Background: an optimization exercise with open tools, aiming at small area. Do not read the settings as production practice. RTL that was checked went through simulation tests only; none was proved equivalent to the original. The series may have gaps, and a smaller design here may also do less where the tests do not look. The RTL of runs 7 and 8 was laid out without a check of its function.

File: flow/flow/run.sh
#!/bin/bash
# Own flow: the standard layout (standard.sh), with plain buf_1 port
# buffers and a clock tree of small buffers without dummy loads.
export BUFFER_PORTS_ARGS="-buffer_cell sky130_fd_sc_hd__buf_1"
export CTS_ARGS="-sink_clustering_enable -repair_clock_nets -dont_use_dummy_load -buf_list sky130_fd_sc_hd__clkbuf_8"
bash standard.sh > standard.log 2>&1
File: flow/standard.sh
#!/bin/bash
# synth_recipe.tcl (not shown) runs the flow's synth.tcl, then flattens the netlist and writes it again
# the make line also repeats each setting of config.mk as NAME=value (left out here)
make -C /OpenROAD-flow-scripts/flow DESIGN_CONFIG=/design/flow/config.mk WORK_HOME=/design/flow/orfs CLKGATE_MAP_FILE= SYNTH_SCRIPT=/design/flow/synth_recipe.tcl "${@:-finish}"
File: flow/config.mk
export PLATFORM = sky130hd
export DESIGN_NAME = firv2
export DESIGN_NICKNAME = firv2
export VERILOG_FILES = /design/flow/design.v
export SDC_FILE = /design/flow/constraint.sdc
export NUM_CORES = 4
export LEC_CHECK = 0
export CAP_MARGIN = 20
export CORE_MARGIN = 2
export CORE_UTILIZATION = 75
export PLACE_DENSITY = 0.85
export SLEW_MARGIN = 20
export SYNTH_HIERARCHICAL = 1
File: flow/constraint.sdc
create_clock -name core_clock -period 10.0 [get_ports {clock}]
set_input_delay 2.0000 -clock core_clock [delete_from_list [all_inputs] [get_ports {clock}]]
set_output_delay 2.0000 -clock core_clock [all_outputs]
set_load 0.01 [all_outputs]
File: flow/design.v
module firv2(
           o_data,
           i_data,
           i_enable,
           clock
           );
   output reg [7:0] o_data;
   input      [7:0] i_data;
   input            i_enable;
   input            clock;
   reg [7:0] data_r;
   reg [7:0] tap0;
   reg [7:0] tap1;
   reg [7:0] tap2;
   reg [7:0] tap3;
   reg [7:0] tap4;
   reg [7:0] tap5;
   reg [7:0] tap6;
   reg [7:0] tap7;
   reg [7:0] tap8;
   reg [7:0] tap9;
   reg [7:0] tap10;
   reg [7:0] tap11;
   reg [7:0] tap12;
   always @(posedge clock)
     data_r <= {~i_data[7], i_data[6:0]};
   always @(posedge clock)
     if (i_enable) begin
        tap0 <= data_r;
        tap1 <= tap0;
        tap2 <= tap1;
        tap3 <= tap2;
        tap4 <= tap3;
        tap5 <= tap4;
        tap6 <= tap5;
        tap7 <= tap6;
        tap8 <= tap7;
        tap9 <= tap8;
        tap10 <= tap9;
        tap11 <= tap10;
        tap12 <= tap11;
     end
   wire s1, c2;
   fir_ha u_s1 (.a(tap6[0]), .b(tap8[0]), .s(s1), .co(c2));
   wire s4, c3;
   fir_fa u_s4 (.a(tap6[1]), .b(tap8[1]), .c(c2), .s(s4), .co(c3));
   wire s6, c5;
   fir_fa u_s6 (.a(tap6[2]), .b(tap8[2]), .c(c3), .s(s6), .co(c5));
   wire s8, c7;
   fir_fa u_s8 (.a(tap6[3]), .b(tap8[3]), .c(c5), .s(s8), .co(c7));
   wire s10, c9;
   fir_fa u_s10 (.a(tap6[4]), .b(tap8[4]), .c(c7), .s(s10), .co(c9));
   wire s12, c11;
   fir_fa u_s12 (.a(tap6[5]), .b(tap8[5]), .c(c9), .s(s12), .co(c11));
   wire s14, c13;
   fir_fa u_s14 (.a(tap6[6]), .b(tap8[6]), .c(c11), .s(s14), .co(c13));
   wire s16, c15;
   fir_fa u_s16 (.a(tap6[7]), .b(tap8[7]), .c(c13), .s(s16), .co(c15));
   wire s17, c18;
   fir_ha u_s17 (.a(tap4[0]), .b(tap10[0]), .s(s17), .co(c18));
   wire s20, c19;
   fir_fa u_s20 (.a(tap4[1]), .b(tap10[1]), .c(c18), .s(s20), .co(c19));
   wire s21, c22;
   fir_ha u_s21 (.a(s1), .b(s20), .s(s21), .co(c22));
   wire s24, c23;
   fir_fa u_s24 (.a(tap4[2]), .b(tap10[2]), .c(c19), .s(s24), .co(c23));
   wire s26, c25;
   fir_fa u_s26 (.a(s4), .b(c22), .c(s24), .s(s26), .co(c25));
   wire s28, c27;
   fir_fa u_s28 (.a(tap4[3]), .b(tap10[3]), .c(c23), .s(s28), .co(c27));
   wire s30, c29;
   fir_fa u_s30 (.a(s6), .b(c25), .c(s28), .s(s30), .co(c29));
   wire s32, c31;
   fir_fa u_s32 (.a(tap4[4]), .b(tap10[4]), .c(c27), .s(s32), .co(c31));
   wire s34, c33;
   fir_fa u_s34 (.a(s8), .b(c29), .c(s32), .s(s34), .co(c33));
   wire s36, c35;
   fir_fa u_s36 (.a(tap4[5]), .b(tap10[5]), .c(c31), .s(s36), .co(c35));
   wire s38, c37;
   fir_fa u_s38 (.a(s10), .b(c33), .c(s36), .s(s38), .co(c37));
   wire s40, c39;
   fir_fa u_s40 (.a(tap4[6]), .b(tap10[6]), .c(c35), .s(s40), .co(c39));
   wire s42, c41;
   fir_fa u_s42 (.a(s12), .b(c37), .c(s40), .s(s42), .co(c41));
   wire s44, c43;
   fir_fa u_s44 (.a(tap4[7]), .b(tap10[7]), .c(c39), .s(s44), .co(c43));
   wire s46, c45;
   fir_fa u_s46 (.a(s14), .b(c41), .c(s44), .s(s46), .co(c45));
   wire s48, c47;
   fir_fa u_s48 (.a(c43), .b(s16), .c(c45), .s(s48), .co(c47));
   wire s49, c50;
   fir_ha u_s49 (.a(c15), .b(c47), .s(s49), .co(c50));
   wire c51 = (tap2[0] & tap12[0]) | (tap2[0] & s1) | (tap12[0] & s1);
   wire s53, c52;
   fir_fa u_s53 (.a(tap2[1]), .b(tap12[1]), .c(s17), .s(s53), .co(c52));
   wire c54 = (c51 & s4) | (c51 & s53) | (s4 & s53);
   wire s56, c55;
   fir_fa u_s56 (.a(tap2[2]), .b(tap12[2]), .c(tap3[0]), .s(s56), .co(c55));
   wire s58, c57;
   fir_fa u_s58 (.a(tap11[0]), .b(s56), .c(c52), .s(s58), .co(c57));
   wire s60, c59;
   fir_fa u_s60 (.a(s21), .b(s6), .c(c54), .s(s60), .co(c59));
   wire c61 = s58 & s60;
   wire s63, c62;
   fir_fa u_s63 (.a(tap2[3]), .b(tap12[3]), .c(tap3[1]), .s(s63), .co(c62));
   wire s65, c64;
   fir_fa u_s65 (.a(tap11[1]), .b(tap7[0]), .c(s17), .s(s65), .co(c64));
   wire s67, c66;
   fir_fa u_s67 (.a(c55), .b(s63), .c(s65), .s(s67), .co(c66));
   wire s69, c68;
   fir_fa u_s69 (.a(c57), .b(s67), .c(s8), .s(s69), .co(c68));
   wire s71, c70;
   fir_fa u_s71 (.a(c59), .b(s26), .c(c61), .s(s71), .co(c70));
   wire c72 = s69 & s71;
   wire s74, c73;
   fir_fa u_s74 (.a(tap2[4]), .b(tap12[4]), .c(tap3[2]), .s(s74), .co(c73));
   wire s76, c75;
   fir_fa u_s76 (.a(tap11[2]), .b(tap7[1]), .c(tap5[0]), .s(s76), .co(c75));
   wire s78, c77;
   fir_fa u_s78 (.a(tap9[0]), .b(tap7[0]), .c(c62), .s(s78), .co(c77));
   wire s80, c79;
   fir_fa u_s80 (.a(s74), .b(s76), .c(c64), .s(s80), .co(c79));
   wire s82, c81;
   fir_fa u_s82 (.a(s78), .b(s21), .c(c66), .s(s82), .co(c81));
   wire s84, c83;
   fir_fa u_s84 (.a(s80), .b(s82), .c(s10), .s(s84), .co(c83));
   wire s86, c85;
   fir_fa u_s86 (.a(c68), .b(s30), .c(c70), .s(s86), .co(c85));
   wire c87 = (s84 & c72) | (s84 & s86) | (c72 & s86);
   wire s89, c88;
   fir_fa u_s89 (.a(tap2[5]), .b(tap12[5]), .c(tap3[3]), .s(s89), .co(c88));
   wire s91, c90;
   fir_fa u_s91 (.a(tap11[3]), .b(tap7[2]), .c(tap5[1]), .s(s91), .co(c90));
   wire s93, c92;
   fir_fa u_s93 (.a(tap9[1]), .b(tap7[1]), .c(c73), .s(s93), .co(c92));
   wire s95, c94;
   fir_fa u_s95 (.a(c75), .b(s89), .c(s91), .s(s95), .co(c94));
   wire s97, c96;
   fir_fa u_s97 (.a(c77), .b(s93), .c(s95), .s(s97), .co(c96));
   wire s99, c98;
   fir_fa u_s99 (.a(c79), .b(s97), .c(c81), .s(s99), .co(c98));
   wire s101, c100;
   fir_fa u_s101 (.a(s26), .b(s99), .c(s12), .s(s101), .co(c100));
   wire s103, c102;
   fir_fa u_s103 (.a(c83), .b(s34), .c(c85), .s(s103), .co(c102));
   wire c104 = (s101 & c87) | (s101 & s103) | (c87 & s103);
   wire s106, c105;
   fir_fa u_s106 (.a(tap2[6]), .b(tap12[6]), .c(tap3[4]), .s(s106), .co(c105));
   wire s108, c107;
   fir_fa u_s108 (.a(tap11[4]), .b(tap7[3]), .c(tap5[2]), .s(s108), .co(c107));
   wire s110, c109;
   fir_fa u_s110 (.a(tap9[2]), .b(tap7[2]), .c(c88), .s(s110), .co(c109));
   wire s112, c111;
   fir_fa u_s112 (.a(c90), .b(s106), .c(s108), .s(s112), .co(c111));
   wire s114, c113;
   fir_fa u_s114 (.a(c92), .b(c94), .c(s110), .s(s114), .co(c113));
   wire s116, c115;
   fir_fa u_s116 (.a(s112), .b(c96), .c(s114), .s(s116), .co(c115));
   wire s118, c117;
   fir_fa u_s118 (.a(s116), .b(c98), .c(s30), .s(s118), .co(c117));
   wire s120, c119;
   fir_fa u_s120 (.a(s118), .b(s14), .c(c100), .s(s120), .co(c119));
   wire s122, c121;
   fir_fa u_s122 (.a(s38), .b(c102), .c(s120), .s(s122), .co(c121));
   wire c123 = c104 & s122;
   wire s125, c124;
   fir_fa u_s125 (.a(tap2[7]), .b(tap12[7]), .c(tap3[5]), .s(s125), .co(c124));
   wire s127, c126;
   fir_fa u_s127 (.a(tap11[5]), .b(tap7[4]), .c(tap5[3]), .s(s127), .co(c126));
   wire s129, c128;
   fir_fa u_s129 (.a(tap9[3]), .b(tap7[3]), .c(c105), .s(s129), .co(c128));
   wire s131, c130;
   fir_fa u_s131 (.a(c107), .b(s125), .c(s127), .s(s131), .co(c130));
   wire s133, c132;
   fir_fa u_s133 (.a(c109), .b(c111), .c(s129), .s(s133), .co(c132));
   wire s135, c134;
   fir_fa u_s135 (.a(s131), .b(c113), .c(s133), .s(s135), .co(c134));
   wire s137, c136;
   fir_fa u_s137 (.a(c115), .b(s135), .c(s34), .s(s137), .co(c136));
   wire s139, c138;
   fir_fa u_s139 (.a(c117), .b(s137), .c(s16), .s(s139), .co(c138));
   wire s141, c140;
   fir_fa u_s141 (.a(c119), .b(s42), .c(c121), .s(s141), .co(c140));
   wire s143, c142;
   fir_fa u_s143 (.a(s139), .b(c123), .c(s141), .s(s143), .co(c142));
   wire s145, c144;
   fir_fa u_s145 (.a(tap3[6]), .b(tap11[6]), .c(tap7[5]), .s(s145), .co(c144));
   wire s147, c146;
   fir_fa u_s147 (.a(tap5[4]), .b(tap9[4]), .c(tap7[4]), .s(s147), .co(c146));
   wire s149, c148;
   fir_fa u_s149 (.a(c124), .b(c126), .c(s145), .s(s149), .co(c148));
   wire s151, c150;
   fir_fa u_s151 (.a(s147), .b(c128), .c(c130), .s(s151), .co(c150));
   wire s153, c152;
   fir_fa u_s153 (.a(s149), .b(c132), .c(s151), .s(s153), .co(c152));
   wire s155, c154;
   fir_fa u_s155 (.a(c134), .b(s153), .c(s38), .s(s155), .co(c154));
   wire s157, c156;
   fir_fa u_s157 (.a(c136), .b(c15), .c(s155), .s(s157), .co(c156));
   wire s159, c158;
   fir_fa u_s159 (.a(c138), .b(s46), .c(s157), .s(s159), .co(c158));
   wire s161, c160;
   fir_fa u_s161 (.a(c140), .b(s159), .c(c142), .s(s161), .co(c160));
   wire s163, c162;
   fir_fa u_s163 (.a(tap3[7]), .b(tap11[7]), .c(tap7[6]), .s(s163), .co(c162));
   wire s165, c164;
   fir_fa u_s165 (.a(tap5[5]), .b(tap9[5]), .c(tap7[5]), .s(s165), .co(c164));
   wire s167, c166;
   fir_fa u_s167 (.a(c144), .b(c146), .c(s163), .s(s167), .co(c166));
   wire s169, c168;
   fir_fa u_s169 (.a(s165), .b(c148), .c(s167), .s(s169), .co(c168));
   wire s171, c170;
   fir_fa u_s171 (.a(c150), .b(s169), .c(c152), .s(s171), .co(c170));
   wire s173, c172;
   fir_fa u_s173 (.a(s171), .b(s42), .c(c154), .s(s173), .co(c172));
   wire s175, c174;
   fir_fa u_s175 (.a(c156), .b(s173), .c(s48), .s(s175), .co(c174));
   wire s177, c176;
   fir_fa u_s177 (.a(c158), .b(s175), .c(c160), .s(s177), .co(c176));
   wire s179, c178;
   fir_fa u_s179 (.a(tap7[7]), .b(tap5[6]), .c(tap9[6]), .s(s179), .co(c178));
   wire s181, c180;
   fir_fa u_s181 (.a(tap7[6]), .b(c162), .c(c164), .s(s181), .co(c180));
   wire s183, c182;
   fir_fa u_s183 (.a(s179), .b(c166), .c(s181), .s(s183), .co(c182));
   wire s185, c184;
   fir_fa u_s185 (.a(c168), .b(s183), .c(c170), .s(s185), .co(c184));
   wire s187, c186;
   fir_fa u_s187 (.a(s185), .b(s46), .c(c172), .s(s187), .co(c186));
   wire s189, c188;
   fir_fa u_s189 (.a(s187), .b(s49), .c(c174), .s(s189), .co(c188));
   wire s190, c191;
   fir_ha u_s190 (.a(c176), .b(s189), .s(s190), .co(c191));
   wire s193, c192;
   fir_fa u_s193 (.a(tap5[7]), .b(tap9[7]), .c(tap7[7]), .s(s193), .co(c192));
   wire s195, c194;
   fir_fa u_s195 (.a(c178), .b(s193), .c(c180), .s(s195), .co(c194));
   wire s197, c196;
   fir_fa u_s197 (.a(c182), .b(s195), .c(c184), .s(s197), .co(c196));
   wire s199, c198;
   fir_fa u_s199 (.a(s197), .b(s48), .c(c186), .s(s199), .co(c198));
   wire s201, c200;
   fir_fa u_s201 (.a(c50), .b(s199), .c(c188), .s(s201), .co(c200));
   wire s202, c203;
   fir_ha u_s202 (.a(c191), .b(s201), .s(s202), .co(c203));
   wire s205, c204;
   fir_fa u_s205 (.a(c192), .b(c194), .c(c196), .s(s205), .co(c204));
   wire s207, c206;
   fir_fa u_s207 (.a(s205), .b(s49), .c(c198), .s(s207), .co(c206));
   wire s209, c208;
   fir_fa u_s209 (.a(s207), .b(c200), .c(c203), .s(s209), .co(c208));
   wire s211, c210;
   fir_fa u_s211 (.a(c204), .b(c50), .c(c206), .s(s211), .co(c210));
   wire s212, c213;
   fir_ha u_s212 (.a(c208), .b(s211), .s(s212), .co(c213));
   wire s214 = c210 ^ c213;
   always @(posedge clock)
     if (i_enable)
       o_data <= {~s214, s212, s209, s202, s190, s177, s161, s143};
endmodule
module fir_fa(a, b, c, s, co);
   input  a, b, c;
   output s, co;
   assign s  = a ^ b ^ c;
   assign co = (a & b) | (a & c) | (b & c);
endmodule
module fir_ha(a, b, s, co);
   input  a, b;
   output s, co;
   assign s  = a ^ b;
   assign co = a & b;
endmodule
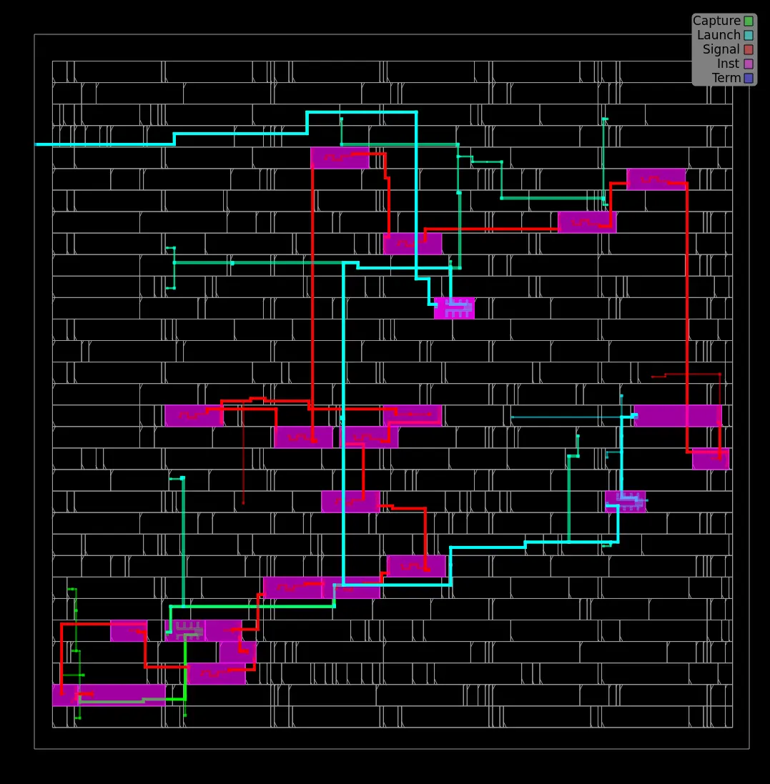
Run 1: path with the least slack
Final TNS setup: 0 ps
Period minus WS final: 7143 ps
Post-Layout Cell Count: 367
final core utilization: 0.8327
worst setup margin: 2857 ps

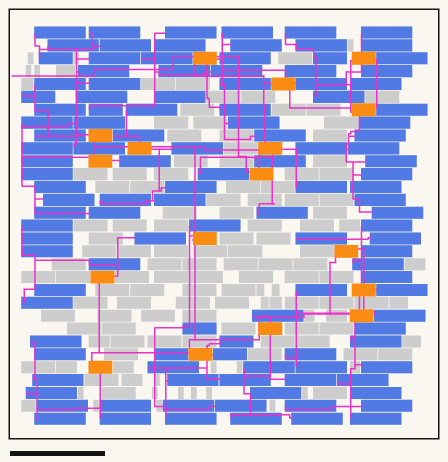
Run 1: clock network drawn from the DEF
The bar under the picture is 20 um long.
[orange] clock-net drivers | count: 17
[blue] flip-flops | count: 120
[magenta] clock wires | length: 1200 um
flops lie: all over the die
routed clock nets: 18

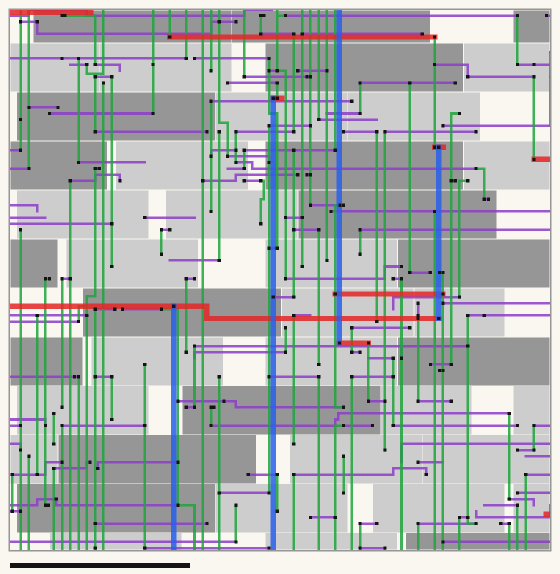
Run 1: close-up of the layout
The bar under the picture is 10 um long. Window x 30 to 60, y 48 to 78 um. Cells in grey, sequential cells in the stronger grey; small squares are vias.
| colour | layer |
|---|---|
| purple | M1 |
| blue | M4 |
| green | M2 |
| red | M3 |
sequential cells in the window: 12
netlist names of flops here include: tap10 (2), tap11 (2), tap12 (2)
most frequent: fa_1 (18), edfxtp_1 (12), clkbuf_8 (3)
cells with their middle in the window: 33

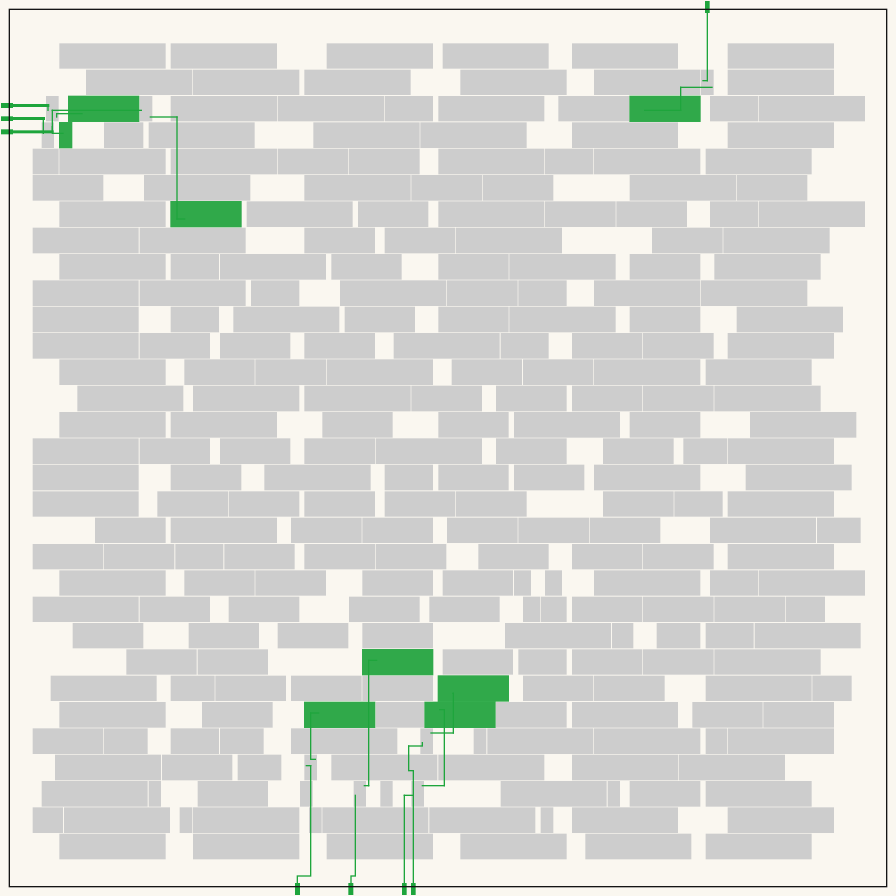
Run 1: nets reached from selected ports
| colour | port | bits | direction | end cells | buffers | wire |
|---|---|---|---|---|---|---|
| green | i_data | 8 | input | 8 | 8 | 146 um |

==> summary.txt, run 1 <==
Layout
  – Data buffer area share: 0.01305
  – FF+latch area: 3523 um2
  – Clock Buffer Count: 17
  – Fraction of area in registers: 0.5834
  – Most common cell after layout, fill and taps aside: edfxtp_1
  – Final net count: 383
  – Non-clk bufs: 18
  – Multi-input gate area: 2076 um2
  – Non-clk invs: 1
  – Final clock-cell share: 0.03874

Global routing
  – GR Util met1: 0.3209
  – GR peak layer: met2
  – Maximum number of pins on one net before global-route repair: 103
  – Vias in the first global route: around 2500
  – Global route total overflow: 0
  – Met3 usage: 0.06761
  – GRT Util Overall: 0.2356
  – Antenna violations before repair: 0

Setup path
  – Critical-path top delay cell: fa_1
  – Worst setup endpoint: o_data[7]$_DFFE_PP_
  – Worst Setup SP: tap6[0]$_DFFE_PP_

Synth
  – Synth area leader: edfxtp_1
  – Post-synthesis mux area share: 0
  – Top cells by area, synth: edfxtp_1 60%, fa_1 34%, dfxtp_1 2.9%
  – Synth warn: 7
  – Post-Synth Adder-Cell Area: 0.3627
  – Syn avg cell area: 24.05 um2
  – Cells after synthesis: approximately 230
  – Yosys top cell area share: 0.6003
  – Largest family of logic cells by synthesized area: adder cells
  – Syn Nets: about 350

Flow run
  – Maxcap violations: 0

Clock tree
  – CTS buffer count: 17
  – CTS tree: yes
  – Clock Pin Slew Worst Setup and Hold Paths: 60 ps
  – Clock root cell: clkbuf_8
  – Max Root-Sink Buffers: 2
  – CTS sink count: 120

STA
  – Worst-Margin Slew: just under 900 ps
  – Skew final: about 28 ps
  – Fin. Hold Viols: 0
  – RSZ-0062 raised after global routing: no
  – Final setup violation count: 0
  – Fmax: 140.0 MHz

Place
  – Dpl ws: 2822 ps
  – Gpl congestion: 0.8788

Floorplanning
  – Die area: 8178 um2
  – Tap cell count: 99
  – DIE HEIGHT: 90.43 um
  – Initial Utilization: 0.7725

Detailed routing
  – TritonRoute pass-1 iters: 4
  – Drt via density: 5.785
  – Initial DRC count: 114

Min path
  – HP Class: reg -> reg
  – Worst Hold Launch: data_r[1]$_DFF_P_

Outcome
  – Status: no timing/DRC/antenna violations
-- run 1: metal layers --
layer	vias up	wire, um	part of all wire
li1	900	-	-
met1	1161	3091	0.39
met2	47	4419	0.56
met3	15	258	0.032
met4	0	169	0.021
met5	-	0	0
-- run 1: modules after synthesis (local to each module, per instance) --
| module | area [um2] | flip-flops and latches | copies in the design |
|---|---|---|---|
| fir_fa | 20.02 | 0 | 96 |
| fir_ha | 12.51 | 0 | 7 |
| firv2 | 3593 | 120 | 1 |
-- run 1: metrics by stage --
| stage | hold WS [ps] | util | cells |
|---|---|---|---|
| after floorplan | 385.5 | - | 233 |
| after global placement | 386.6 | 0.7999 | 350 |
| after detailed placement | 395.9 | 0.7999 | 350 |
| after CTS | 404.9 | 0.8322 | 367 |
| after global routing | 412.5 | 0.8327 | 367 |
| final | 401.2 | 0.8327 | 367 |
-- run 1: synthesized netlist by cell type, drive strengths merged --
master	n
a21oi	1
a22oi	1
and2	2
dfxtp	8
edfxtp	112
fa	96
ha	7
inv	1
maj3	2
o21ai	2
xnor2	1
==> run 2: changes to the inputs <==
==> flow/flow/run.sh (replaced) <==
#!/bin/bash
# Own flow: the standard layout (standard.sh), with plain buf_1 port
# buffers and a clock tree of small buffers without dummy loads.
export BUFFER_PORTS_ARGS="-buffer_cell sky130_fd_sc_hd__buf_1"
export CTS_ARGS="-sink_clustering_enable -repair_clock_nets -dont_use_dummy_load -buf_list sky130_fd_sc_hd__clkbuf_4"
bash standard.sh > standard.log 2>&1
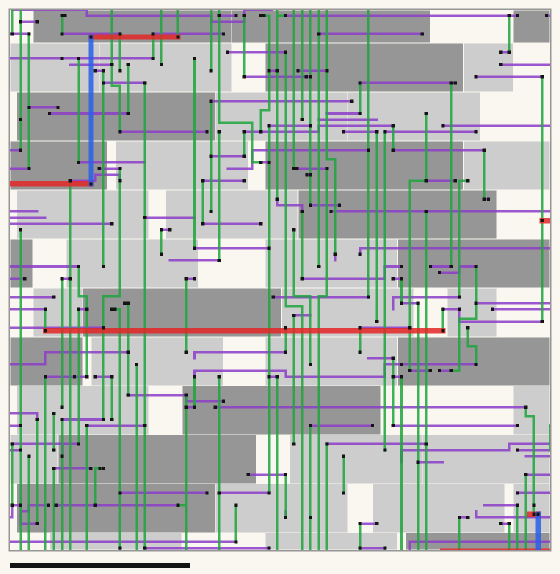
Run 2: close-up of the layout
The bar under the picture is 10 um long. Window x 30 to 60, y 48 to 78 um. Cells in grey, sequential cells in the stronger grey; small squares are vias.
| colour | layer |
|---|---|
| blue | M4 |
| green | M2 |
| purple | M1 |
| red | M3 |
netlist names of flops here include: tap10 (2), tap11 (2), tap12 (2)
cells with their middle in the window: 33
most frequent: fa_1 (18), edfxtp_1 (12), clkbuf_4 (3)
sequential cells in the window: 12

==> summary.txt, run 2 <==
STA
  – Final setup violation count: 0
  – RSZ-0062 raised after global routing: no
  – Fin. Hold Viols: 0
  – Worst setup margin: 2864 ps

Min path
  – Worst Hold Launch: tap1[1]$_DFFE_PP_

Synth
  – Commonest cells in the synthesized netlist: 112 x edfxtp_1, 96 x fa_1, 8 x dfxtp_1
  – Top cells by area, synth: edfxtp_1 60%, fa_1 34%, dfxtp_1 2.9%
  – Ys flop type: edfxtp_1
  – EDFF count, synth: 112
  – Synth area leader: edfxtp_1
  – Ys async rst share: 0
  – Syn avg cell area: ~24 um2
  – Post-synthesis mux area share: 0
  – Synth warn: 7
  – Syn Nets: approximately 350
  – Post-Synth Adder-Cell Area: 0.3627
  – Cells after synthesis: 233
  – Largest family of logic cells by synthesized area: adder cells

Clock tree
  – CTS tree: yes
  – Clock root cell: clkbuf_4
  – CTS buffer count: 17
  – Max Root-Sink Buffers: 2

Layout
  – FF+latch area: 3523 um2
  – Final net count: 383
  – Final core utilization: 0.8180
  – Multi-input gate area: around 2100 um2
  – Most common cell after layout, fill and taps aside: edfxtp_1
  – Post-Layout Cell Count: 367

Place
  – Cell Count Post-Placement: between 300 and 400
  – Gpl congestion: 0.8788
  – Dpl ws: between 2000 and 3000 ps

Global routing
  – Global route total overflow: 0
  – Vias in the first global route: 2515
  – Maximum number of pins on one net before global-route repair: 103
  – GRT Util Overall: 0.2372

Setup path
  – Worst Setup SP: tap6[0]$_DFFE_PP_

Floorplanning
  – Die area: 8178 um2
  – DIE HEIGHT: 90.43 um
  – Initial Utilization: 0.7725

Detailed routing
  – Initial DRC count: 133
  – Drt via density: between 5 and 6

Outcome
  – Status: no timing/DRC/antenna violations

Flow run
  – Maxcap violations: 0
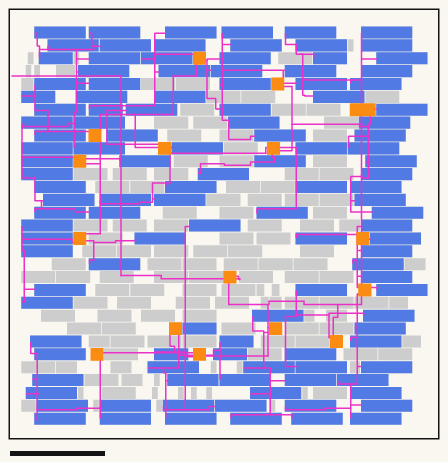
Run 2: clock network drawn from the DEF
The bar under the picture is 20 um long.
[blue] flip-flops | count: 120
[orange] clock-net drivers | count: 17
[magenta] clock wires | length: 1230 um
flops lie: all over the die
skew final: 47.75 ps

run 2: cell count changes in the layout (fill, tap and decap cells not counted):
cell      before  now
clkbuf_8      17    0
clkbuf_4       1   18
run 2: kinds of logic (layout without fill, tap and decap cells):
group                    Yosys count  after routing
AO/OA/AOI/OAI                      4              4
buffers and inverters              1             36
adder cells (fa/ha/maj)          105            105
AND/OR/NAND/NOR                    2              2
flip-flops                       120            120
XOR/XNOR                           1              1
run 2: layer usage:
layer	GRT usage	up-vias	routed length [um]
met3	0.07179	9	294
met5	0	-	0
met2	0.3810	53	4479
li1	-	905	-
met4	0.09103	0	97
met1	0.3173	1162	3072
run 2: critical path, stage by stage (launching register included):
cell	delay (ps)
edfxtp_1	400
ha_1	250
fa_1	390
fa_1	410
fa_1	400
fa_1	420
fa_1	400
fa_1	600
fa_1	470
fa_1	400
fa_1	470
fa_1	390
fa_1	380
fa_1	380
ha_1	210
ha_1	200
fa_1	370
ha_1	230
xnor2_1	120
run 2: final cells by class:
type                    instances  share of cell area
well taps                      99             0.02088
inverters                       1           0.0006326
multi-input cells             112              0.3499
flip-flops and latches        120              0.5938
clock buffers                  17             0.02151
repair buffers                 18             0.01329
==> run 3: changes to the inputs <==
==> flow/run.sh (new file) <==
#!/bin/bash
# synth_recipe.tcl (not shown) runs the flow's synth.tcl, then flattens the netlist and writes it again
# the make line also repeats each setting of config.mk as NAME=value (left out here)
make -C /OpenROAD-flow-scripts/flow DESIGN_CONFIG=/design/flow/config.mk WORK_HOME=/design/flow/orfs CLKGATE_MAP_FILE= SYNTH_SCRIPT=/design/flow/synth_recipe.tcl finish
--- a/flow/config.mk
+++ b/flow/config.mk
@@ -8,6 +8,5 @@
 export CAP_MARGIN = 20
 export CORE_MARGIN = 2
-export CORE_UTILIZATION = 75
-export PLACE_DENSITY = 0.85
+export CORE_UTILIZATION = 40
 export SLEW_MARGIN = 20
 export SYNTH_HIERARCHICAL = 1
removed: flow/flow/run.sh
removed: flow/standard.sh
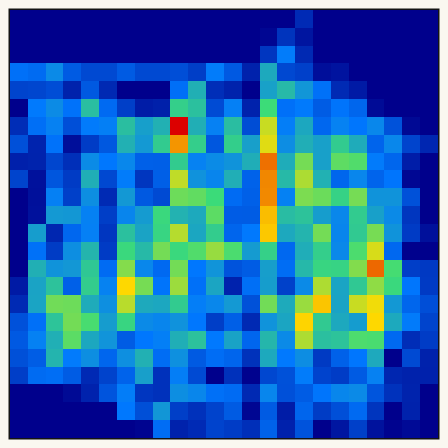
Run 3: wiring heat map
24 x 24 tiles, from dark blue (low) to red (high), scaled to the fullest tile. Values are wire area over tile area, all layers added.
mean over tiles: 0.089
emptiest ninth of the die: north-east
densest ninth of the die: centre
fullest tile: 0.39

==> summary.txt, run 3 <==
Detailed routing
  – Drt via density: 4.609
  – Met2 wire len: 4.437 mm
  – Met3 WL: 278 um
  – WL met1: 3.862 mm

Global routing
  – GRT met2 Usage: 0.2128
  – Antenna violations before repair: 0
  – GR Util met1: 0.1860
  – Met3 usage: 0.05158
  – Global route total overflow: 0

Place
  – Gpl congestion: 0.7378

Setup path
  – Worst Setup SP: tap6[0]$_DFFE_PP_
  – Worst setup endpoint: o_data[7]$_DFFE_PP_
  – Critical Path, Cell by Cell: ha_1 -> fa_1 -> fa_1 -> fa_1 -> fa_1 -> fa_1 -> fa_1 -> fa_1 -> fa_1 -> fa_1 -> fa_1 -> fa_1 -> fa_1 -> ha_1 -> ha_1 -> fa_1 -> ha_1 -> xnor2_1
  – CP top delay family: adder cells
  – Levels on crit path: 18

Layout
  – Non-clk invs: 1
  – Non-clk bufs: 18
  – Multi-input gate area: 2076 um2
  – FF+latch count: 120
  – Clock Buffer Count: 28

Synth
  – Yosys top cell area share: 0.6003
  – Syn avg cell area: around 24 um2
  – Largest family of logic cells by synthesized area: adder cells
  – Cells after synthesis: 233
  – Ys async rst share: 0
  – Count leader, synth: edfxtp_1
  – Synth area leader: edfxtp_1
  – EDFF count, synth: 112

Floorplanning
  – Tap cell count: 180
  – Die area: 14970 um2

Clock tree
  – Clock root cell: clkbuf_16
  – Max Root-Sink Buffers: 2
  – CTS tree: yes

Min path
  – HP Class: reg -> reg

STA
  – RSZ-0062 raised after global routing: no
  – Period minus WS final: 7233 ps
  – Final setup violation count: 0

Outcome
  – Status: no timing/DRC/antenna violations
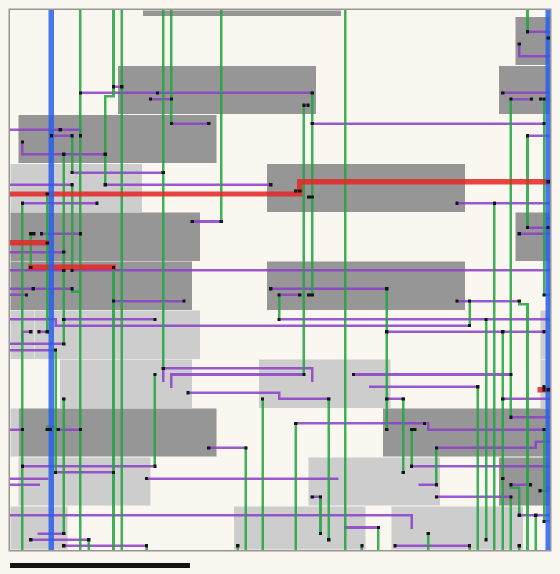
Run 3: close-up of the layout
The bar under the picture is 10 um long. Window x 46 to 76, y 71 to 101 um. Cells in grey, sequential cells in the stronger grey; small squares are vias.
| colour | layer |
|---|---|
| green | M2 |
| red | M3 |
| purple | M1 |
| blue | M4 |
netlist names of flops here include: tap4 (2), tap5 (2)
cells with their middle in the window: 17
most frequent: edfxtp_1 (8), fa_1 (6), clkbuf_16 (2)
sequential cells in the window: 8

[run 3: cell counts after synthesis]
No cell type changed its count.
[run 3: metrics by stage]
| step | instance area (um2) | setup WS (ps) |
|---|---|---|
| 6_report | 6533 | 2767 |
| 5_1_grt | 6533 | 2458 |
| 4_1_cts | 6533 | 2661 |
| 3_5_place_dp | 6003 | 2676 |
| 3_3_place_gp | 6003 | 2746 |
| 2_1_floorplan | 5603 | 3250 |
[run 3: worst min-delay path by stage]
stage,cells after the start,from,endpoint,slack (ps)
CTS,0,data_r[3]$_DFF_P_,tap0[3]$_DFFE_PP_,400
floorplan,0,data_r[0]$_DFF_P_,tap0[0]$_DFFE_PP_,390
global route,0,data_r[1]$_DFF_P_,tap0[1]$_DFFE_PP_,410
finish,0,data_r[3]$_DFF_P_,tap0[3]$_DFFE_PP_,400
global placement,0,data_r[6]$_DFF_P_,tap0[6]$_DFFE_PP_,390
detailed placement,0,data_r[3]$_DFF_P_,tap0[3]$_DFFE_PP_,390
[run 3: kinds of logic (layout without fill, tap and decap cells)]
group           count (synthesis)  in the layout
compound gates                  4              4
xor+xnor                        1              1
fa+ha+maj                     105            105
buf+inv                         1             51
flops                         120            120
simple gates                    2              2
==> run 4: changes to the inputs <==
--- a/flow/config.mk
+++ b/flow/config.mk
@@ -9,4 +9,7 @@
 export CORE_MARGIN = 2
 export CORE_UTILIZATION = 40
+export CTS_BUF_LIST = sky130_fd_sc_hd__clkbuf_8
+export CTS_CLUSTER_DIAMETER = 100
+export CTS_CLUSTER_SIZE = 30
 export SLEW_MARGIN = 20
 export SYNTH_HIERARCHICAL = 1
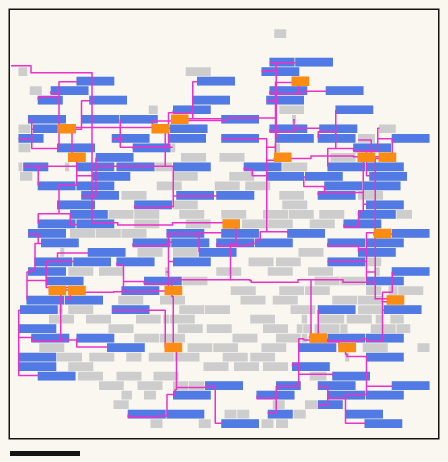
Run 4: clock network drawn from the DEF
The bar under the picture is 20 um long.
[blue] flip-flops | count: 120
[orange] clock-net drivers | count: 17
[magenta] clock wires | length: 1550 um
routed clock nets: 18
clock latency (worst-skew pair): 430 ps

==> summary.txt, run 4 <==
Place
  – Placed cell areas: 6003 um2
  – Gpl congestion: roughly 0.74
  – Dpl ws: 2676 ps
  – DP HPWL: between 6 and 7 mm
  – Cell Count Post-Placement: 431

Layout
  – FF+latch area: 3523 um2
  – Fraction of area in multi-input gates: 0.3273
  – Post-Layout Cell Count: ~460
  – Final net count: 383
  – Non-clk bufs: 18
  – Largest cell class by area: flip-flops and latches
  – Fraction of area in registers: 0.5556
  – FF+latch count: 120
  – Area grow syn2layout: 13.18%
  – N_diodes: 0
  – Clock Buffer Count: 21
  – Multi-input gate area: 2076 um2
  – Data buffer area share: 0.02762
  – Final clock-cell share: 0.05328
  – Non-clk invs: 1
  – Multi-input logic cell count: 112
  – Most common cell after layout, fill and taps aside: edfxtp_1
  – Post-Layout Inst Area: 6341 um2

STA
  – WHS: between 400 and 500 ps
  – Final TNS setup: 0 ps
  – Fin. Hold Viols: 0
  – Fin crit share: 0.7195
  – Relative slew slack: 0.3763
  – Skew final: around 8 ps
  – Worst-Margin Slew: around 940 ps
  – Fmax: 139.0 MHz
  – RSZ-0062 raised after global routing: no
  – Final setup violation count: 0

Setup path
  – CP required: 10190 ps
  – Critical Path, Cell by Cell: ha_1 -> fa_1 -> fa_1 -> fa_1 -> fa_1 -> fa_1 -> fa_1 -> fa_1 -> fa_1 -> fa_1 -> fa_1 -> fa_1 -> fa_1 -> ha_1 -> ha_1 -> fa_1 -> ha_1 -> xnor2_1
  – Max stage delay on crit path: roughly 630 ps
  – CP bufs+invs: 0
  – Worst setup EP type: flip-flop
  – Critical-path top delay cell: fa_1
  – CP top delay family: adder cells
  – Critical setup path kind: reg -> reg
  – CP most frequent cell: fa_1
  – Reg2reg start: tap6[0]$_DFFE_PP_
  – R2R setup slack: 2800 ps
  – Worst Path Arrival: 7380 ps
  – Worst Setup SP: tap6[0]$_DFFE_PP_

Synth
  – Commonest cells in the synthesized netlist: 112 x edfxtp_1, 96 x fa_1, 8 x dfxtp_1
  – Synth area leader: edfxtp_1
  – Count leader, synth: edfxtp_1
  – Post-synthesis register bit count: 120
  – Syn Nets: 346
  – Post-Synth Adder-Cell Area: 0.3627
  – Synth warn: 7
  – Register area share after synthesis: 0.6289
  – Largest family of logic cells by synthesized area: adder cells
  – Cells after synthesis: roughly 230
  – Yosys top cell area share: 0.6003
  – Ys async rst share: 0
  – Post-synthesis mux area share: 0
  – Ys flop type: edfxtp_1
  – Top cells by area, synth: edfxtp_1 60%, fa_1 34%, dfxtp_1 2.9%
  – Syn avg cell area: between 20 and 25 um2
  – EDFF count, synth: 112
  – Post-Syn Area: between 5000 and 6000 um2

Clock tree
  – Post-CTS Setup Inserts: 0
  – CTS tree: yes
  – Clock Pin Slew Worst Setup and Hold Paths: 70 ps
  – Max Root-Sink Buffers: 2
  – Clock root cell: clkbuf_8
  – CTS sink count: 120
  – CTS buffer count: 17
  – H-tree depth: 4

Floorplanning
  – DIE HEIGHT: 122.4 um
  – Tap cell count: 180
  – Row cnt: 43
  – Initial Utilization: 0.4068
  – Die W: 122.4 um
  – Core footprint: 13770 um2
  – Die area: 14970 um2

Min path
  – Worst Hold Launch: data_r[3]$_DFF_P_
  – HP Class: reg -> reg

Detailed routing
  – TritonRoute pass-1 iters: 4
  – Vias: 2132
  – Initial DRC count: 225
  – Drt via density: about 4.6
  – Drt wl/cell: 18.36 um

Global routing
  – Vias in the first global route: 2520
  – Antenna violations before repair: 0
  – Global route total overflow: 0
  – Maximum number of pins on one net before global-route repair: 75
  – GRT Util Overall: 0.1377
  – Global-route wire length before repair: between 10 and 15 mm

Outcome
  – Status: no timing/DRC/antenna violations

Flow run
  – Maxcap violations: 0
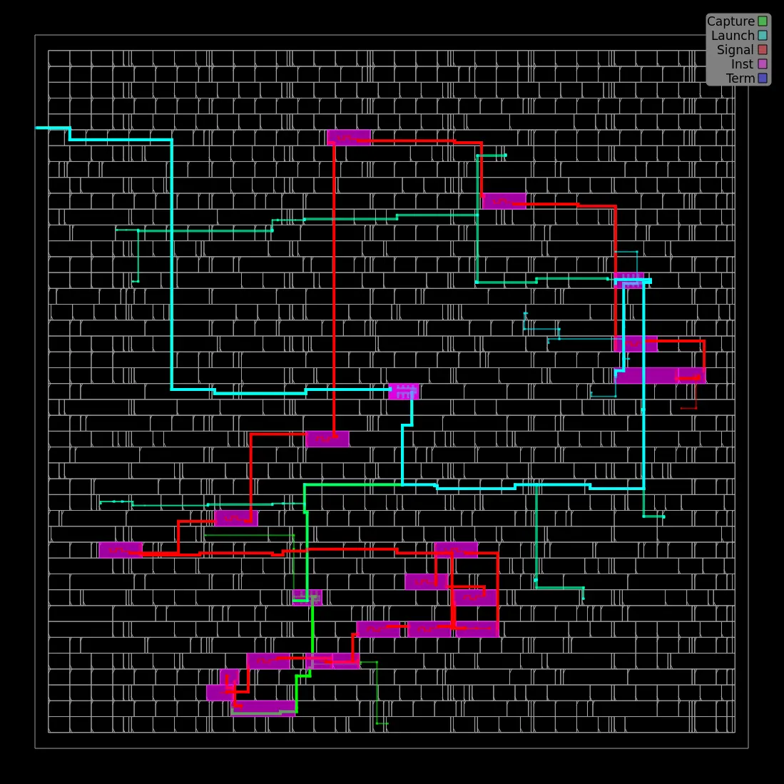
Run 4: path with the least slack
worst setup margin: 2805 ps
final core utilization: 0.4604
Period minus WS final: 7195 ps

[run 4: cell counts after synthesis]
No cell type changed its count.
[run 4: routing by layer]
| layer | share of wire | global-route usage | up-vias | wire length [um] |
|---|---|---|---|---|
| li1 | - | - | 911 | - |
| met1 | 0.44 | 0.1805 | 1178 | 3753 |
| met2 | 0.51 | 0.2090 | 30 | 4340 |
| met3 | 0.032 | 0.05158 | 13 | 274 |
| met4 | 0.015 | 0.05603 | 0 | 131 |
| met5 | 0 | 0 | - | 0 |
[run 4: path summary, 6_finish.rpt]
path	cells after the start	end
min	0	tap0[3]$_DFFE_PP_
min reg2reg	0	tap0[3]$_DFFE_PP_
max reg2reg	18	o_data[7]$_DFFE_PP_
max	18	o_data[7]$_DFFE_PP_
==> run 5: changes to the inputs <==
--- a/flow/design.v
+++ b/flow/design.v
@@ -9,4 +9,6 @@
    input            i_enable;
    input            clock;
+   wire       en   = i_enable;
+   wire       en_n = ~i_enable;
    reg [7:0] data_r;
    reg [7:0] tap0;
@@ -25,20 +27,56 @@
    always @(posedge clock)
      data_r <= {~i_data[7], i_data[6:0]};
-   always @(posedge clock)
-     if (i_enable) begin
-        tap0 <= data_r;
-        tap1 <= tap0;
-        tap2 <= tap1;
-        tap3 <= tap2;
-        tap4 <= tap3;
-        tap5 <= tap4;
-        tap6 <= tap5;
-        tap7 <= tap6;
-        tap8 <= tap7;
-        tap9 <= tap8;
-        tap10 <= tap9;
-        tap11 <= tap10;
-        tap12 <= tap11;
-     end
+   wire [7:0] tap0_next;
+   fir_hold8 u_hold_0 (.en(en), .en_n(en_n), .d(data_r), .q(tap0), .y(tap0_next));
+   always @(posedge clock)
+     tap0 <= tap0_next;
+   wire [7:0] tap1_next;
+   fir_hold8 u_hold_1 (.en(en), .en_n(en_n), .d(tap0), .q(tap1), .y(tap1_next));
+   always @(posedge clock)
+     tap1 <= tap1_next;
+   wire [7:0] tap2_next;
+   fir_hold8 u_hold_2 (.en(en), .en_n(en_n), .d(tap1), .q(tap2), .y(tap2_next));
+   always @(posedge clock)
+     tap2 <= tap2_next;
+   wire [7:0] tap3_next;
+   fir_hold8 u_hold_3 (.en(en), .en_n(en_n), .d(tap2), .q(tap3), .y(tap3_next));
+   always @(posedge clock)
+     tap3 <= tap3_next;
+   wire [7:0] tap4_next;
+   fir_hold8 u_hold_4 (.en(en), .en_n(en_n), .d(tap3), .q(tap4), .y(tap4_next));
+   always @(posedge clock)
+     tap4 <= tap4_next;
+   wire [7:0] tap5_next;
+   fir_hold8 u_hold_5 (.en(en), .en_n(en_n), .d(tap4), .q(tap5), .y(tap5_next));
+   always @(posedge clock)
+     tap5 <= tap5_next;
+   wire [7:0] tap6_next;
+   fir_hold8 u_hold_6 (.en(en), .en_n(en_n), .d(tap5), .q(tap6), .y(tap6_next));
+   always @(posedge clock)
+     tap6 <= tap6_next;
+   wire [7:0] tap7_next;
+   fir_hold8 u_hold_7 (.en(en), .en_n(en_n), .d(tap6), .q(tap7), .y(tap7_next));
+   always @(posedge clock)
+     tap7 <= tap7_next;
+   wire [7:0] tap8_next;
+   fir_hold8 u_hold_8 (.en(en), .en_n(en_n), .d(tap7), .q(tap8), .y(tap8_next));
+   always @(posedge clock)
+     tap8 <= tap8_next;
+   wire [7:0] tap9_next;
+   fir_hold8 u_hold_9 (.en(en), .en_n(en_n), .d(tap8), .q(tap9), .y(tap9_next));
+   always @(posedge clock)
+     tap9 <= tap9_next;
+   wire [7:0] tap10_next;
+   fir_hold8 u_hold_10 (.en(en), .en_n(en_n), .d(tap9), .q(tap10), .y(tap10_next));
+   always @(posedge clock)
+     tap10 <= tap10_next;
+   wire [7:0] tap11_next;
+   fir_hold8 u_hold_11 (.en(en), .en_n(en_n), .d(tap10), .q(tap11), .y(tap11_next));
+   always @(posedge clock)
+     tap11 <= tap11_next;
+   wire [7:0] tap12_next;
+   fir_hold8 u_hold_12 (.en(en), .en_n(en_n), .d(tap11), .q(tap12), .y(tap12_next));
+   always @(posedge clock)
+     tap12 <= tap12_next;
    wire s1, c2;
    fir_ha u_s1 (.a(tap6[0]), .b(tap8[0]), .s(s1), .co(c2));
@@ -255,7 +293,14 @@
    fir_ha u_s212 (.a(c208), .b(s211), .s(s212), .co(c213));
    wire s214 = c210 ^ c213;
-   always @(posedge clock)
-     if (i_enable)
-       o_data <= {~s214, s212, s209, s202, s190, s177, s161, s143};
+   wire [7:0] o_next;
+   fir_hold8 u_hold_o (.en(en), .en_n(en_n), .d({~s214, s212, s209, s202, s190, s177, s161, s143}), .q(o_data), .y(o_next));
+   always @(posedge clock)
+     o_data <= o_next;
+endmodule
+module fir_hold8(en, en_n, d, q, y);
+   input        en, en_n;
+   input  [7:0] d, q;
+   output [7:0] y;
+   assign y = (d & {8{en}}) | (q & {8{en_n}});
 endmodule
 module fir_fa(a, b, c, s, co);
==> flow/flow/run.sh (new file) <==
#!/bin/bash
# Own flow: the standard layout (standard.sh), with plain buf_1 port
# buffers and a clock tree of small buffers without dummy loads.
export BUFFER_PORTS_ARGS="-buffer_cell sky130_fd_sc_hd__buf_1"
export CTS_ARGS="-sink_clustering_enable -repair_clock_nets -dont_use_dummy_load -buf_list sky130_fd_sc_hd__clkbuf_8"
bash standard.sh > standard.log 2>&1
==> flow/standard.sh (new file) <==
#!/bin/bash
# synth_recipe.tcl (not shown) runs the flow's synth.tcl, then flattens the netlist and writes it again
# the make line also repeats each setting of config.mk as NAME=value (left out here)
make -C /OpenROAD-flow-scripts/flow DESIGN_CONFIG=/design/flow/config.mk WORK_HOME=/design/flow/orfs CLKGATE_MAP_FILE= SYNTH_SCRIPT=/design/flow/synth_recipe.tcl "${@:-finish}"
==> flow/config.mk (replaced) <==
export PLATFORM = sky130hd
export DESIGN_NAME = firv2
export DESIGN_NICKNAME = firv2
export VERILOG_FILES = /design/flow/design.v
export SDC_FILE = /design/flow/constraint.sdc
export NUM_CORES = 4
export LEC_CHECK = 0
export ABC_AREA = 1
export CAP_MARGIN = 20
export CORE_MARGIN = 2
export CORE_UTILIZATION = 75
export PLACE_DENSITY = 0.85
export SLEW_MARGIN = 20
export SYNTH_HIERARCHICAL = 1
removed: flow/run.sh
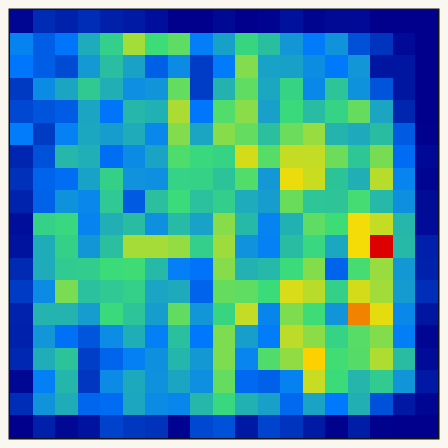
Run 5: wiring heat map
19 x 19 tiles, from dark blue (low) to red (high), scaled to the fullest tile. Values are wire area over tile area, all layers added.
mean over tiles: 0.21
nearly empty tiles: 7.5%
fullest tile: 0.63
tiles over half the peak: 19%
emptiest ninth of the die: north-east

==> summary.txt, run 5 <==
Synth
  – Syn Nets: just over 700
  – Post-synthesis register bit count: 120
  – Cells after synthesis: 612
  – Syn avg cell area: 9.682 um2
  – Largest family of logic cells by synthesized area: adder cells
  – Post-synthesis mux area share: 0
  – Post-Synth Adder-Cell Area: 0.3391
  – Post-Syn Area: 5926 um2
  – Ys flop type: dfxtp_1
  – Register area share after synthesis: 0.4054
  – Synth area leader: dfxtp_1
  – Count leader, synth: nand2_1
  – Commonest cells in the synthesized netlist: 346 x nand2_1, 120 x dfxtp_1, 96 x fa_1
  – Yosys top cell area share: 0.4054
  – Synth warn: 7
  – Top cells by area, synth: dfxtp_1 41%, fa_1 32%, nand2_1 22%
  – Ys async rst share: 0

Setup path
  – Worst setup EP type: flip-flop
  – Critical-path top delay cell: fa_1
  – Reg2reg start: tap6[0]$_DFF_P_
  – R2R Path End: o_data[7]$_DFF_P_
  – Critical Path, Cell by Cell: ha_1 -> fa_1 -> fa_1 -> fa_1 -> fa_1 -> fa_1 -> fa_1 -> fa_1 -> fa_1 -> fa_1 -> fa_1 -> fa_1 -> fa_1 -> ha_1 -> ha_1 -> fa_1 -> ha_1 -> xnor2_1 -> nand2_1 -> nand2_1
  – CP required: 10380 ps
  – Max stage delay on crit path: 570 ps
  – CP most frequent cell: fa_1
  – Worst Path Arrival: 7440 ps
  – R2R setup slack: 2950 ps
  – CP top delay family: adder cells
  – Critical setup path kind: reg -> reg
  – Worst r2r path cells: 20
  – CP bufs+invs: 0

Min path
  – Hold endpoint: tap0[5]$_DFF_P_
  – Worst Hold Launch: data_r[5]$_DFF_P_
  – Hold depth: 2

Clock tree
  – Clock latency (worst-skew pair): 450 ps
  – Clock root cell: clkbuf_8
  – Clock Pin Slew Worst Setup and Hold Paths: 80 ps
  – CTS sink count: 120
  – H-tree depth: 4
  – Max Root-Sink Buffers: 2
  – CTS tree: yes

Detailed routing
  – Drt wl/cell: 15.59 um
  – WL met1: approximately 4.3 mm
  – Antenna Nets Post-Route: 0
  – Met2 wire len: ~6.0 mm
  – Initial DRC count: roughly 170
  – Drt via density: 5.312
  – Max layer used: met4
  – TritonRoute pass-1 iters: 4
  – Vias: 3835

Layout
  – Final core utilization: 0.8104
  – Most common cell after layout, fill and taps aside: nand2_1
  – Area grow syn2layout: 5.131%
  – N_diodes: 0
  – Post-Layout Cell Count: 722
  – Final net count: 735

STA
  – RSZ-0062 raised after global routing: no
  – Fin. Hold Viols: 0
  – Relative slew slack: 0.2774
  – Period minus WS final: slightly above 7000 ps
  – Worst setup margin: around 2900 ps
  – Worst-Margin Slew: 1084 ps
  – Fin crit share: 0.7054
  – Fmax: 141.8 MHz

Global routing
  – Maximum number of pins on one net before global-route repair: 114
  – GR peak layer: met2
  – Global-route wire length before repair: just under 20 mm
  – GRT Util Overall: 0.3046
  – Global route total overflow: 0
  – Antenna violations before repair: 0
  – GR Util met1: 0.3495
  – Vias in the first global route: 4060
  – Met3 usage: 0.07893
  – GRT met2 Usage: 0.5266

Floorplanning
  – Die area: ~8600 um2
  – DIE HEIGHT: 92.89 um
  – Die W: 92.89 um
  – Initial Utilization: 0.7708
  – Core footprint: 7687 um2
  – Row cnt: 32

Outcome
  – Status: no timing/DRC/antenna violations

Flow run
  – Maxcap violations: 0

Place
  – Dpl ws: 2930 ps
  – DP HPWL: 8.355 mm
  – Gpl congestion: 0.9210
  – Cell Count Post-Placement: around 710
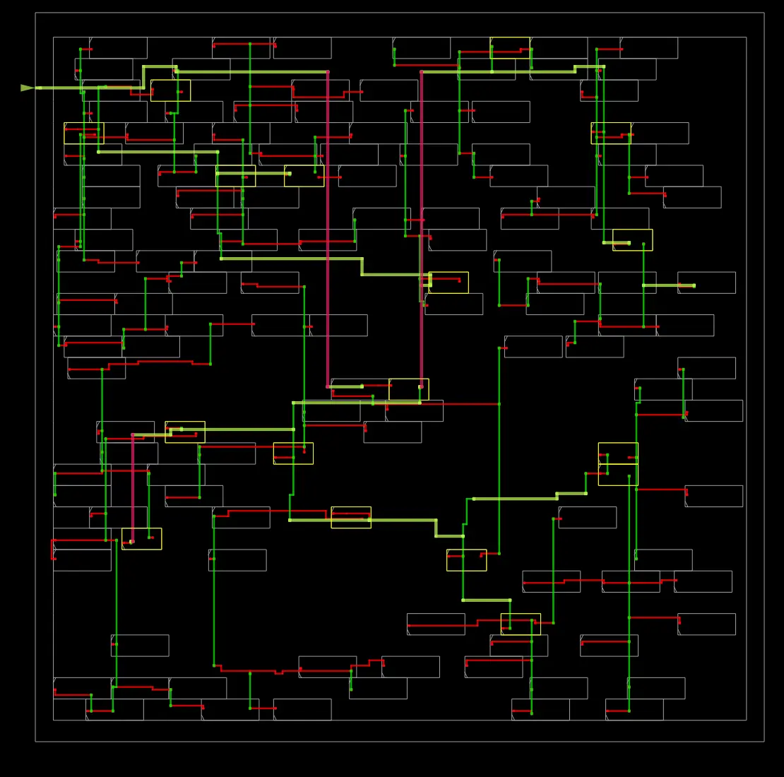
Run 5: the clock network
CTS buffer count: 17
skew final: 21.26 ps

run 5: stage by stage:
stage | cell area (um2) | hold slack [ps]
after floorplan | 5926 | 403.0
after detailed placement | 5996 | 413.1
after CTS | 6230 | 434.4
after global routing | 6230 | 459.1
final | 6230 | 433.2
after global placement | 5996 | 407.6
run 5: area by class of cell:
cell class                      instances  area [um2]
Sequential cell                       120        2402
Multi-Input combinational cell        455        3349
Clock buffer                           17       234.0
Timing Repair Buffer                   19       82.58
Tap cell                              102       127.6
Inverter                                9       33.78
Fill cell                             472        1458
run 5: worst min-delay path, delay by kind of cell, from the launching register on:
family        cells  cell delay [ps]
simple gates      2              100
flops             1              310
run 5: logic make-up after synthesis:
family                     after synthesis
xor gates and xnor gates                 1
AOI/OAI and AO/OA                        3
and+or+nand+nor                        348
DFF                                    120
buffers and inverters                   37
adders and majority gates              103
run 5: Yosys stat by module, one instance, submodules excluded:
module     flops+latches  times used  cells inside  cell area (um2)
fir_fa                 0          96             1            20.02
fir_hold8              0          14            26            100.1
firv2                120           1           145             2515
fir_ha                 0           7             1            12.51
==> run 6: changes to the inputs <==
--- a/flow/config.mk
+++ b/flow/config.mk
@@ -6,5 +6,4 @@
 export NUM_CORES = 4
 export LEC_CHECK = 0
-export ABC_AREA = 1
 export CAP_MARGIN = 20
 export CORE_MARGIN = 2
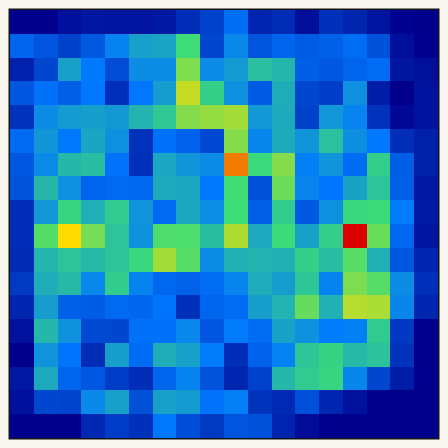
Run 6: wiring heat map
18 x 18 tiles, from dark blue (low) to red (high), scaled to the fullest tile. Values are wire area over tile area, all layers added.
tiles over half the peak: 8.6%
emptiest ninth of the die: north-east
densest ninth of the die: centre
fullest tile: 0.69

==> summary.txt, run 6 <==
Outcome
  – Status: no timing/DRC/antenna violations

STA
  – Fin crit share: 0.6979
  – Fmax: 143.3 MHz
  – Fin. Hold Viols: 0
  – Worst-Margin Slew: between 1000 and 1500 ps
  – Final setup violation count: 0
  – Period minus WS final: between 6000 and 7000 ps
  – RSZ-0062 raised after global routing: no
  – WHS: between 400 and 500 ps

Global routing
  – Met3 usage: 0.06245
  – Global route total overflow: 0
  – Vias in the first global route: 3304
  – Maximum number of pins on one net before global-route repair: 114
  – GRT met2 Usage: 0.4203
  – GRT Util Overall: 0.2626
  – Global-route wire length before repair: 16.68 mm

Floorplanning
  – Die W: 91.80 um
  – Initial Utilization: 0.7600
  – Tap cell count: 102
  – Die area: between 8000 and 9000 um2

Min path
  – HP Class: reg -> reg
  – Worst Hold Launch: data_r[5]$_DFF_P_

Setup path
  – R2R Path End: o_data[7]$_DFF_P_
  – Worst r2r path cells: 19
  – Worst Path Arrival: around 7300 ps
  – Worst setup EP type: flip-flop
  – Reg2reg start: tap6[0]$_DFF_P_

Clock tree
  – Clock latency (worst-skew pair): 420 ps
  – H-tree depth: 4
  – Clock Pin Slew Worst Setup and Hold Paths: 70 ps
  – Clock root cell: clkbuf_8
  – Max Root-Sink Buffers: 2

Layout
  – FF+latch count: 120
  – Post-Layout Cell Count: 484
  – FF+latch area: 2402 um2
  – Fraction of area in registers: 0.4064
  – Final clock-cell share: 0.03959
  – Post-Layout Inst Area: roughly 5900 um2
  – Most common cell after layout, fill and taps aside: dfxtp_1
  – Final net count: 497
  – Fraction of area in multi-input gates: 0.5171
  – Area grow syn2layout: 2.229%
  – Non-clk bufs: 19
  – Largest cell class by area: multi-input combinational cells

Place
  – Dpl ws: between 2000 and 3000 ps
  – Gpl congestion: 0.8361

Synth
  – Post-Synth Adder-Cell Area: 0.3514
  – Synth area leader: dfxtp_1
  – Register area share after synthesis: 0.4155
  – Yosys top cell area share: 0.4155
  – Post-Syn Area: 5782 um2
  – Post-synthesis mux area share: 0
  – Cells after synthesis: around 370

Detailed routing
  – Drt wl/cell: 20.21 um
  – Met2 wire len: between 5 and 6 mm
  – TritonRoute pass-1 iters: 4
  – Antenna Nets Post-Route: 0
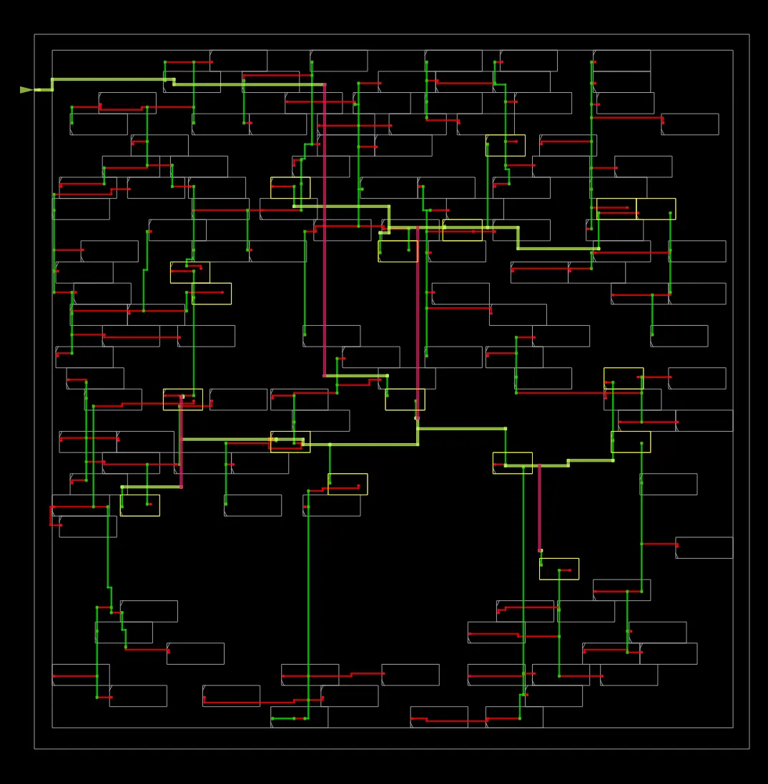
Run 6: the clock network
CTS sink count: 120

-- run 6: changes by cell type after synthesis, sizes merged, moves of 7 or more --
cell	previous run	this run
inv	9	2
clkbuf	14	0
buf	14	28
a22o	0	112
nand2	346	0
-- run 6: critical path: stages (launching register included) --
cell     delay (ps)
dfxtp_1         330
ha_1            220
fa_1            370
fa_1            400
fa_1            390
fa_1            390
fa_1            400
fa_1            590
fa_1            450
fa_1            390
fa_1            450
fa_1            380
fa_1            380
fa_1            370
ha_1            210
ha_1            210
fa_1            370
ha_1            220
xnor2_1         120
a22o_1          220
-- run 6: Yosys stat by module, one instance, submodules excluded --
module,times used,flops+latches,area (um2)
fir_fa,96,0,20.02
fir_hold8,14,0,92.59
firv2,1,120,2476
fir_ha,7,0,12.51
## Run 7: files that changed since run 6, shown whole
removed: flow/flow/run.sh
removed: flow/standard.sh
==> flow/design.v <==
module firv2(
           o_data,
           i_data,
           i_enable,
           clock
           );
   parameter NB_DATA   = 8;
   parameter NBF_DATA  = 7;
   parameter NB_COEFF  = 8;
   parameter NBF_COEFF = 7;
   parameter N_COEFFS  = 15;
   localparam NB_DOT       = NB_DATA + NB_COEFF;
   localparam NBF_DOT      = NBF_DATA + NBF_COEFF;
   localparam NB_ADD       = NB_DOT + 4;
   localparam NBF_ADD      = NBF_DOT;
   localparam NB_DATA_OUT  = NB_DATA;
   localparam NBF_DATA_OUT = NBF_DATA;
   localparam NBI_ADD      = NB_ADD-NBF_ADD;
   localparam NBI_DATA_OUT = NB_DATA_OUT-NBF_DATA_OUT;
   localparam NB_SAT       = NBI_ADD-NBI_DATA_OUT;
   output reg signed [NB_DATA_OUT - 1 : 0] o_data;
   input [NB_DATA                 - 1 : 0] i_data;
   input                                   i_enable;
   input                                   clock;
   reg signed  [NB_DATA - 1 : 0] data_r;
   reg signed [NB_COEFF  - 1 : 0] coeff[N_COEFFS - 1 : 0];
   wire signed [NB_DATA  - 1 : 0] datam[N_COEFFS - 1 : 0];
      wire signed [NB_DOT   - 1 : 0] dots[N_COEFFS - 1 : 0];
   (* srl_style = "srl_register" *)reg [NB_DATA*N_COEFFS - 1 : 0] shift_data;
   reg signed [NB_ADD           - 1 : 0] tmp_add_data;
   wire signed [NB_DATA_OUT-1:0] add_trunc;
   integer                        ptr;
   always@(posedge clock) begin
     coeff[0]  <= 8'd0;
     coeff[1]  <= 8'd0;
     coeff[2]  <= 8'd1;
     coeff[3]  <= 8'd4;
     coeff[4]  <= 8'd10;
     coeff[5]  <= 8'd16;
     coeff[6]  <= 8'd21;
     coeff[7]  <= 8'd24;
     coeff[8]  <= 8'd21;
     coeff[9]  <= 8'd16;
     coeff[10]  <= 8'd10;
     coeff[11]  <= 8'd4;
     coeff[12]  <= 8'd1;
     coeff[13]  <= 8'd0;
     coeff[14]  <= 8'd0;
   end
   always@(posedge clock)
     data_r <= i_data;
   always@(posedge clock) begin
      if(i_enable)
        shift_data <= {{shift_data[(N_COEFFS-1)*NB_DATA - 1 -: (N_COEFFS-1)*NB_DATA]},data_r};
      else
        shift_data <= shift_data;
   end
   generate
      genvar                     ptr_dot;
      for(ptr_dot=0;ptr_dot<N_COEFFS;ptr_dot=ptr_dot+1) begin:dots_prod
         assign datam[ptr_dot] = shift_data[(ptr_dot+1)*NB_DATA - 1 -: NB_DATA];
            assign dots[ptr_dot]  = datam[ptr_dot]*coeff[ptr_dot];
      end
   endgenerate
   always@(*) begin
      tmp_add_data = $signed({NB_ADD{1'b0}});
      for(ptr=0;ptr<N_COEFFS;ptr=ptr+1) begin
         tmp_add_data = tmp_add_data + $signed({{NB_ADD-NB_DOT{dots[ptr][NB_DOT-1]}},dots[ptr]});
      end
   end
   assign add_trunc = (~|tmp_add_data[NB_ADD-1 -: NB_SAT+1] || &tmp_add_data[NB_ADD-1 -: NB_SAT+1]) ? 
                      tmp_add_data[NB_ADD-NB_SAT-1 -: NB_DATA_OUT] : (tmp_add_data[NB_ADD-1]) ? {{1'b1},{NB_DATA_OUT-1{1'b0}}}:{{1'b0},{NB_DATA_OUT-1{1'b1}}};
   always@(posedge clock) begin
      if(i_enable)      
        o_data <= add_trunc;
      else
        o_data <= o_data;
   end
endmodule  
==> flow/run.sh <==
#!/bin/bash
# synth_recipe.tcl (not shown) runs the flow's synth.tcl, then flattens the netlist and writes it again
# the make line also repeats each setting of config.mk as NAME=value (left out here)
make -C /OpenROAD-flow-scripts/flow DESIGN_CONFIG=/design/flow/config.mk WORK_HOME=/design/flow/orfs CLKGATE_MAP_FILE= SYNTH_SCRIPT=/design/flow/synth_recipe.tcl finish
==> flow/config.mk <==
export PLATFORM = sky130hd
export DESIGN_NAME = firv2
export DESIGN_NICKNAME = firv2
export VERILOG_FILES = /design/flow/design.v
export SDC_FILE = /design/flow/constraint.sdc
export NUM_CORES = 4
export LEC_CHECK = 0
export CAP_MARGIN = 20
export CORE_MARGIN = 2
export CORE_UTILIZATION = 40
export SLEW_MARGIN = 20
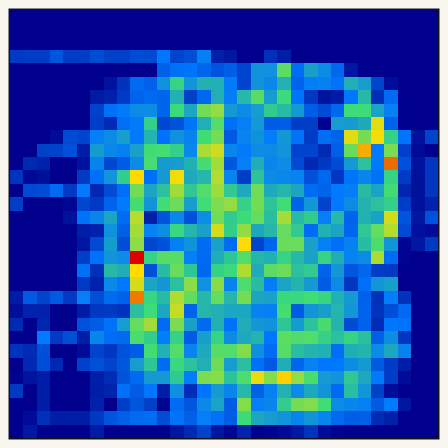
Run 7: wiring heat map
32 x 32 tiles, from dark blue (low) to red (high), scaled to the fullest tile. Values are wire area over tile area, all layers added.
densest ninth of the die: centre
fullest tile: 0.48
tiles over half the peak: 10%
mean over tiles: 0.10
drt wl/cell: 14.71 um
Vias: 5083
final WL: 16.77 mm
GRT Util Overall: 0.1521

==> summary.txt, run 7 <==
Setup path
  – Worst Setup SP: shift_data[35]$_DFFE_PP_
  – Worst Path Arrival: 8030 ps
  – Worst setup EP type: flip-flop
  – CP bufs+invs: 4
  – Max stage delay on crit path: 560 ps
  – R2R Path End: o_data[4]$_DFFE_PP_
  – CP most frequent cell: fa_1
  – Levels on crit path: 27
  – Worst r2r path cells: 27
  – Worst setup endpoint: o_data[4]$_DFFE_PP_
  – Critical-path top delay cell: fa_1
  – Critical setup path kind: reg -> reg
  – CP required: 10140 ps
  – R2R setup slack: 2110 ps
  – Reg2reg start: shift_data[35]$_DFFE_PP_
  – CP top delay family: adder cells

Global routing
  – Antenna violations before repair: 0
  – Maximum number of pins on one net before global-route repair: 70
  – GRT met2 Usage: 0.2362
  – GR peak layer: met2
  – Global-route wire length before repair: roughly 28 mm
  – GR Util met1: 0.2184
  – Met3 usage: 0.03203
  – Vias in the first global route: ~5400
  – Global route total overflow: 0

Layout
  – Most common cell after layout, fill and taps aside: inv_1
  – N_diodes: 0
  – Multi-input gate area: 4965 um2
  – FF+latch area: 3523 um2
  – Post-Layout Inst Area: 10680 um2
  – Number of fill cells in the layout: 2151
  – Final net count: ~1100
  – Area grow syn2layout: 12.30%

Clock tree
  – Hold-fix buffers, CTS: 0
  – CTS sink count: 120
  – H-tree depth: 4
  – CTS tree: yes
  – CTS buffer count: 17
  – Post-CTS Setup Inserts: 0
  – Clock latency (worst-skew pair): 420 ps

Synth
  – Post-synthesis register bit count: 120
  – Post-Synth Adder-Cell Area: 0.4124
  – Synth area leader: edfxtp_1
  – Commonest cells in the synthesized netlist: 268 x inv_1, 131 x fa_1, 112 x edfxtp_1
  – EDFF count, synth: 112
  – Count leader, synth: inv_1
  – Ys flop type: edfxtp_1
  – Post-synthesis mux area share: 0.001184
  – Cells after synthesis: 774
  – Syn avg cell area: 12.29 um2
  – Ys async rst share: 0
  – Yosys top cell area share: 0.3535
  – Syn Nets: 1019
  – Register area share after synthesis: 0.3703
  – Synth warn: 2
  – Largest family of logic cells by synthesized area: adder cells
  – Post-Syn Area: approximately 9500 um2

Detailed routing
  – Antenna Nets Post-Route: 0
  – TritonRoute pass-1 iters: 4
  – WL met1: between 8 and 9 mm
  – Drt via density: 4.459
  – Max layer used: met4
  – Initial DRC count: 273
  – Met3 WL: 502 um
  – Met2 wire len: 7.591 mm

Floorplanning
  – DIE HEIGHT: 158.2 um
  – Row cnt: 56
  – Initial Utilization: 0.4065
  – Die area: around 25000 um2
  – Die W: approximately 160 um

Outcome
  – Status: no timing/DRC/antenna violations

Min path
  – HP Class: reg -> reg

STA
  – WHS: 401.9 ps
  – Fin crit share: 0.7895
  – Fmax: 126.7 MHz
  – Fin. Hold Viols: 0
  – Relative slew slack: 0.3974
  – RSZ-0062 raised after global routing: no
  – Skew final: 6.239 ps

Place
  – Gpl congestion: ~0.79
  – Placed cell areas: 10070 um2
  – Cell Count Post-Placement: about 1100
  – DP HPWL: 13.59 mm
  – Dpl ws: roughly 2100 ps

Flow run
  – Maxcap violations: 0
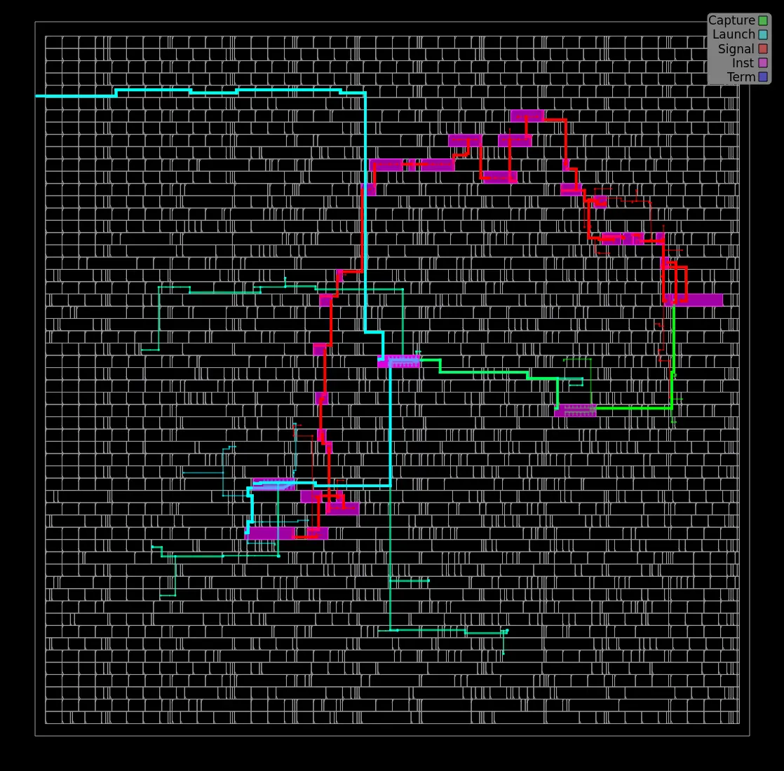
Run 7: path with the least slack
Period minus WS final: 7895 ps
Post-Layout Cell Count: 1140
worst setup margin: 2105 ps
final core utilization: 0.4565

==> run 7: changes by cell type in the layout (fill, tap and decap cells not counted), sizes merged, moves of 35 or more <==
cell and change:
fa +35, inv +268, ha +97, edfxtp +112, a22o -112, dfxtp -112
==> run 7: final cells by class <==
cell class / count / area share
clock buffers: 22 / 0.04438
flip-flops and latches: 120 / 0.3298
well taps: 319 / 0.03736
inverters: 268 / 0.09416
multi-input cells: 383 / 0.4647
repair buffers: 18 / 0.01640
clock inverters: 10 / 0.01323
==> run 7: worst min path at each step <==
stage                      start                 endpoint  slack [ps]  cells past startpoint
2_1_floorplan  data_r[0]$_DFF_P_  shift_data[0]$_DFFE_PP_         390                      0
3_3_place_gp   data_r[7]$_DFF_P_  shift_data[7]$_DFFE_PP_         390                      0
3_5_place_dp   data_r[0]$_DFF_P_  shift_data[0]$_DFFE_PP_         390                      0
4_1_cts        data_r[0]$_DFF_P_  shift_data[0]$_DFFE_PP_         400                      0
5_1_grt        data_r[6]$_DFF_P_  shift_data[6]$_DFFE_PP_         410                      0
6_report       data_r[7]$_DFF_P_  shift_data[7]$_DFFE_PP_         400                      0
--- run 8 (changed files replaced; the others as in run 7) ---
==> flow/design.v <==
module firv2(
           o_data,
           i_data,
           i_enable,
           clock
           );
   output reg [7:0] o_data;
   input      [7:0] i_data;
   input            i_enable;
   input            clock;
   reg [7:0] data_r;
   reg [7:0] tap0;
   reg [7:0] tap1;
   reg [7:0] tap2;
   reg [7:0] tap3;
   reg [7:0] tap4;
   reg [7:0] tap5;
   reg [7:0] tap6;
   reg [7:0] tap7;
   reg [7:0] tap8;
   reg [7:0] tap9;
   reg [7:0] tap10;
   reg [7:0] tap11;
   reg [7:0] tap12;
   always @(posedge clock)
     data_r <= {~i_data[7], i_data[6:0]};
   always @(posedge clock)
     if (i_enable) begin
        tap0 <= data_r;
        tap1 <= tap0;
        tap2 <= tap1;
        tap3 <= tap2;
        tap4 <= tap3;
        tap5 <= tap4;
        tap6 <= tap5;
        tap7 <= tap6;
        tap8 <= tap7;
        tap9 <= tap8;
        tap10 <= tap9;
        tap11 <= tap10;
        tap12 <= tap11;
     end
   wire s1 = tap6[0] ^ tap8[0];
   wire c2 = tap6[0] & tap8[0];
   wire s4 = tap6[1] ^ tap8[1] ^ c2;
   wire c3 = (tap6[1] & tap8[1]) | (tap6[1] & c2) | (tap8[1] & c2);
   wire s6 = tap6[2] ^ tap8[2] ^ c3;
   wire c5 = (tap6[2] & tap8[2]) | (tap6[2] & c3) | (tap8[2] & c3);
   wire s8 = tap6[3] ^ tap8[3] ^ c5;
   wire c7 = (tap6[3] & tap8[3]) | (tap6[3] & c5) | (tap8[3] & c5);
   wire s10 = tap6[4] ^ tap8[4] ^ c7;
   wire c9 = (tap6[4] & tap8[4]) | (tap6[4] & c7) | (tap8[4] & c7);
   wire s12 = tap6[5] ^ tap8[5] ^ c9;
   wire c11 = (tap6[5] & tap8[5]) | (tap6[5] & c9) | (tap8[5] & c9);
   wire s14 = tap6[6] ^ tap8[6] ^ c11;
   wire c13 = (tap6[6] & tap8[6]) | (tap6[6] & c11) | (tap8[6] & c11);
   wire s16 = tap6[7] ^ tap8[7] ^ c13;
   wire c15 = (tap6[7] & tap8[7]) | (tap6[7] & c13) | (tap8[7] & c13);
   wire s17 = tap4[0] ^ tap10[0];
   wire c18 = tap4[0] & tap10[0];
   wire s20 = tap4[1] ^ tap10[1] ^ c18;
   wire c19 = (tap4[1] & tap10[1]) | (tap4[1] & c18) | (tap10[1] & c18);
   wire s21 = s1 ^ s20;
   wire c22 = s1 & s20;
   wire s24 = tap4[2] ^ tap10[2] ^ c19;
   wire c23 = (tap4[2] & tap10[2]) | (tap4[2] & c19) | (tap10[2] & c19);
   wire s26 = s4 ^ c22 ^ s24;
   wire c25 = (s4 & c22) | (s4 & s24) | (c22 & s24);
   wire s28 = tap4[3] ^ tap10[3] ^ c23;
   wire c27 = (tap4[3] & tap10[3]) | (tap4[3] & c23) | (tap10[3] & c23);
   wire s30 = s6 ^ c25 ^ s28;
   wire c29 = (s6 & c25) | (s6 & s28) | (c25 & s28);
   wire s32 = tap4[4] ^ tap10[4] ^ c27;
   wire c31 = (tap4[4] & tap10[4]) | (tap4[4] & c27) | (tap10[4] & c27);
   wire s34 = s8 ^ c29 ^ s32;
   wire c33 = (s8 & c29) | (s8 & s32) | (c29 & s32);
   wire s36 = tap4[5] ^ tap10[5] ^ c31;
   wire c35 = (tap4[5] & tap10[5]) | (tap4[5] & c31) | (tap10[5] & c31);
   wire s38 = s10 ^ c33 ^ s36;
   wire c37 = (s10 & c33) | (s10 & s36) | (c33 & s36);
   wire s40 = tap4[6] ^ tap10[6] ^ c35;
   wire c39 = (tap4[6] & tap10[6]) | (tap4[6] & c35) | (tap10[6] & c35);
   wire s42 = s12 ^ c37 ^ s40;
   wire c41 = (s12 & c37) | (s12 & s40) | (c37 & s40);
   wire s44 = tap4[7] ^ tap10[7] ^ c39;
   wire c43 = (tap4[7] & tap10[7]) | (tap4[7] & c39) | (tap10[7] & c39);
   wire s46 = s14 ^ c41 ^ s44;
   wire c45 = (s14 & c41) | (s14 & s44) | (c41 & s44);
   wire s48 = c43 ^ s16 ^ c45;
   wire c47 = (c43 & s16) | (c43 & c45) | (s16 & c45);
   wire s49 = c15 ^ c47;
   wire c50 = c15 & c47;
   wire c51 = (tap2[0] & tap12[0]) | (tap2[0] & s1) | (tap12[0] & s1);
   wire s53 = tap2[1] ^ tap12[1] ^ s17;
   wire c52 = (tap2[1] & tap12[1]) | (tap2[1] & s17) | (tap12[1] & s17);
   wire c54 = (c51 & s4) | (c51 & s53) | (s4 & s53);
   wire s56 = tap2[2] ^ tap12[2] ^ tap3[0];
   wire c55 = (tap2[2] & tap12[2]) | (tap2[2] & tap3[0]) | (tap12[2] & tap3[0]);
   wire s58 = tap11[0] ^ s56 ^ c52;
   wire c57 = (tap11[0] & s56) | (tap11[0] & c52) | (s56 & c52);
   wire s60 = s21 ^ s6 ^ c54;
   wire c59 = (s21 & s6) | (s21 & c54) | (s6 & c54);
   wire c61 = s58 & s60;
   wire s63 = tap2[3] ^ tap12[3] ^ tap3[1];
   wire c62 = (tap2[3] & tap12[3]) | (tap2[3] & tap3[1]) | (tap12[3] & tap3[1]);
   wire s65 = tap11[1] ^ tap7[0] ^ s17;
   wire c64 = (tap11[1] & tap7[0]) | (tap11[1] & s17) | (tap7[0] & s17);
   wire s67 = c55 ^ s63 ^ s65;
   wire c66 = (c55 & s63) | (c55 & s65) | (s63 & s65);
   wire s69 = c57 ^ s67 ^ s8;
   wire c68 = (c57 & s67) | (c57 & s8) | (s67 & s8);
   wire s71 = c59 ^ s26 ^ c61;
   wire c70 = (c59 & s26) | (c59 & c61) | (s26 & c61);
   wire c72 = s69 & s71;
   wire s74 = tap2[4] ^ tap12[4] ^ tap3[2];
   wire c73 = (tap2[4] & tap12[4]) | (tap2[4] & tap3[2]) | (tap12[4] & tap3[2]);
   wire s76 = tap11[2] ^ tap7[1] ^ tap5[0];
   wire c75 = (tap11[2] & tap7[1]) | (tap11[2] & tap5[0]) | (tap7[1] & tap5[0]);
   wire s78 = tap9[0] ^ tap7[0] ^ c62;
   wire c77 = (tap9[0] & tap7[0]) | (tap9[0] & c62) | (tap7[0] & c62);
   wire s80 = s74 ^ s76 ^ c64;
   wire c79 = (s74 & s76) | (s74 & c64) | (s76 & c64);
   wire s82 = s78 ^ s21 ^ c66;
   wire c81 = (s78 & s21) | (s78 & c66) | (s21 & c66);
   wire s84 = s80 ^ s82 ^ s10;
   wire c83 = (s80 & s82) | (s80 & s10) | (s82 & s10);
   wire s86 = c68 ^ s30 ^ c70;
   wire c85 = (c68 & s30) | (c68 & c70) | (s30 & c70);
   wire c87 = (s84 & c72) | (s84 & s86) | (c72 & s86);
   wire s89 = tap2[5] ^ tap12[5] ^ tap3[3];
   wire c88 = (tap2[5] & tap12[5]) | (tap2[5] & tap3[3]) | (tap12[5] & tap3[3]);
   wire s91 = tap11[3] ^ tap7[2] ^ tap5[1];
   wire c90 = (tap11[3] & tap7[2]) | (tap11[3] & tap5[1]) | (tap7[2] & tap5[1]);
   wire s93 = tap9[1] ^ tap7[1] ^ c73;
   wire c92 = (tap9[1] & tap7[1]) | (tap9[1] & c73) | (tap7[1] & c73);
   wire s95 = c75 ^ s89 ^ s91;
   wire c94 = (c75 & s89) | (c75 & s91) | (s89 & s91);
   wire s97 = c77 ^ s93 ^ s95;
   wire c96 = (c77 & s93) | (c77 & s95) | (s93 & s95);
   wire s99 = c79 ^ s97 ^ c81;
   wire c98 = (c79 & s97) | (c79 & c81) | (s97 & c81);
   wire s101 = s26 ^ s99 ^ s12;
   wire c100 = (s26 & s99) | (s26 & s12) | (s99 & s12);
   wire s103 = c83 ^ s34 ^ c85;
   wire c102 = (c83 & s34) | (c83 & c85) | (s34 & c85);
   wire c104 = (s101 & c87) | (s101 & s103) | (c87 & s103);
   wire s106 = tap2[6] ^ tap12[6] ^ tap3[4];
   wire c105 = (tap2[6] & tap12[6]) | (tap2[6] & tap3[4]) | (tap12[6] & tap3[4]);
   wire s108 = tap11[4] ^ tap7[3] ^ tap5[2];
   wire c107 = (tap11[4] & tap7[3]) | (tap11[4] & tap5[2]) | (tap7[3] & tap5[2]);
   wire s110 = tap9[2] ^ tap7[2] ^ c88;
   wire c109 = (tap9[2] & tap7[2]) | (tap9[2] & c88) | (tap7[2] & c88);
   wire s112 = c90 ^ s106 ^ s108;
   wire c111 = (c90 & s106) | (c90 & s108) | (s106 & s108);
   wire s114 = c92 ^ c94 ^ s110;
   wire c113 = (c92 & c94) | (c92 & s110) | (c94 & s110);
   wire s116 = s112 ^ c96 ^ s114;
   wire c115 = (s112 & c96) | (s112 & s114) | (c96 & s114);
   wire s118 = s116 ^ c98 ^ s30;
   wire c117 = (s116 & c98) | (s116 & s30) | (c98 & s30);
   wire s120 = s118 ^ s14 ^ c100;
   wire c119 = (s118 & s14) | (s118 & c100) | (s14 & c100);
   wire s122 = s38 ^ c102 ^ s120;
   wire c121 = (s38 & c102) | (s38 & s120) | (c102 & s120);
   wire c123 = c104 & s122;
   wire s125 = tap2[7] ^ tap12[7] ^ tap3[5];
   wire c124 = (tap2[7] & tap12[7]) | (tap2[7] & tap3[5]) | (tap12[7] & tap3[5]);
   wire s127 = tap11[5] ^ tap7[4] ^ tap5[3];
   wire c126 = (tap11[5] & tap7[4]) | (tap11[5] & tap5[3]) | (tap7[4] & tap5[3]);
   wire s129 = tap9[3] ^ tap7[3] ^ c105;
   wire c128 = (tap9[3] & tap7[3]) | (tap9[3] & c105) | (tap7[3] & c105);
   wire s131 = c107 ^ s125 ^ s127;
   wire c130 = (c107 & s125) | (c107 & s127) | (s125 & s127);
   wire s133 = c109 ^ c111 ^ s129;
   wire c132 = (c109 & c111) | (c109 & s129) | (c111 & s129);
   wire s135 = s131 ^ c113 ^ s133;
   wire c134 = (s131 & c113) | (s131 & s133) | (c113 & s133);
   wire s137 = c115 ^ s135 ^ s34;
   wire c136 = (c115 & s135) | (c115 & s34) | (s135 & s34);
   wire s139 = c117 ^ s137 ^ s16;
   wire c138 = (c117 & s137) | (c117 & s16) | (s137 & s16);
   wire s141 = c119 ^ s42 ^ c121;
   wire c140 = (c119 & s42) | (c119 & c121) | (s42 & c121);
   wire s143 = s139 ^ c123 ^ s141;
   wire c142 = (s139 & c123) | (s139 & s141) | (c123 & s141);
   wire s145 = tap3[6] ^ tap11[6] ^ tap7[5];
   wire c144 = (tap3[6] & tap11[6]) | (tap3[6] & tap7[5]) | (tap11[6] & tap7[5]);
   wire s147 = tap5[4] ^ tap9[4] ^ tap7[4];
   wire c146 = (tap5[4] & tap9[4]) | (tap5[4] & tap7[4]) | (tap9[4] & tap7[4]);
   wire s149 = c124 ^ c126 ^ s145;
   wire c148 = (c124 & c126) | (c124 & s145) | (c126 & s145);
   wire s151 = s147 ^ c128 ^ c130;
   wire c150 = (s147 & c128) | (s147 & c130) | (c128 & c130);
   wire s153 = s149 ^ c132 ^ s151;
   wire c152 = (s149 & c132) | (s149 & s151) | (c132 & s151);
   wire s155 = c134 ^ s153 ^ s38;
   wire c154 = (c134 & s153) | (c134 & s38) | (s153 & s38);
   wire s157 = c136 ^ c15 ^ s155;
   wire c156 = (c136 & c15) | (c136 & s155) | (c15 & s155);
   wire s159 = c138 ^ s46 ^ s157;
   wire c158 = (c138 & s46) | (c138 & s157) | (s46 & s157);
   wire s161 = c140 ^ s159 ^ c142;
   wire c160 = (c140 & s159) | (c140 & c142) | (s159 & c142);
   wire s163 = tap3[7] ^ tap11[7] ^ tap7[6];
   wire c162 = (tap3[7] & tap11[7]) | (tap3[7] & tap7[6]) | (tap11[7] & tap7[6]);
   wire s165 = tap5[5] ^ tap9[5] ^ tap7[5];
   wire c164 = (tap5[5] & tap9[5]) | (tap5[5] & tap7[5]) | (tap9[5] & tap7[5]);
   wire s167 = c144 ^ c146 ^ s163;
   wire c166 = (c144 & c146) | (c144 & s163) | (c146 & s163);
   wire s169 = s165 ^ c148 ^ s167;
   wire c168 = (s165 & c148) | (s165 & s167) | (c148 & s167);
   wire s171 = c150 ^ s169 ^ c152;
   wire c170 = (c150 & s169) | (c150 & c152) | (s169 & c152);
   wire s173 = s171 ^ s42 ^ c154;
   wire c172 = (s171 & s42) | (s171 & c154) | (s42 & c154);
   wire s175 = c156 ^ s173 ^ s48;
   wire c174 = (c156 & s173) | (c156 & s48) | (s173 & s48);
   wire s177 = c158 ^ s175 ^ c160;
   wire c176 = (c158 & s175) | (c158 & c160) | (s175 & c160);
   wire s179 = tap7[7] ^ tap5[6] ^ tap9[6];
   wire c178 = (tap7[7] & tap5[6]) | (tap7[7] & tap9[6]) | (tap5[6] & tap9[6]);
   wire s181 = tap7[6] ^ c162 ^ c164;
   wire c180 = (tap7[6] & c162) | (tap7[6] & c164) | (c162 & c164);
   wire s183 = s179 ^ c166 ^ s181;
   wire c182 = (s179 & c166) | (s179 & s181) | (c166 & s181);
   wire s185 = c168 ^ s183 ^ c170;
   wire c184 = (c168 & s183) | (c168 & c170) | (s183 & c170);
   wire s187 = s185 ^ s46 ^ c172;
   wire c186 = (s185 & s46) | (s185 & c172) | (s46 & c172);
   wire s189 = s187 ^ s49 ^ c174;
   wire c188 = (s187 & s49) | (s187 & c174) | (s49 & c174);
   wire s190 = c176 ^ s189;
   wire c191 = c176 & s189;
   wire s193 = tap5[7] ^ tap9[7] ^ tap7[7];
   wire c192 = (tap5[7] & tap9[7]) | (tap5[7] & tap7[7]) | (tap9[7] & tap7[7]);
   wire s195 = c178 ^ s193 ^ c180;
   wire c194 = (c178 & s193) | (c178 & c180) | (s193 & c180);
   wire s197 = c182 ^ s195 ^ c184;
   wire c196 = (c182 & s195) | (c182 & c184) | (s195 & c184);
   wire s199 = s197 ^ s48 ^ c186;
   wire c198 = (s197 & s48) | (s197 & c186) | (s48 & c186);
   wire s201 = c50 ^ s199 ^ c188;
   wire c200 = (c50 & s199) | (c50 & c188) | (s199 & c188);
   wire s202 = c191 ^ s201;
   wire c203 = c191 & s201;
   wire s205 = c192 ^ c194 ^ c196;
   wire c204 = (c192 & c194) | (c192 & c196) | (c194 & c196);
   wire s207 = s205 ^ s49 ^ c198;
   wire c206 = (s205 & s49) | (s205 & c198) | (s49 & c198);
   wire s209 = s207 ^ c200 ^ c203;
   wire c208 = (s207 & c200) | (s207 & c203) | (c200 & c203);
   wire s211 = c204 ^ c50 ^ c206;
   wire c210 = (c204 & c50) | (c204 & c206) | (c50 & c206);
   wire s212 = c208 ^ s211;
   wire c213 = c208 & s211;
   wire s214 = c210 ^ c213;
   always @(posedge clock)
     if (i_enable)
       o_data <= {~s214, s212, s209, s202, s190, s177, s161, s143};
endmodule
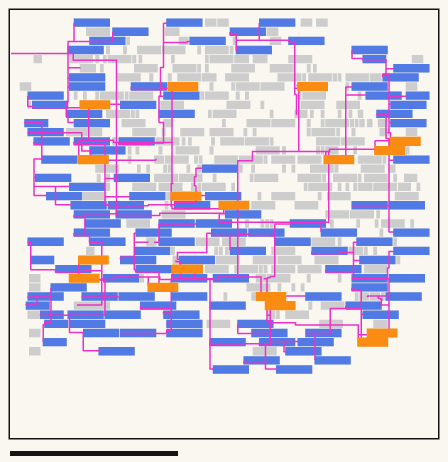
Run 8: clock network drawn from the DEF
The bar under the picture is 50 um long.
[orange] clock-net drivers | count: 17
[blue] flip-flops | count: 120
[magenta] clock wires | length: 1700 um
routed clock nets: 18
clock latency (worst-skew pair): 410 ps
skew final: 6.512 ps

==> summary.txt, run 8 <==
Layout
  – Area grow syn2layout: 16.63%
  – Fraction of area in registers: 0.4950
  – FF+latch area: roughly 3500 um2
  – Final clock-cell share: 0.08490
  – Post-Layout Inst Area: ~7100 um2
  – FF+latch count: 120
  – Multi-input gate area: ~2100 um2
  – Fraction of area in multi-input gates: 0.2918
  – Non-clk invs: about 130
  – Most common cell after layout, fill and taps aside: inv_1
  – Largest cell class by area: flip-flops and latches
  – Non-clk bufs: 18

Floorplanning
  – Die W: 127.5 um
  – DIE HEIGHT: 127.5 um
  – Die area: between 15000 and 20000 um2

Setup path
  – R2R Path End: o_data[6]$_DFFE_PP_
  – Worst r2r path cells: 20
  – Critical-path top delay cell: fa_1
  – CP top delay family: adder cells
  – CP bufs+invs: 4
  – Worst setup endpoint: o_data[6]$_DFFE_PP_
  – Critical Path, Cell by Cell: ha_1 -> inv_1 -> fa_1 -> fa_1 -> fa_1 -> fa_1 -> fa_1 -> inv_1 -> fa_1 -> fa_1 -> fa_1 -> fa_1 -> fa_1 -> fa_1 -> fa_1 -> ha_1 -> inv_1 -> fa_1 -> inv_1 -> ha_1
  – Worst Setup SP: tap4[0]$_DFFE_PP_
  – R2R setup slack: approximately 3000 ps
  – CP required: ~10000 ps
  – CP most frequent cell: fa_1

STA
  – Relative slew slack: 0.3409
  – Fin crit share: 0.7051
  – Fmax: 141.8 MHz
  – WHS: approximately 400 ps
  – RSZ-0062 raised after global routing: no

Clock tree
  – CTS buffer count: 17
  – CTS tree: yes
  – Max Root-Sink Buffers: 2
  – CTS sink count: 120
  – Hold-fix buffers, CTS: 0
  – H-tree depth: 4

Min path
  – HP Class: reg -> reg
  – Worst Hold Launch: data_r[5]$_DFF_P_
  – Hold depth: 0

Global routing
  – Maximum number of pins on one net before global-route repair: between 80 and 90
  – GRT Util Overall: 0.1372
  – Global route total overflow: 0
  – Global-route wire length before repair: 15.98 mm
  – Antenna violations before repair: 0

Place
  – Cell Count Post-Placement: about 570

Synth
  – Top cells by area, synth: edfxtp_1 55%, fa_1 31%, inv_1 8.2%
  – Commonest cells in the synthesized netlist: 134 x inv_1, 112 x edfxtp_1, 96 x fa_1
  – Post-synthesis register bit count: 120
  – Syn avg cell area: 16.59 um2
  – Ys flop type: edfxtp_1
  – Largest family of logic cells by synthesized area: adder cells
  – Synth area leader: edfxtp_1
  – Synth warn: 1
  – EDFF count, synth: roughly 110

Detailed routing
  – Final WL: around 9.5 mm
  – Initial DRC count: ~140
  – TritonRoute pass-1 iters: 4
  – Antenna Nets Post-Route: 0
  – Vias: between 2000 and 3000

Outcome
  – Status: no timing/DRC/antenna violations
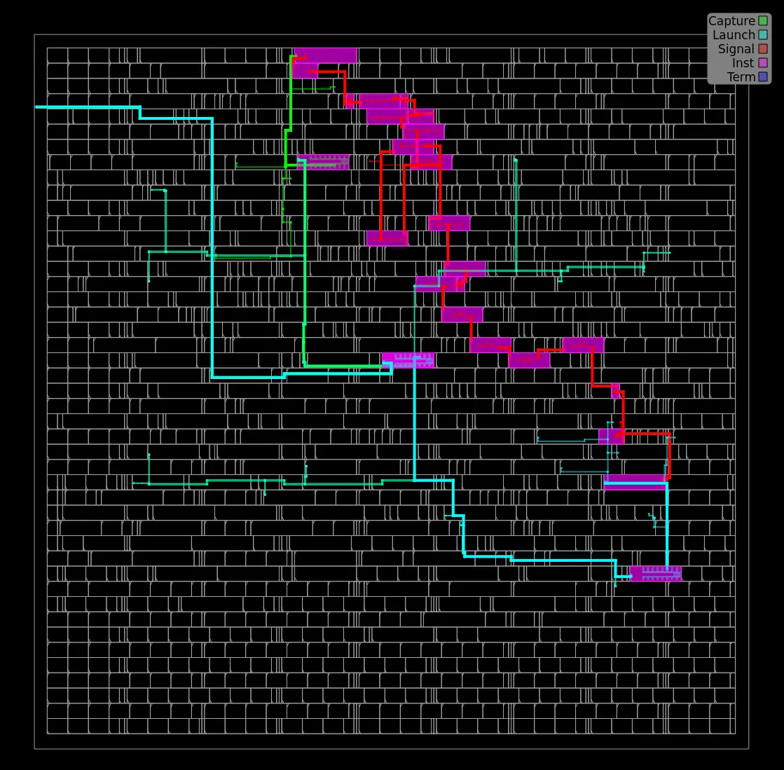
Run 8: path with the least slack
Period minus WS final: 7051 ps
Post-Layout Cell Count: 606
worst setup margin: 2949 ps
final core utilization: 0.4735

[run 8: cell types whose count changed after synthesis, sizes merged, moves of 4 or more]
cell / previous run / this run
o21ai: 15 / 2
ha: 104 / 7
fa: 131 / 96
o21bai: 6 / 0
a21oi: 32 / 1
nor3: 4 / 0
nand4: 4 / 0
xnor2: 23 / 1
a21o: 14 / 0
inv: 268 / 134
xor2: 12 / 0
[run 8: metal layers]
metal	global-route usage	wire length, um	up-vias
met5	0	0	-
met4	0.05236	161	0
met3	0.05025	354	13
met2	0.2139	4695	43
met1	0.1770	4253	1368
li1	-	-	1185
[run 8: worst register-to-register path: stages, from the launching register on]
cell	delay, ps
edfxtp_1	360
ha_1	160
inv_1	50
fa_1	370
fa_1	380
fa_1	380
fa_1	380
fa_1	480
inv_1	50
fa_1	440
fa_1	440
fa_1	450
fa_1	540
fa_1	420
fa_1	460
fa_1	540
ha_1	140
inv_1	50
fa_1	400
inv_1	70
ha_1	220

==> gallery <==
Nets reached from selected ports.
(a)
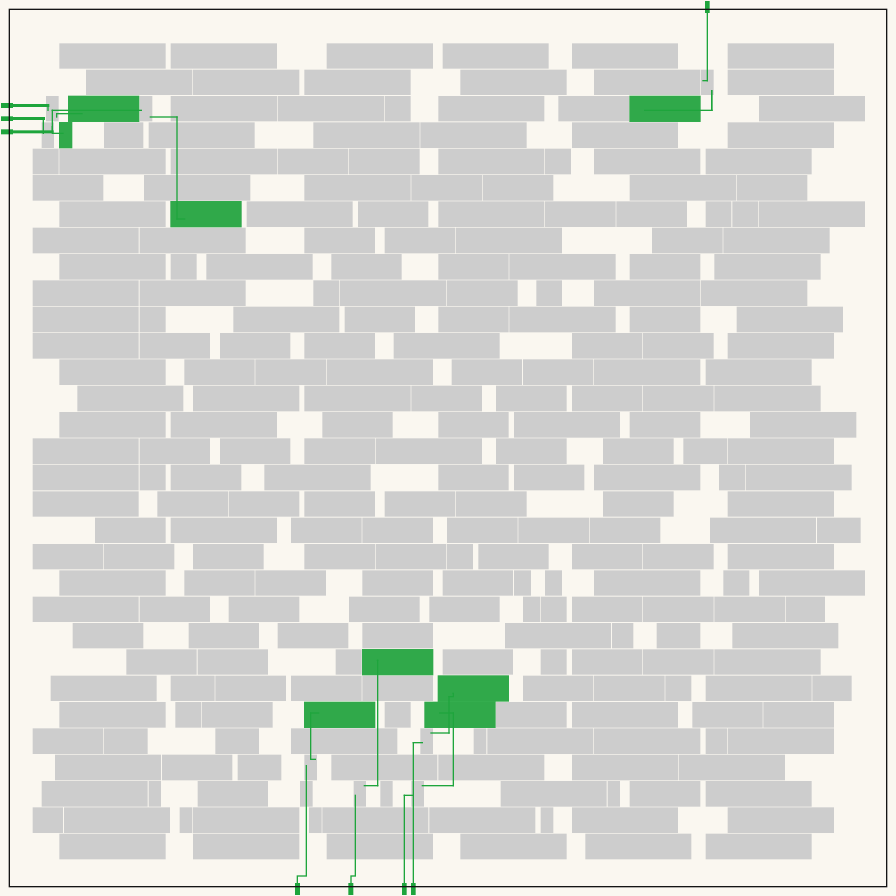
(b)
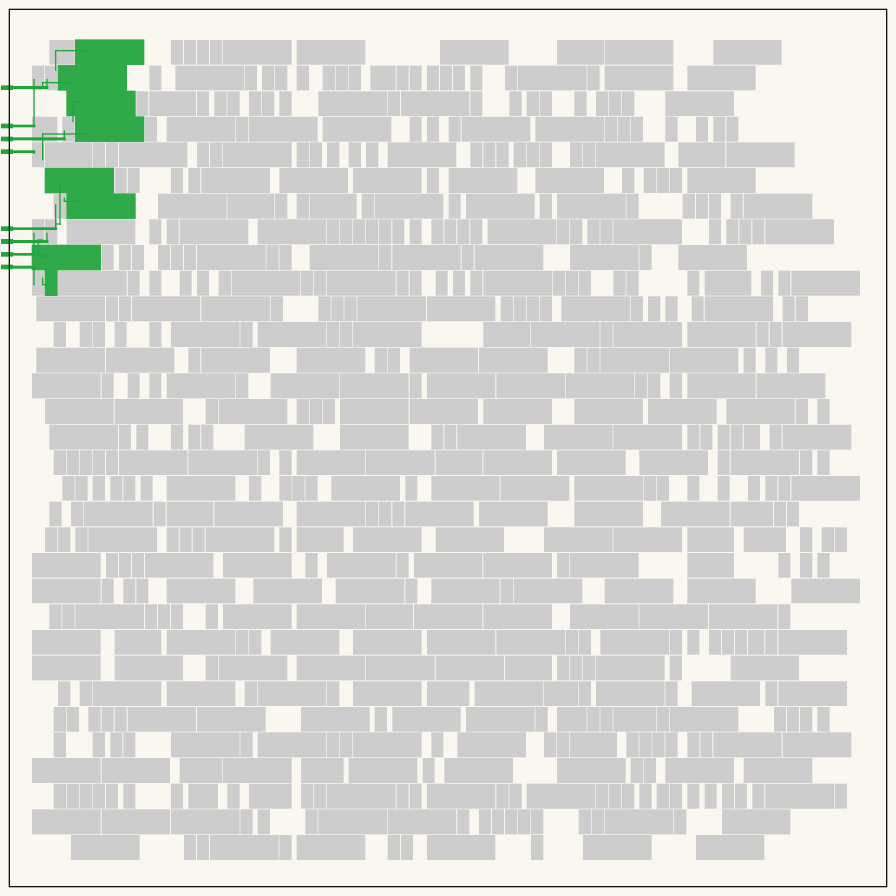
(c)
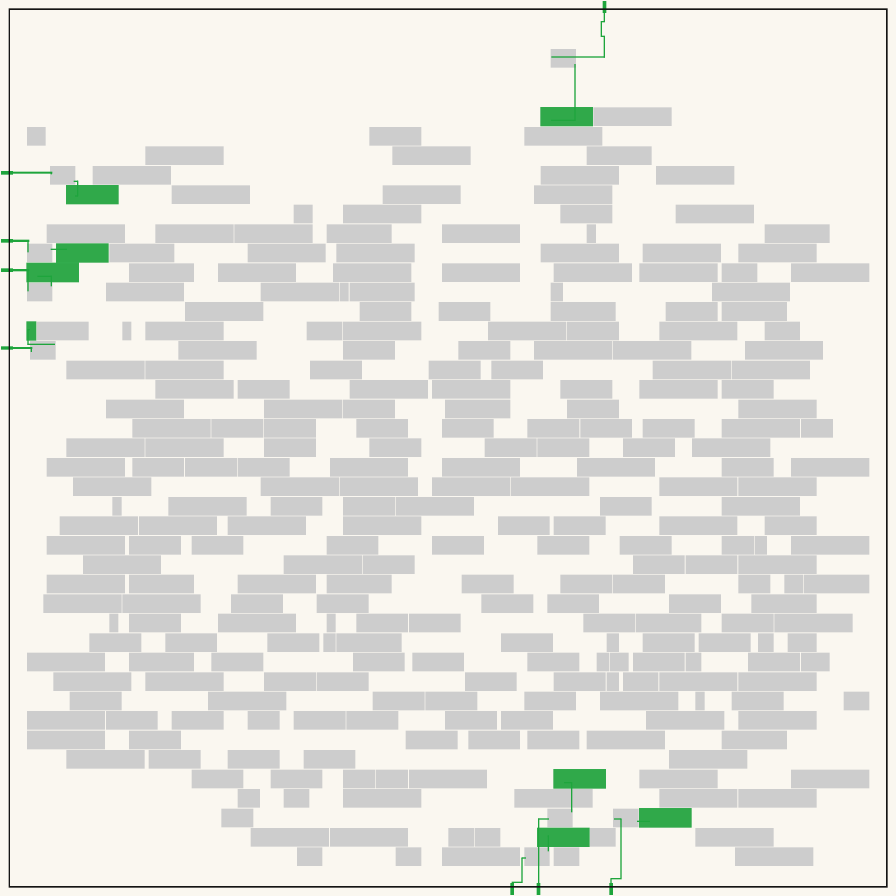
(d)
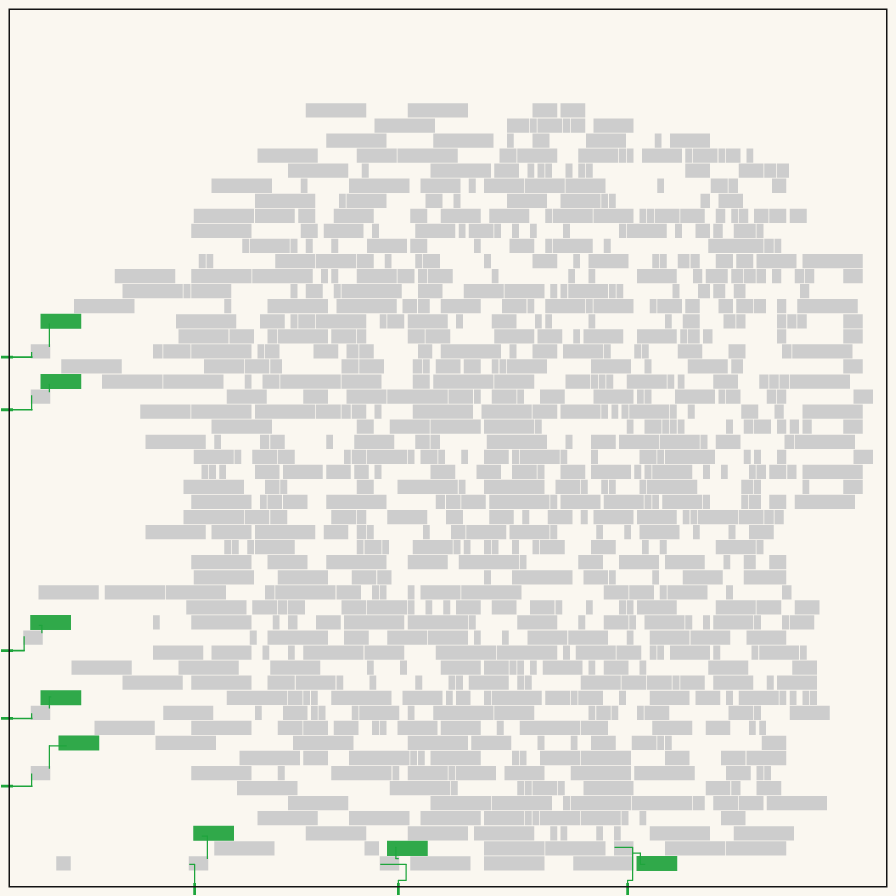
(e)
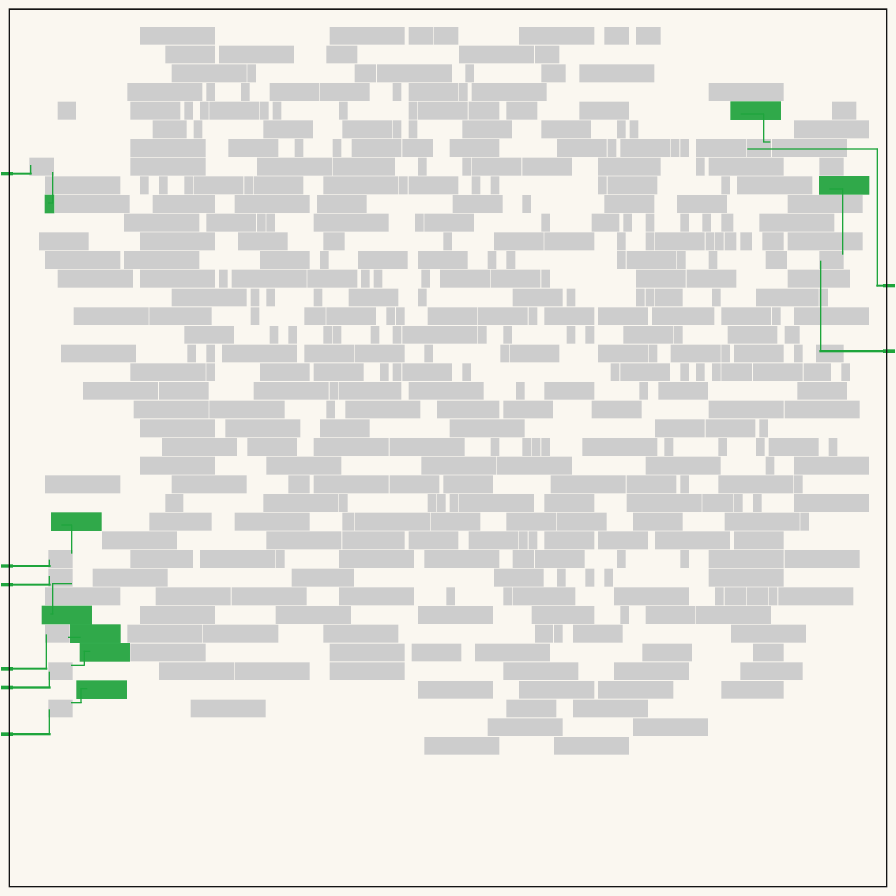
(f)
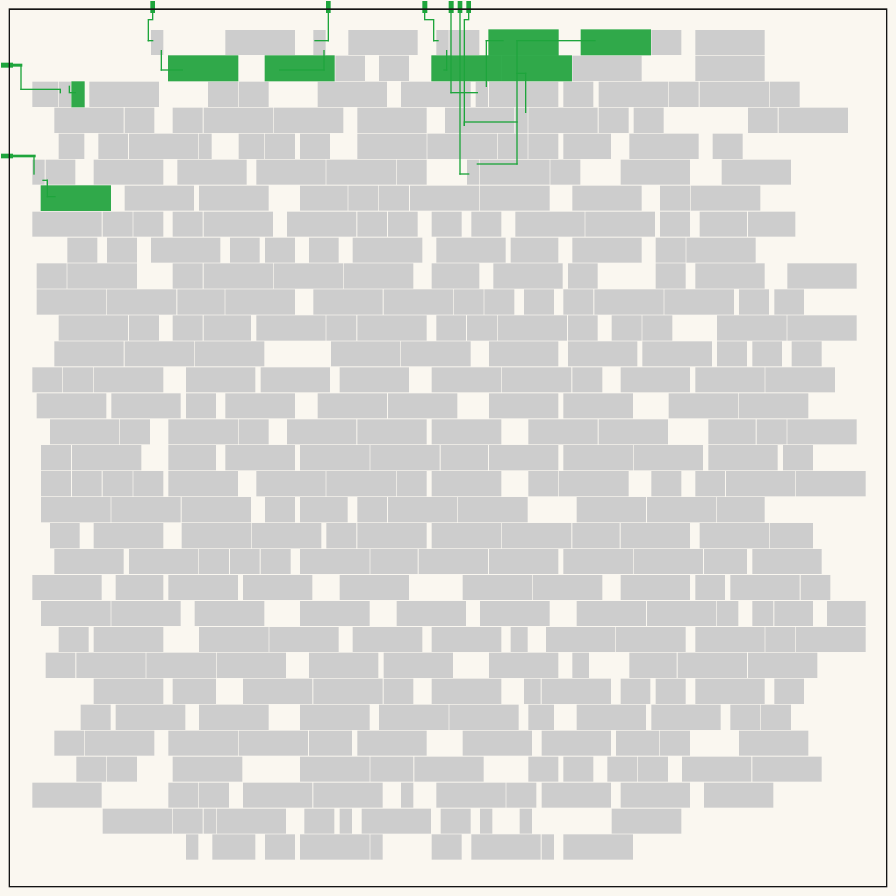
- fewest cells: (a)
- most cells: (d)
(b) comes from run 5.
(d) comes from run 7.
(e) comes from run 8.
(a) comes from run 2.
(c) comes from run 3.
(f) comes from run 6.


==> layout pictures side by side <==
Wiring heat map.
panel A
26 x 26 tiles, from dark blue (low) to red (high), scaled to the fullest tile. Values are wire area over tile area, all layers added.
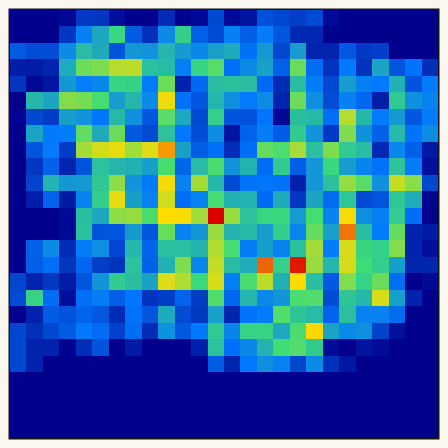
panel B
18 x 18 tiles, from dark blue (low) to red (high), scaled to the fullest tile. Values are wire area over tile area, all layers added.
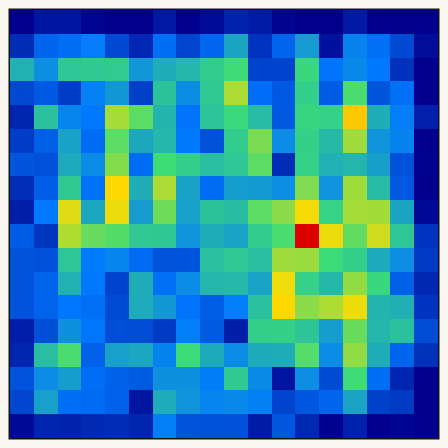
panel C
18 x 18 tiles, from dark blue (low) to red (high), scaled to the fullest tile. Values are wire area over tile area, all layers added.
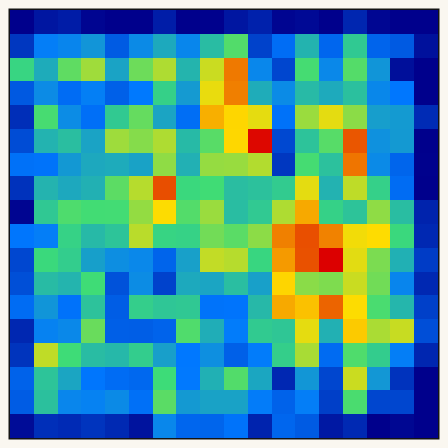
panel D
24 x 24 tiles, from dark blue (low) to red (high), scaled to the fullest tile. Values are wire area over tile area, all layers added.
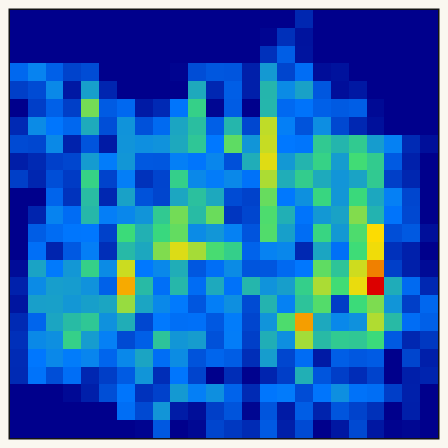
Run 2 is panel B.
Run 8 is panel A.
Run 4 is panel D.
Run 1 is panel C.

separate check: timing with driven ports:
No port has a modelled driver above. Below, the same layouts with a new extraction and two added sets of constraints.
Step 1, drivers: a clkbuf_16 drives clock and a buf_2 each remaining input, both assumed.
Step 2 times the ports against the registers' clock, not the clock port: input delays grow and output delays shrink by t, the midpoint of the rising clock arrivals with the driver on.
Three values: ideal, step 1, step 2; two values: the first two.
run	shift t [ns]	setup slack, ns	cell pins on the clock port's net
run 1	0.442	2.857 / 2.857 / 2.857	1
run 2	0.522	2.864 / 2.864 / 2.864	1
run 3	0.445	2.767 / 2.767 / 2.767	1
run 4	0.461	2.805 / 2.805 / 2.805	1
run 5	0.468	2.946 / 2.946 / 2.946	1
run 6	0.436	3.021 / 3.021 / 3.021	1
run 7	0.457	2.105 / 2.105 / 2.105	1
run 8	0.453	2.949 / 2.949 / 2.949	1
After both steps setup and hold are still met in every run listed.
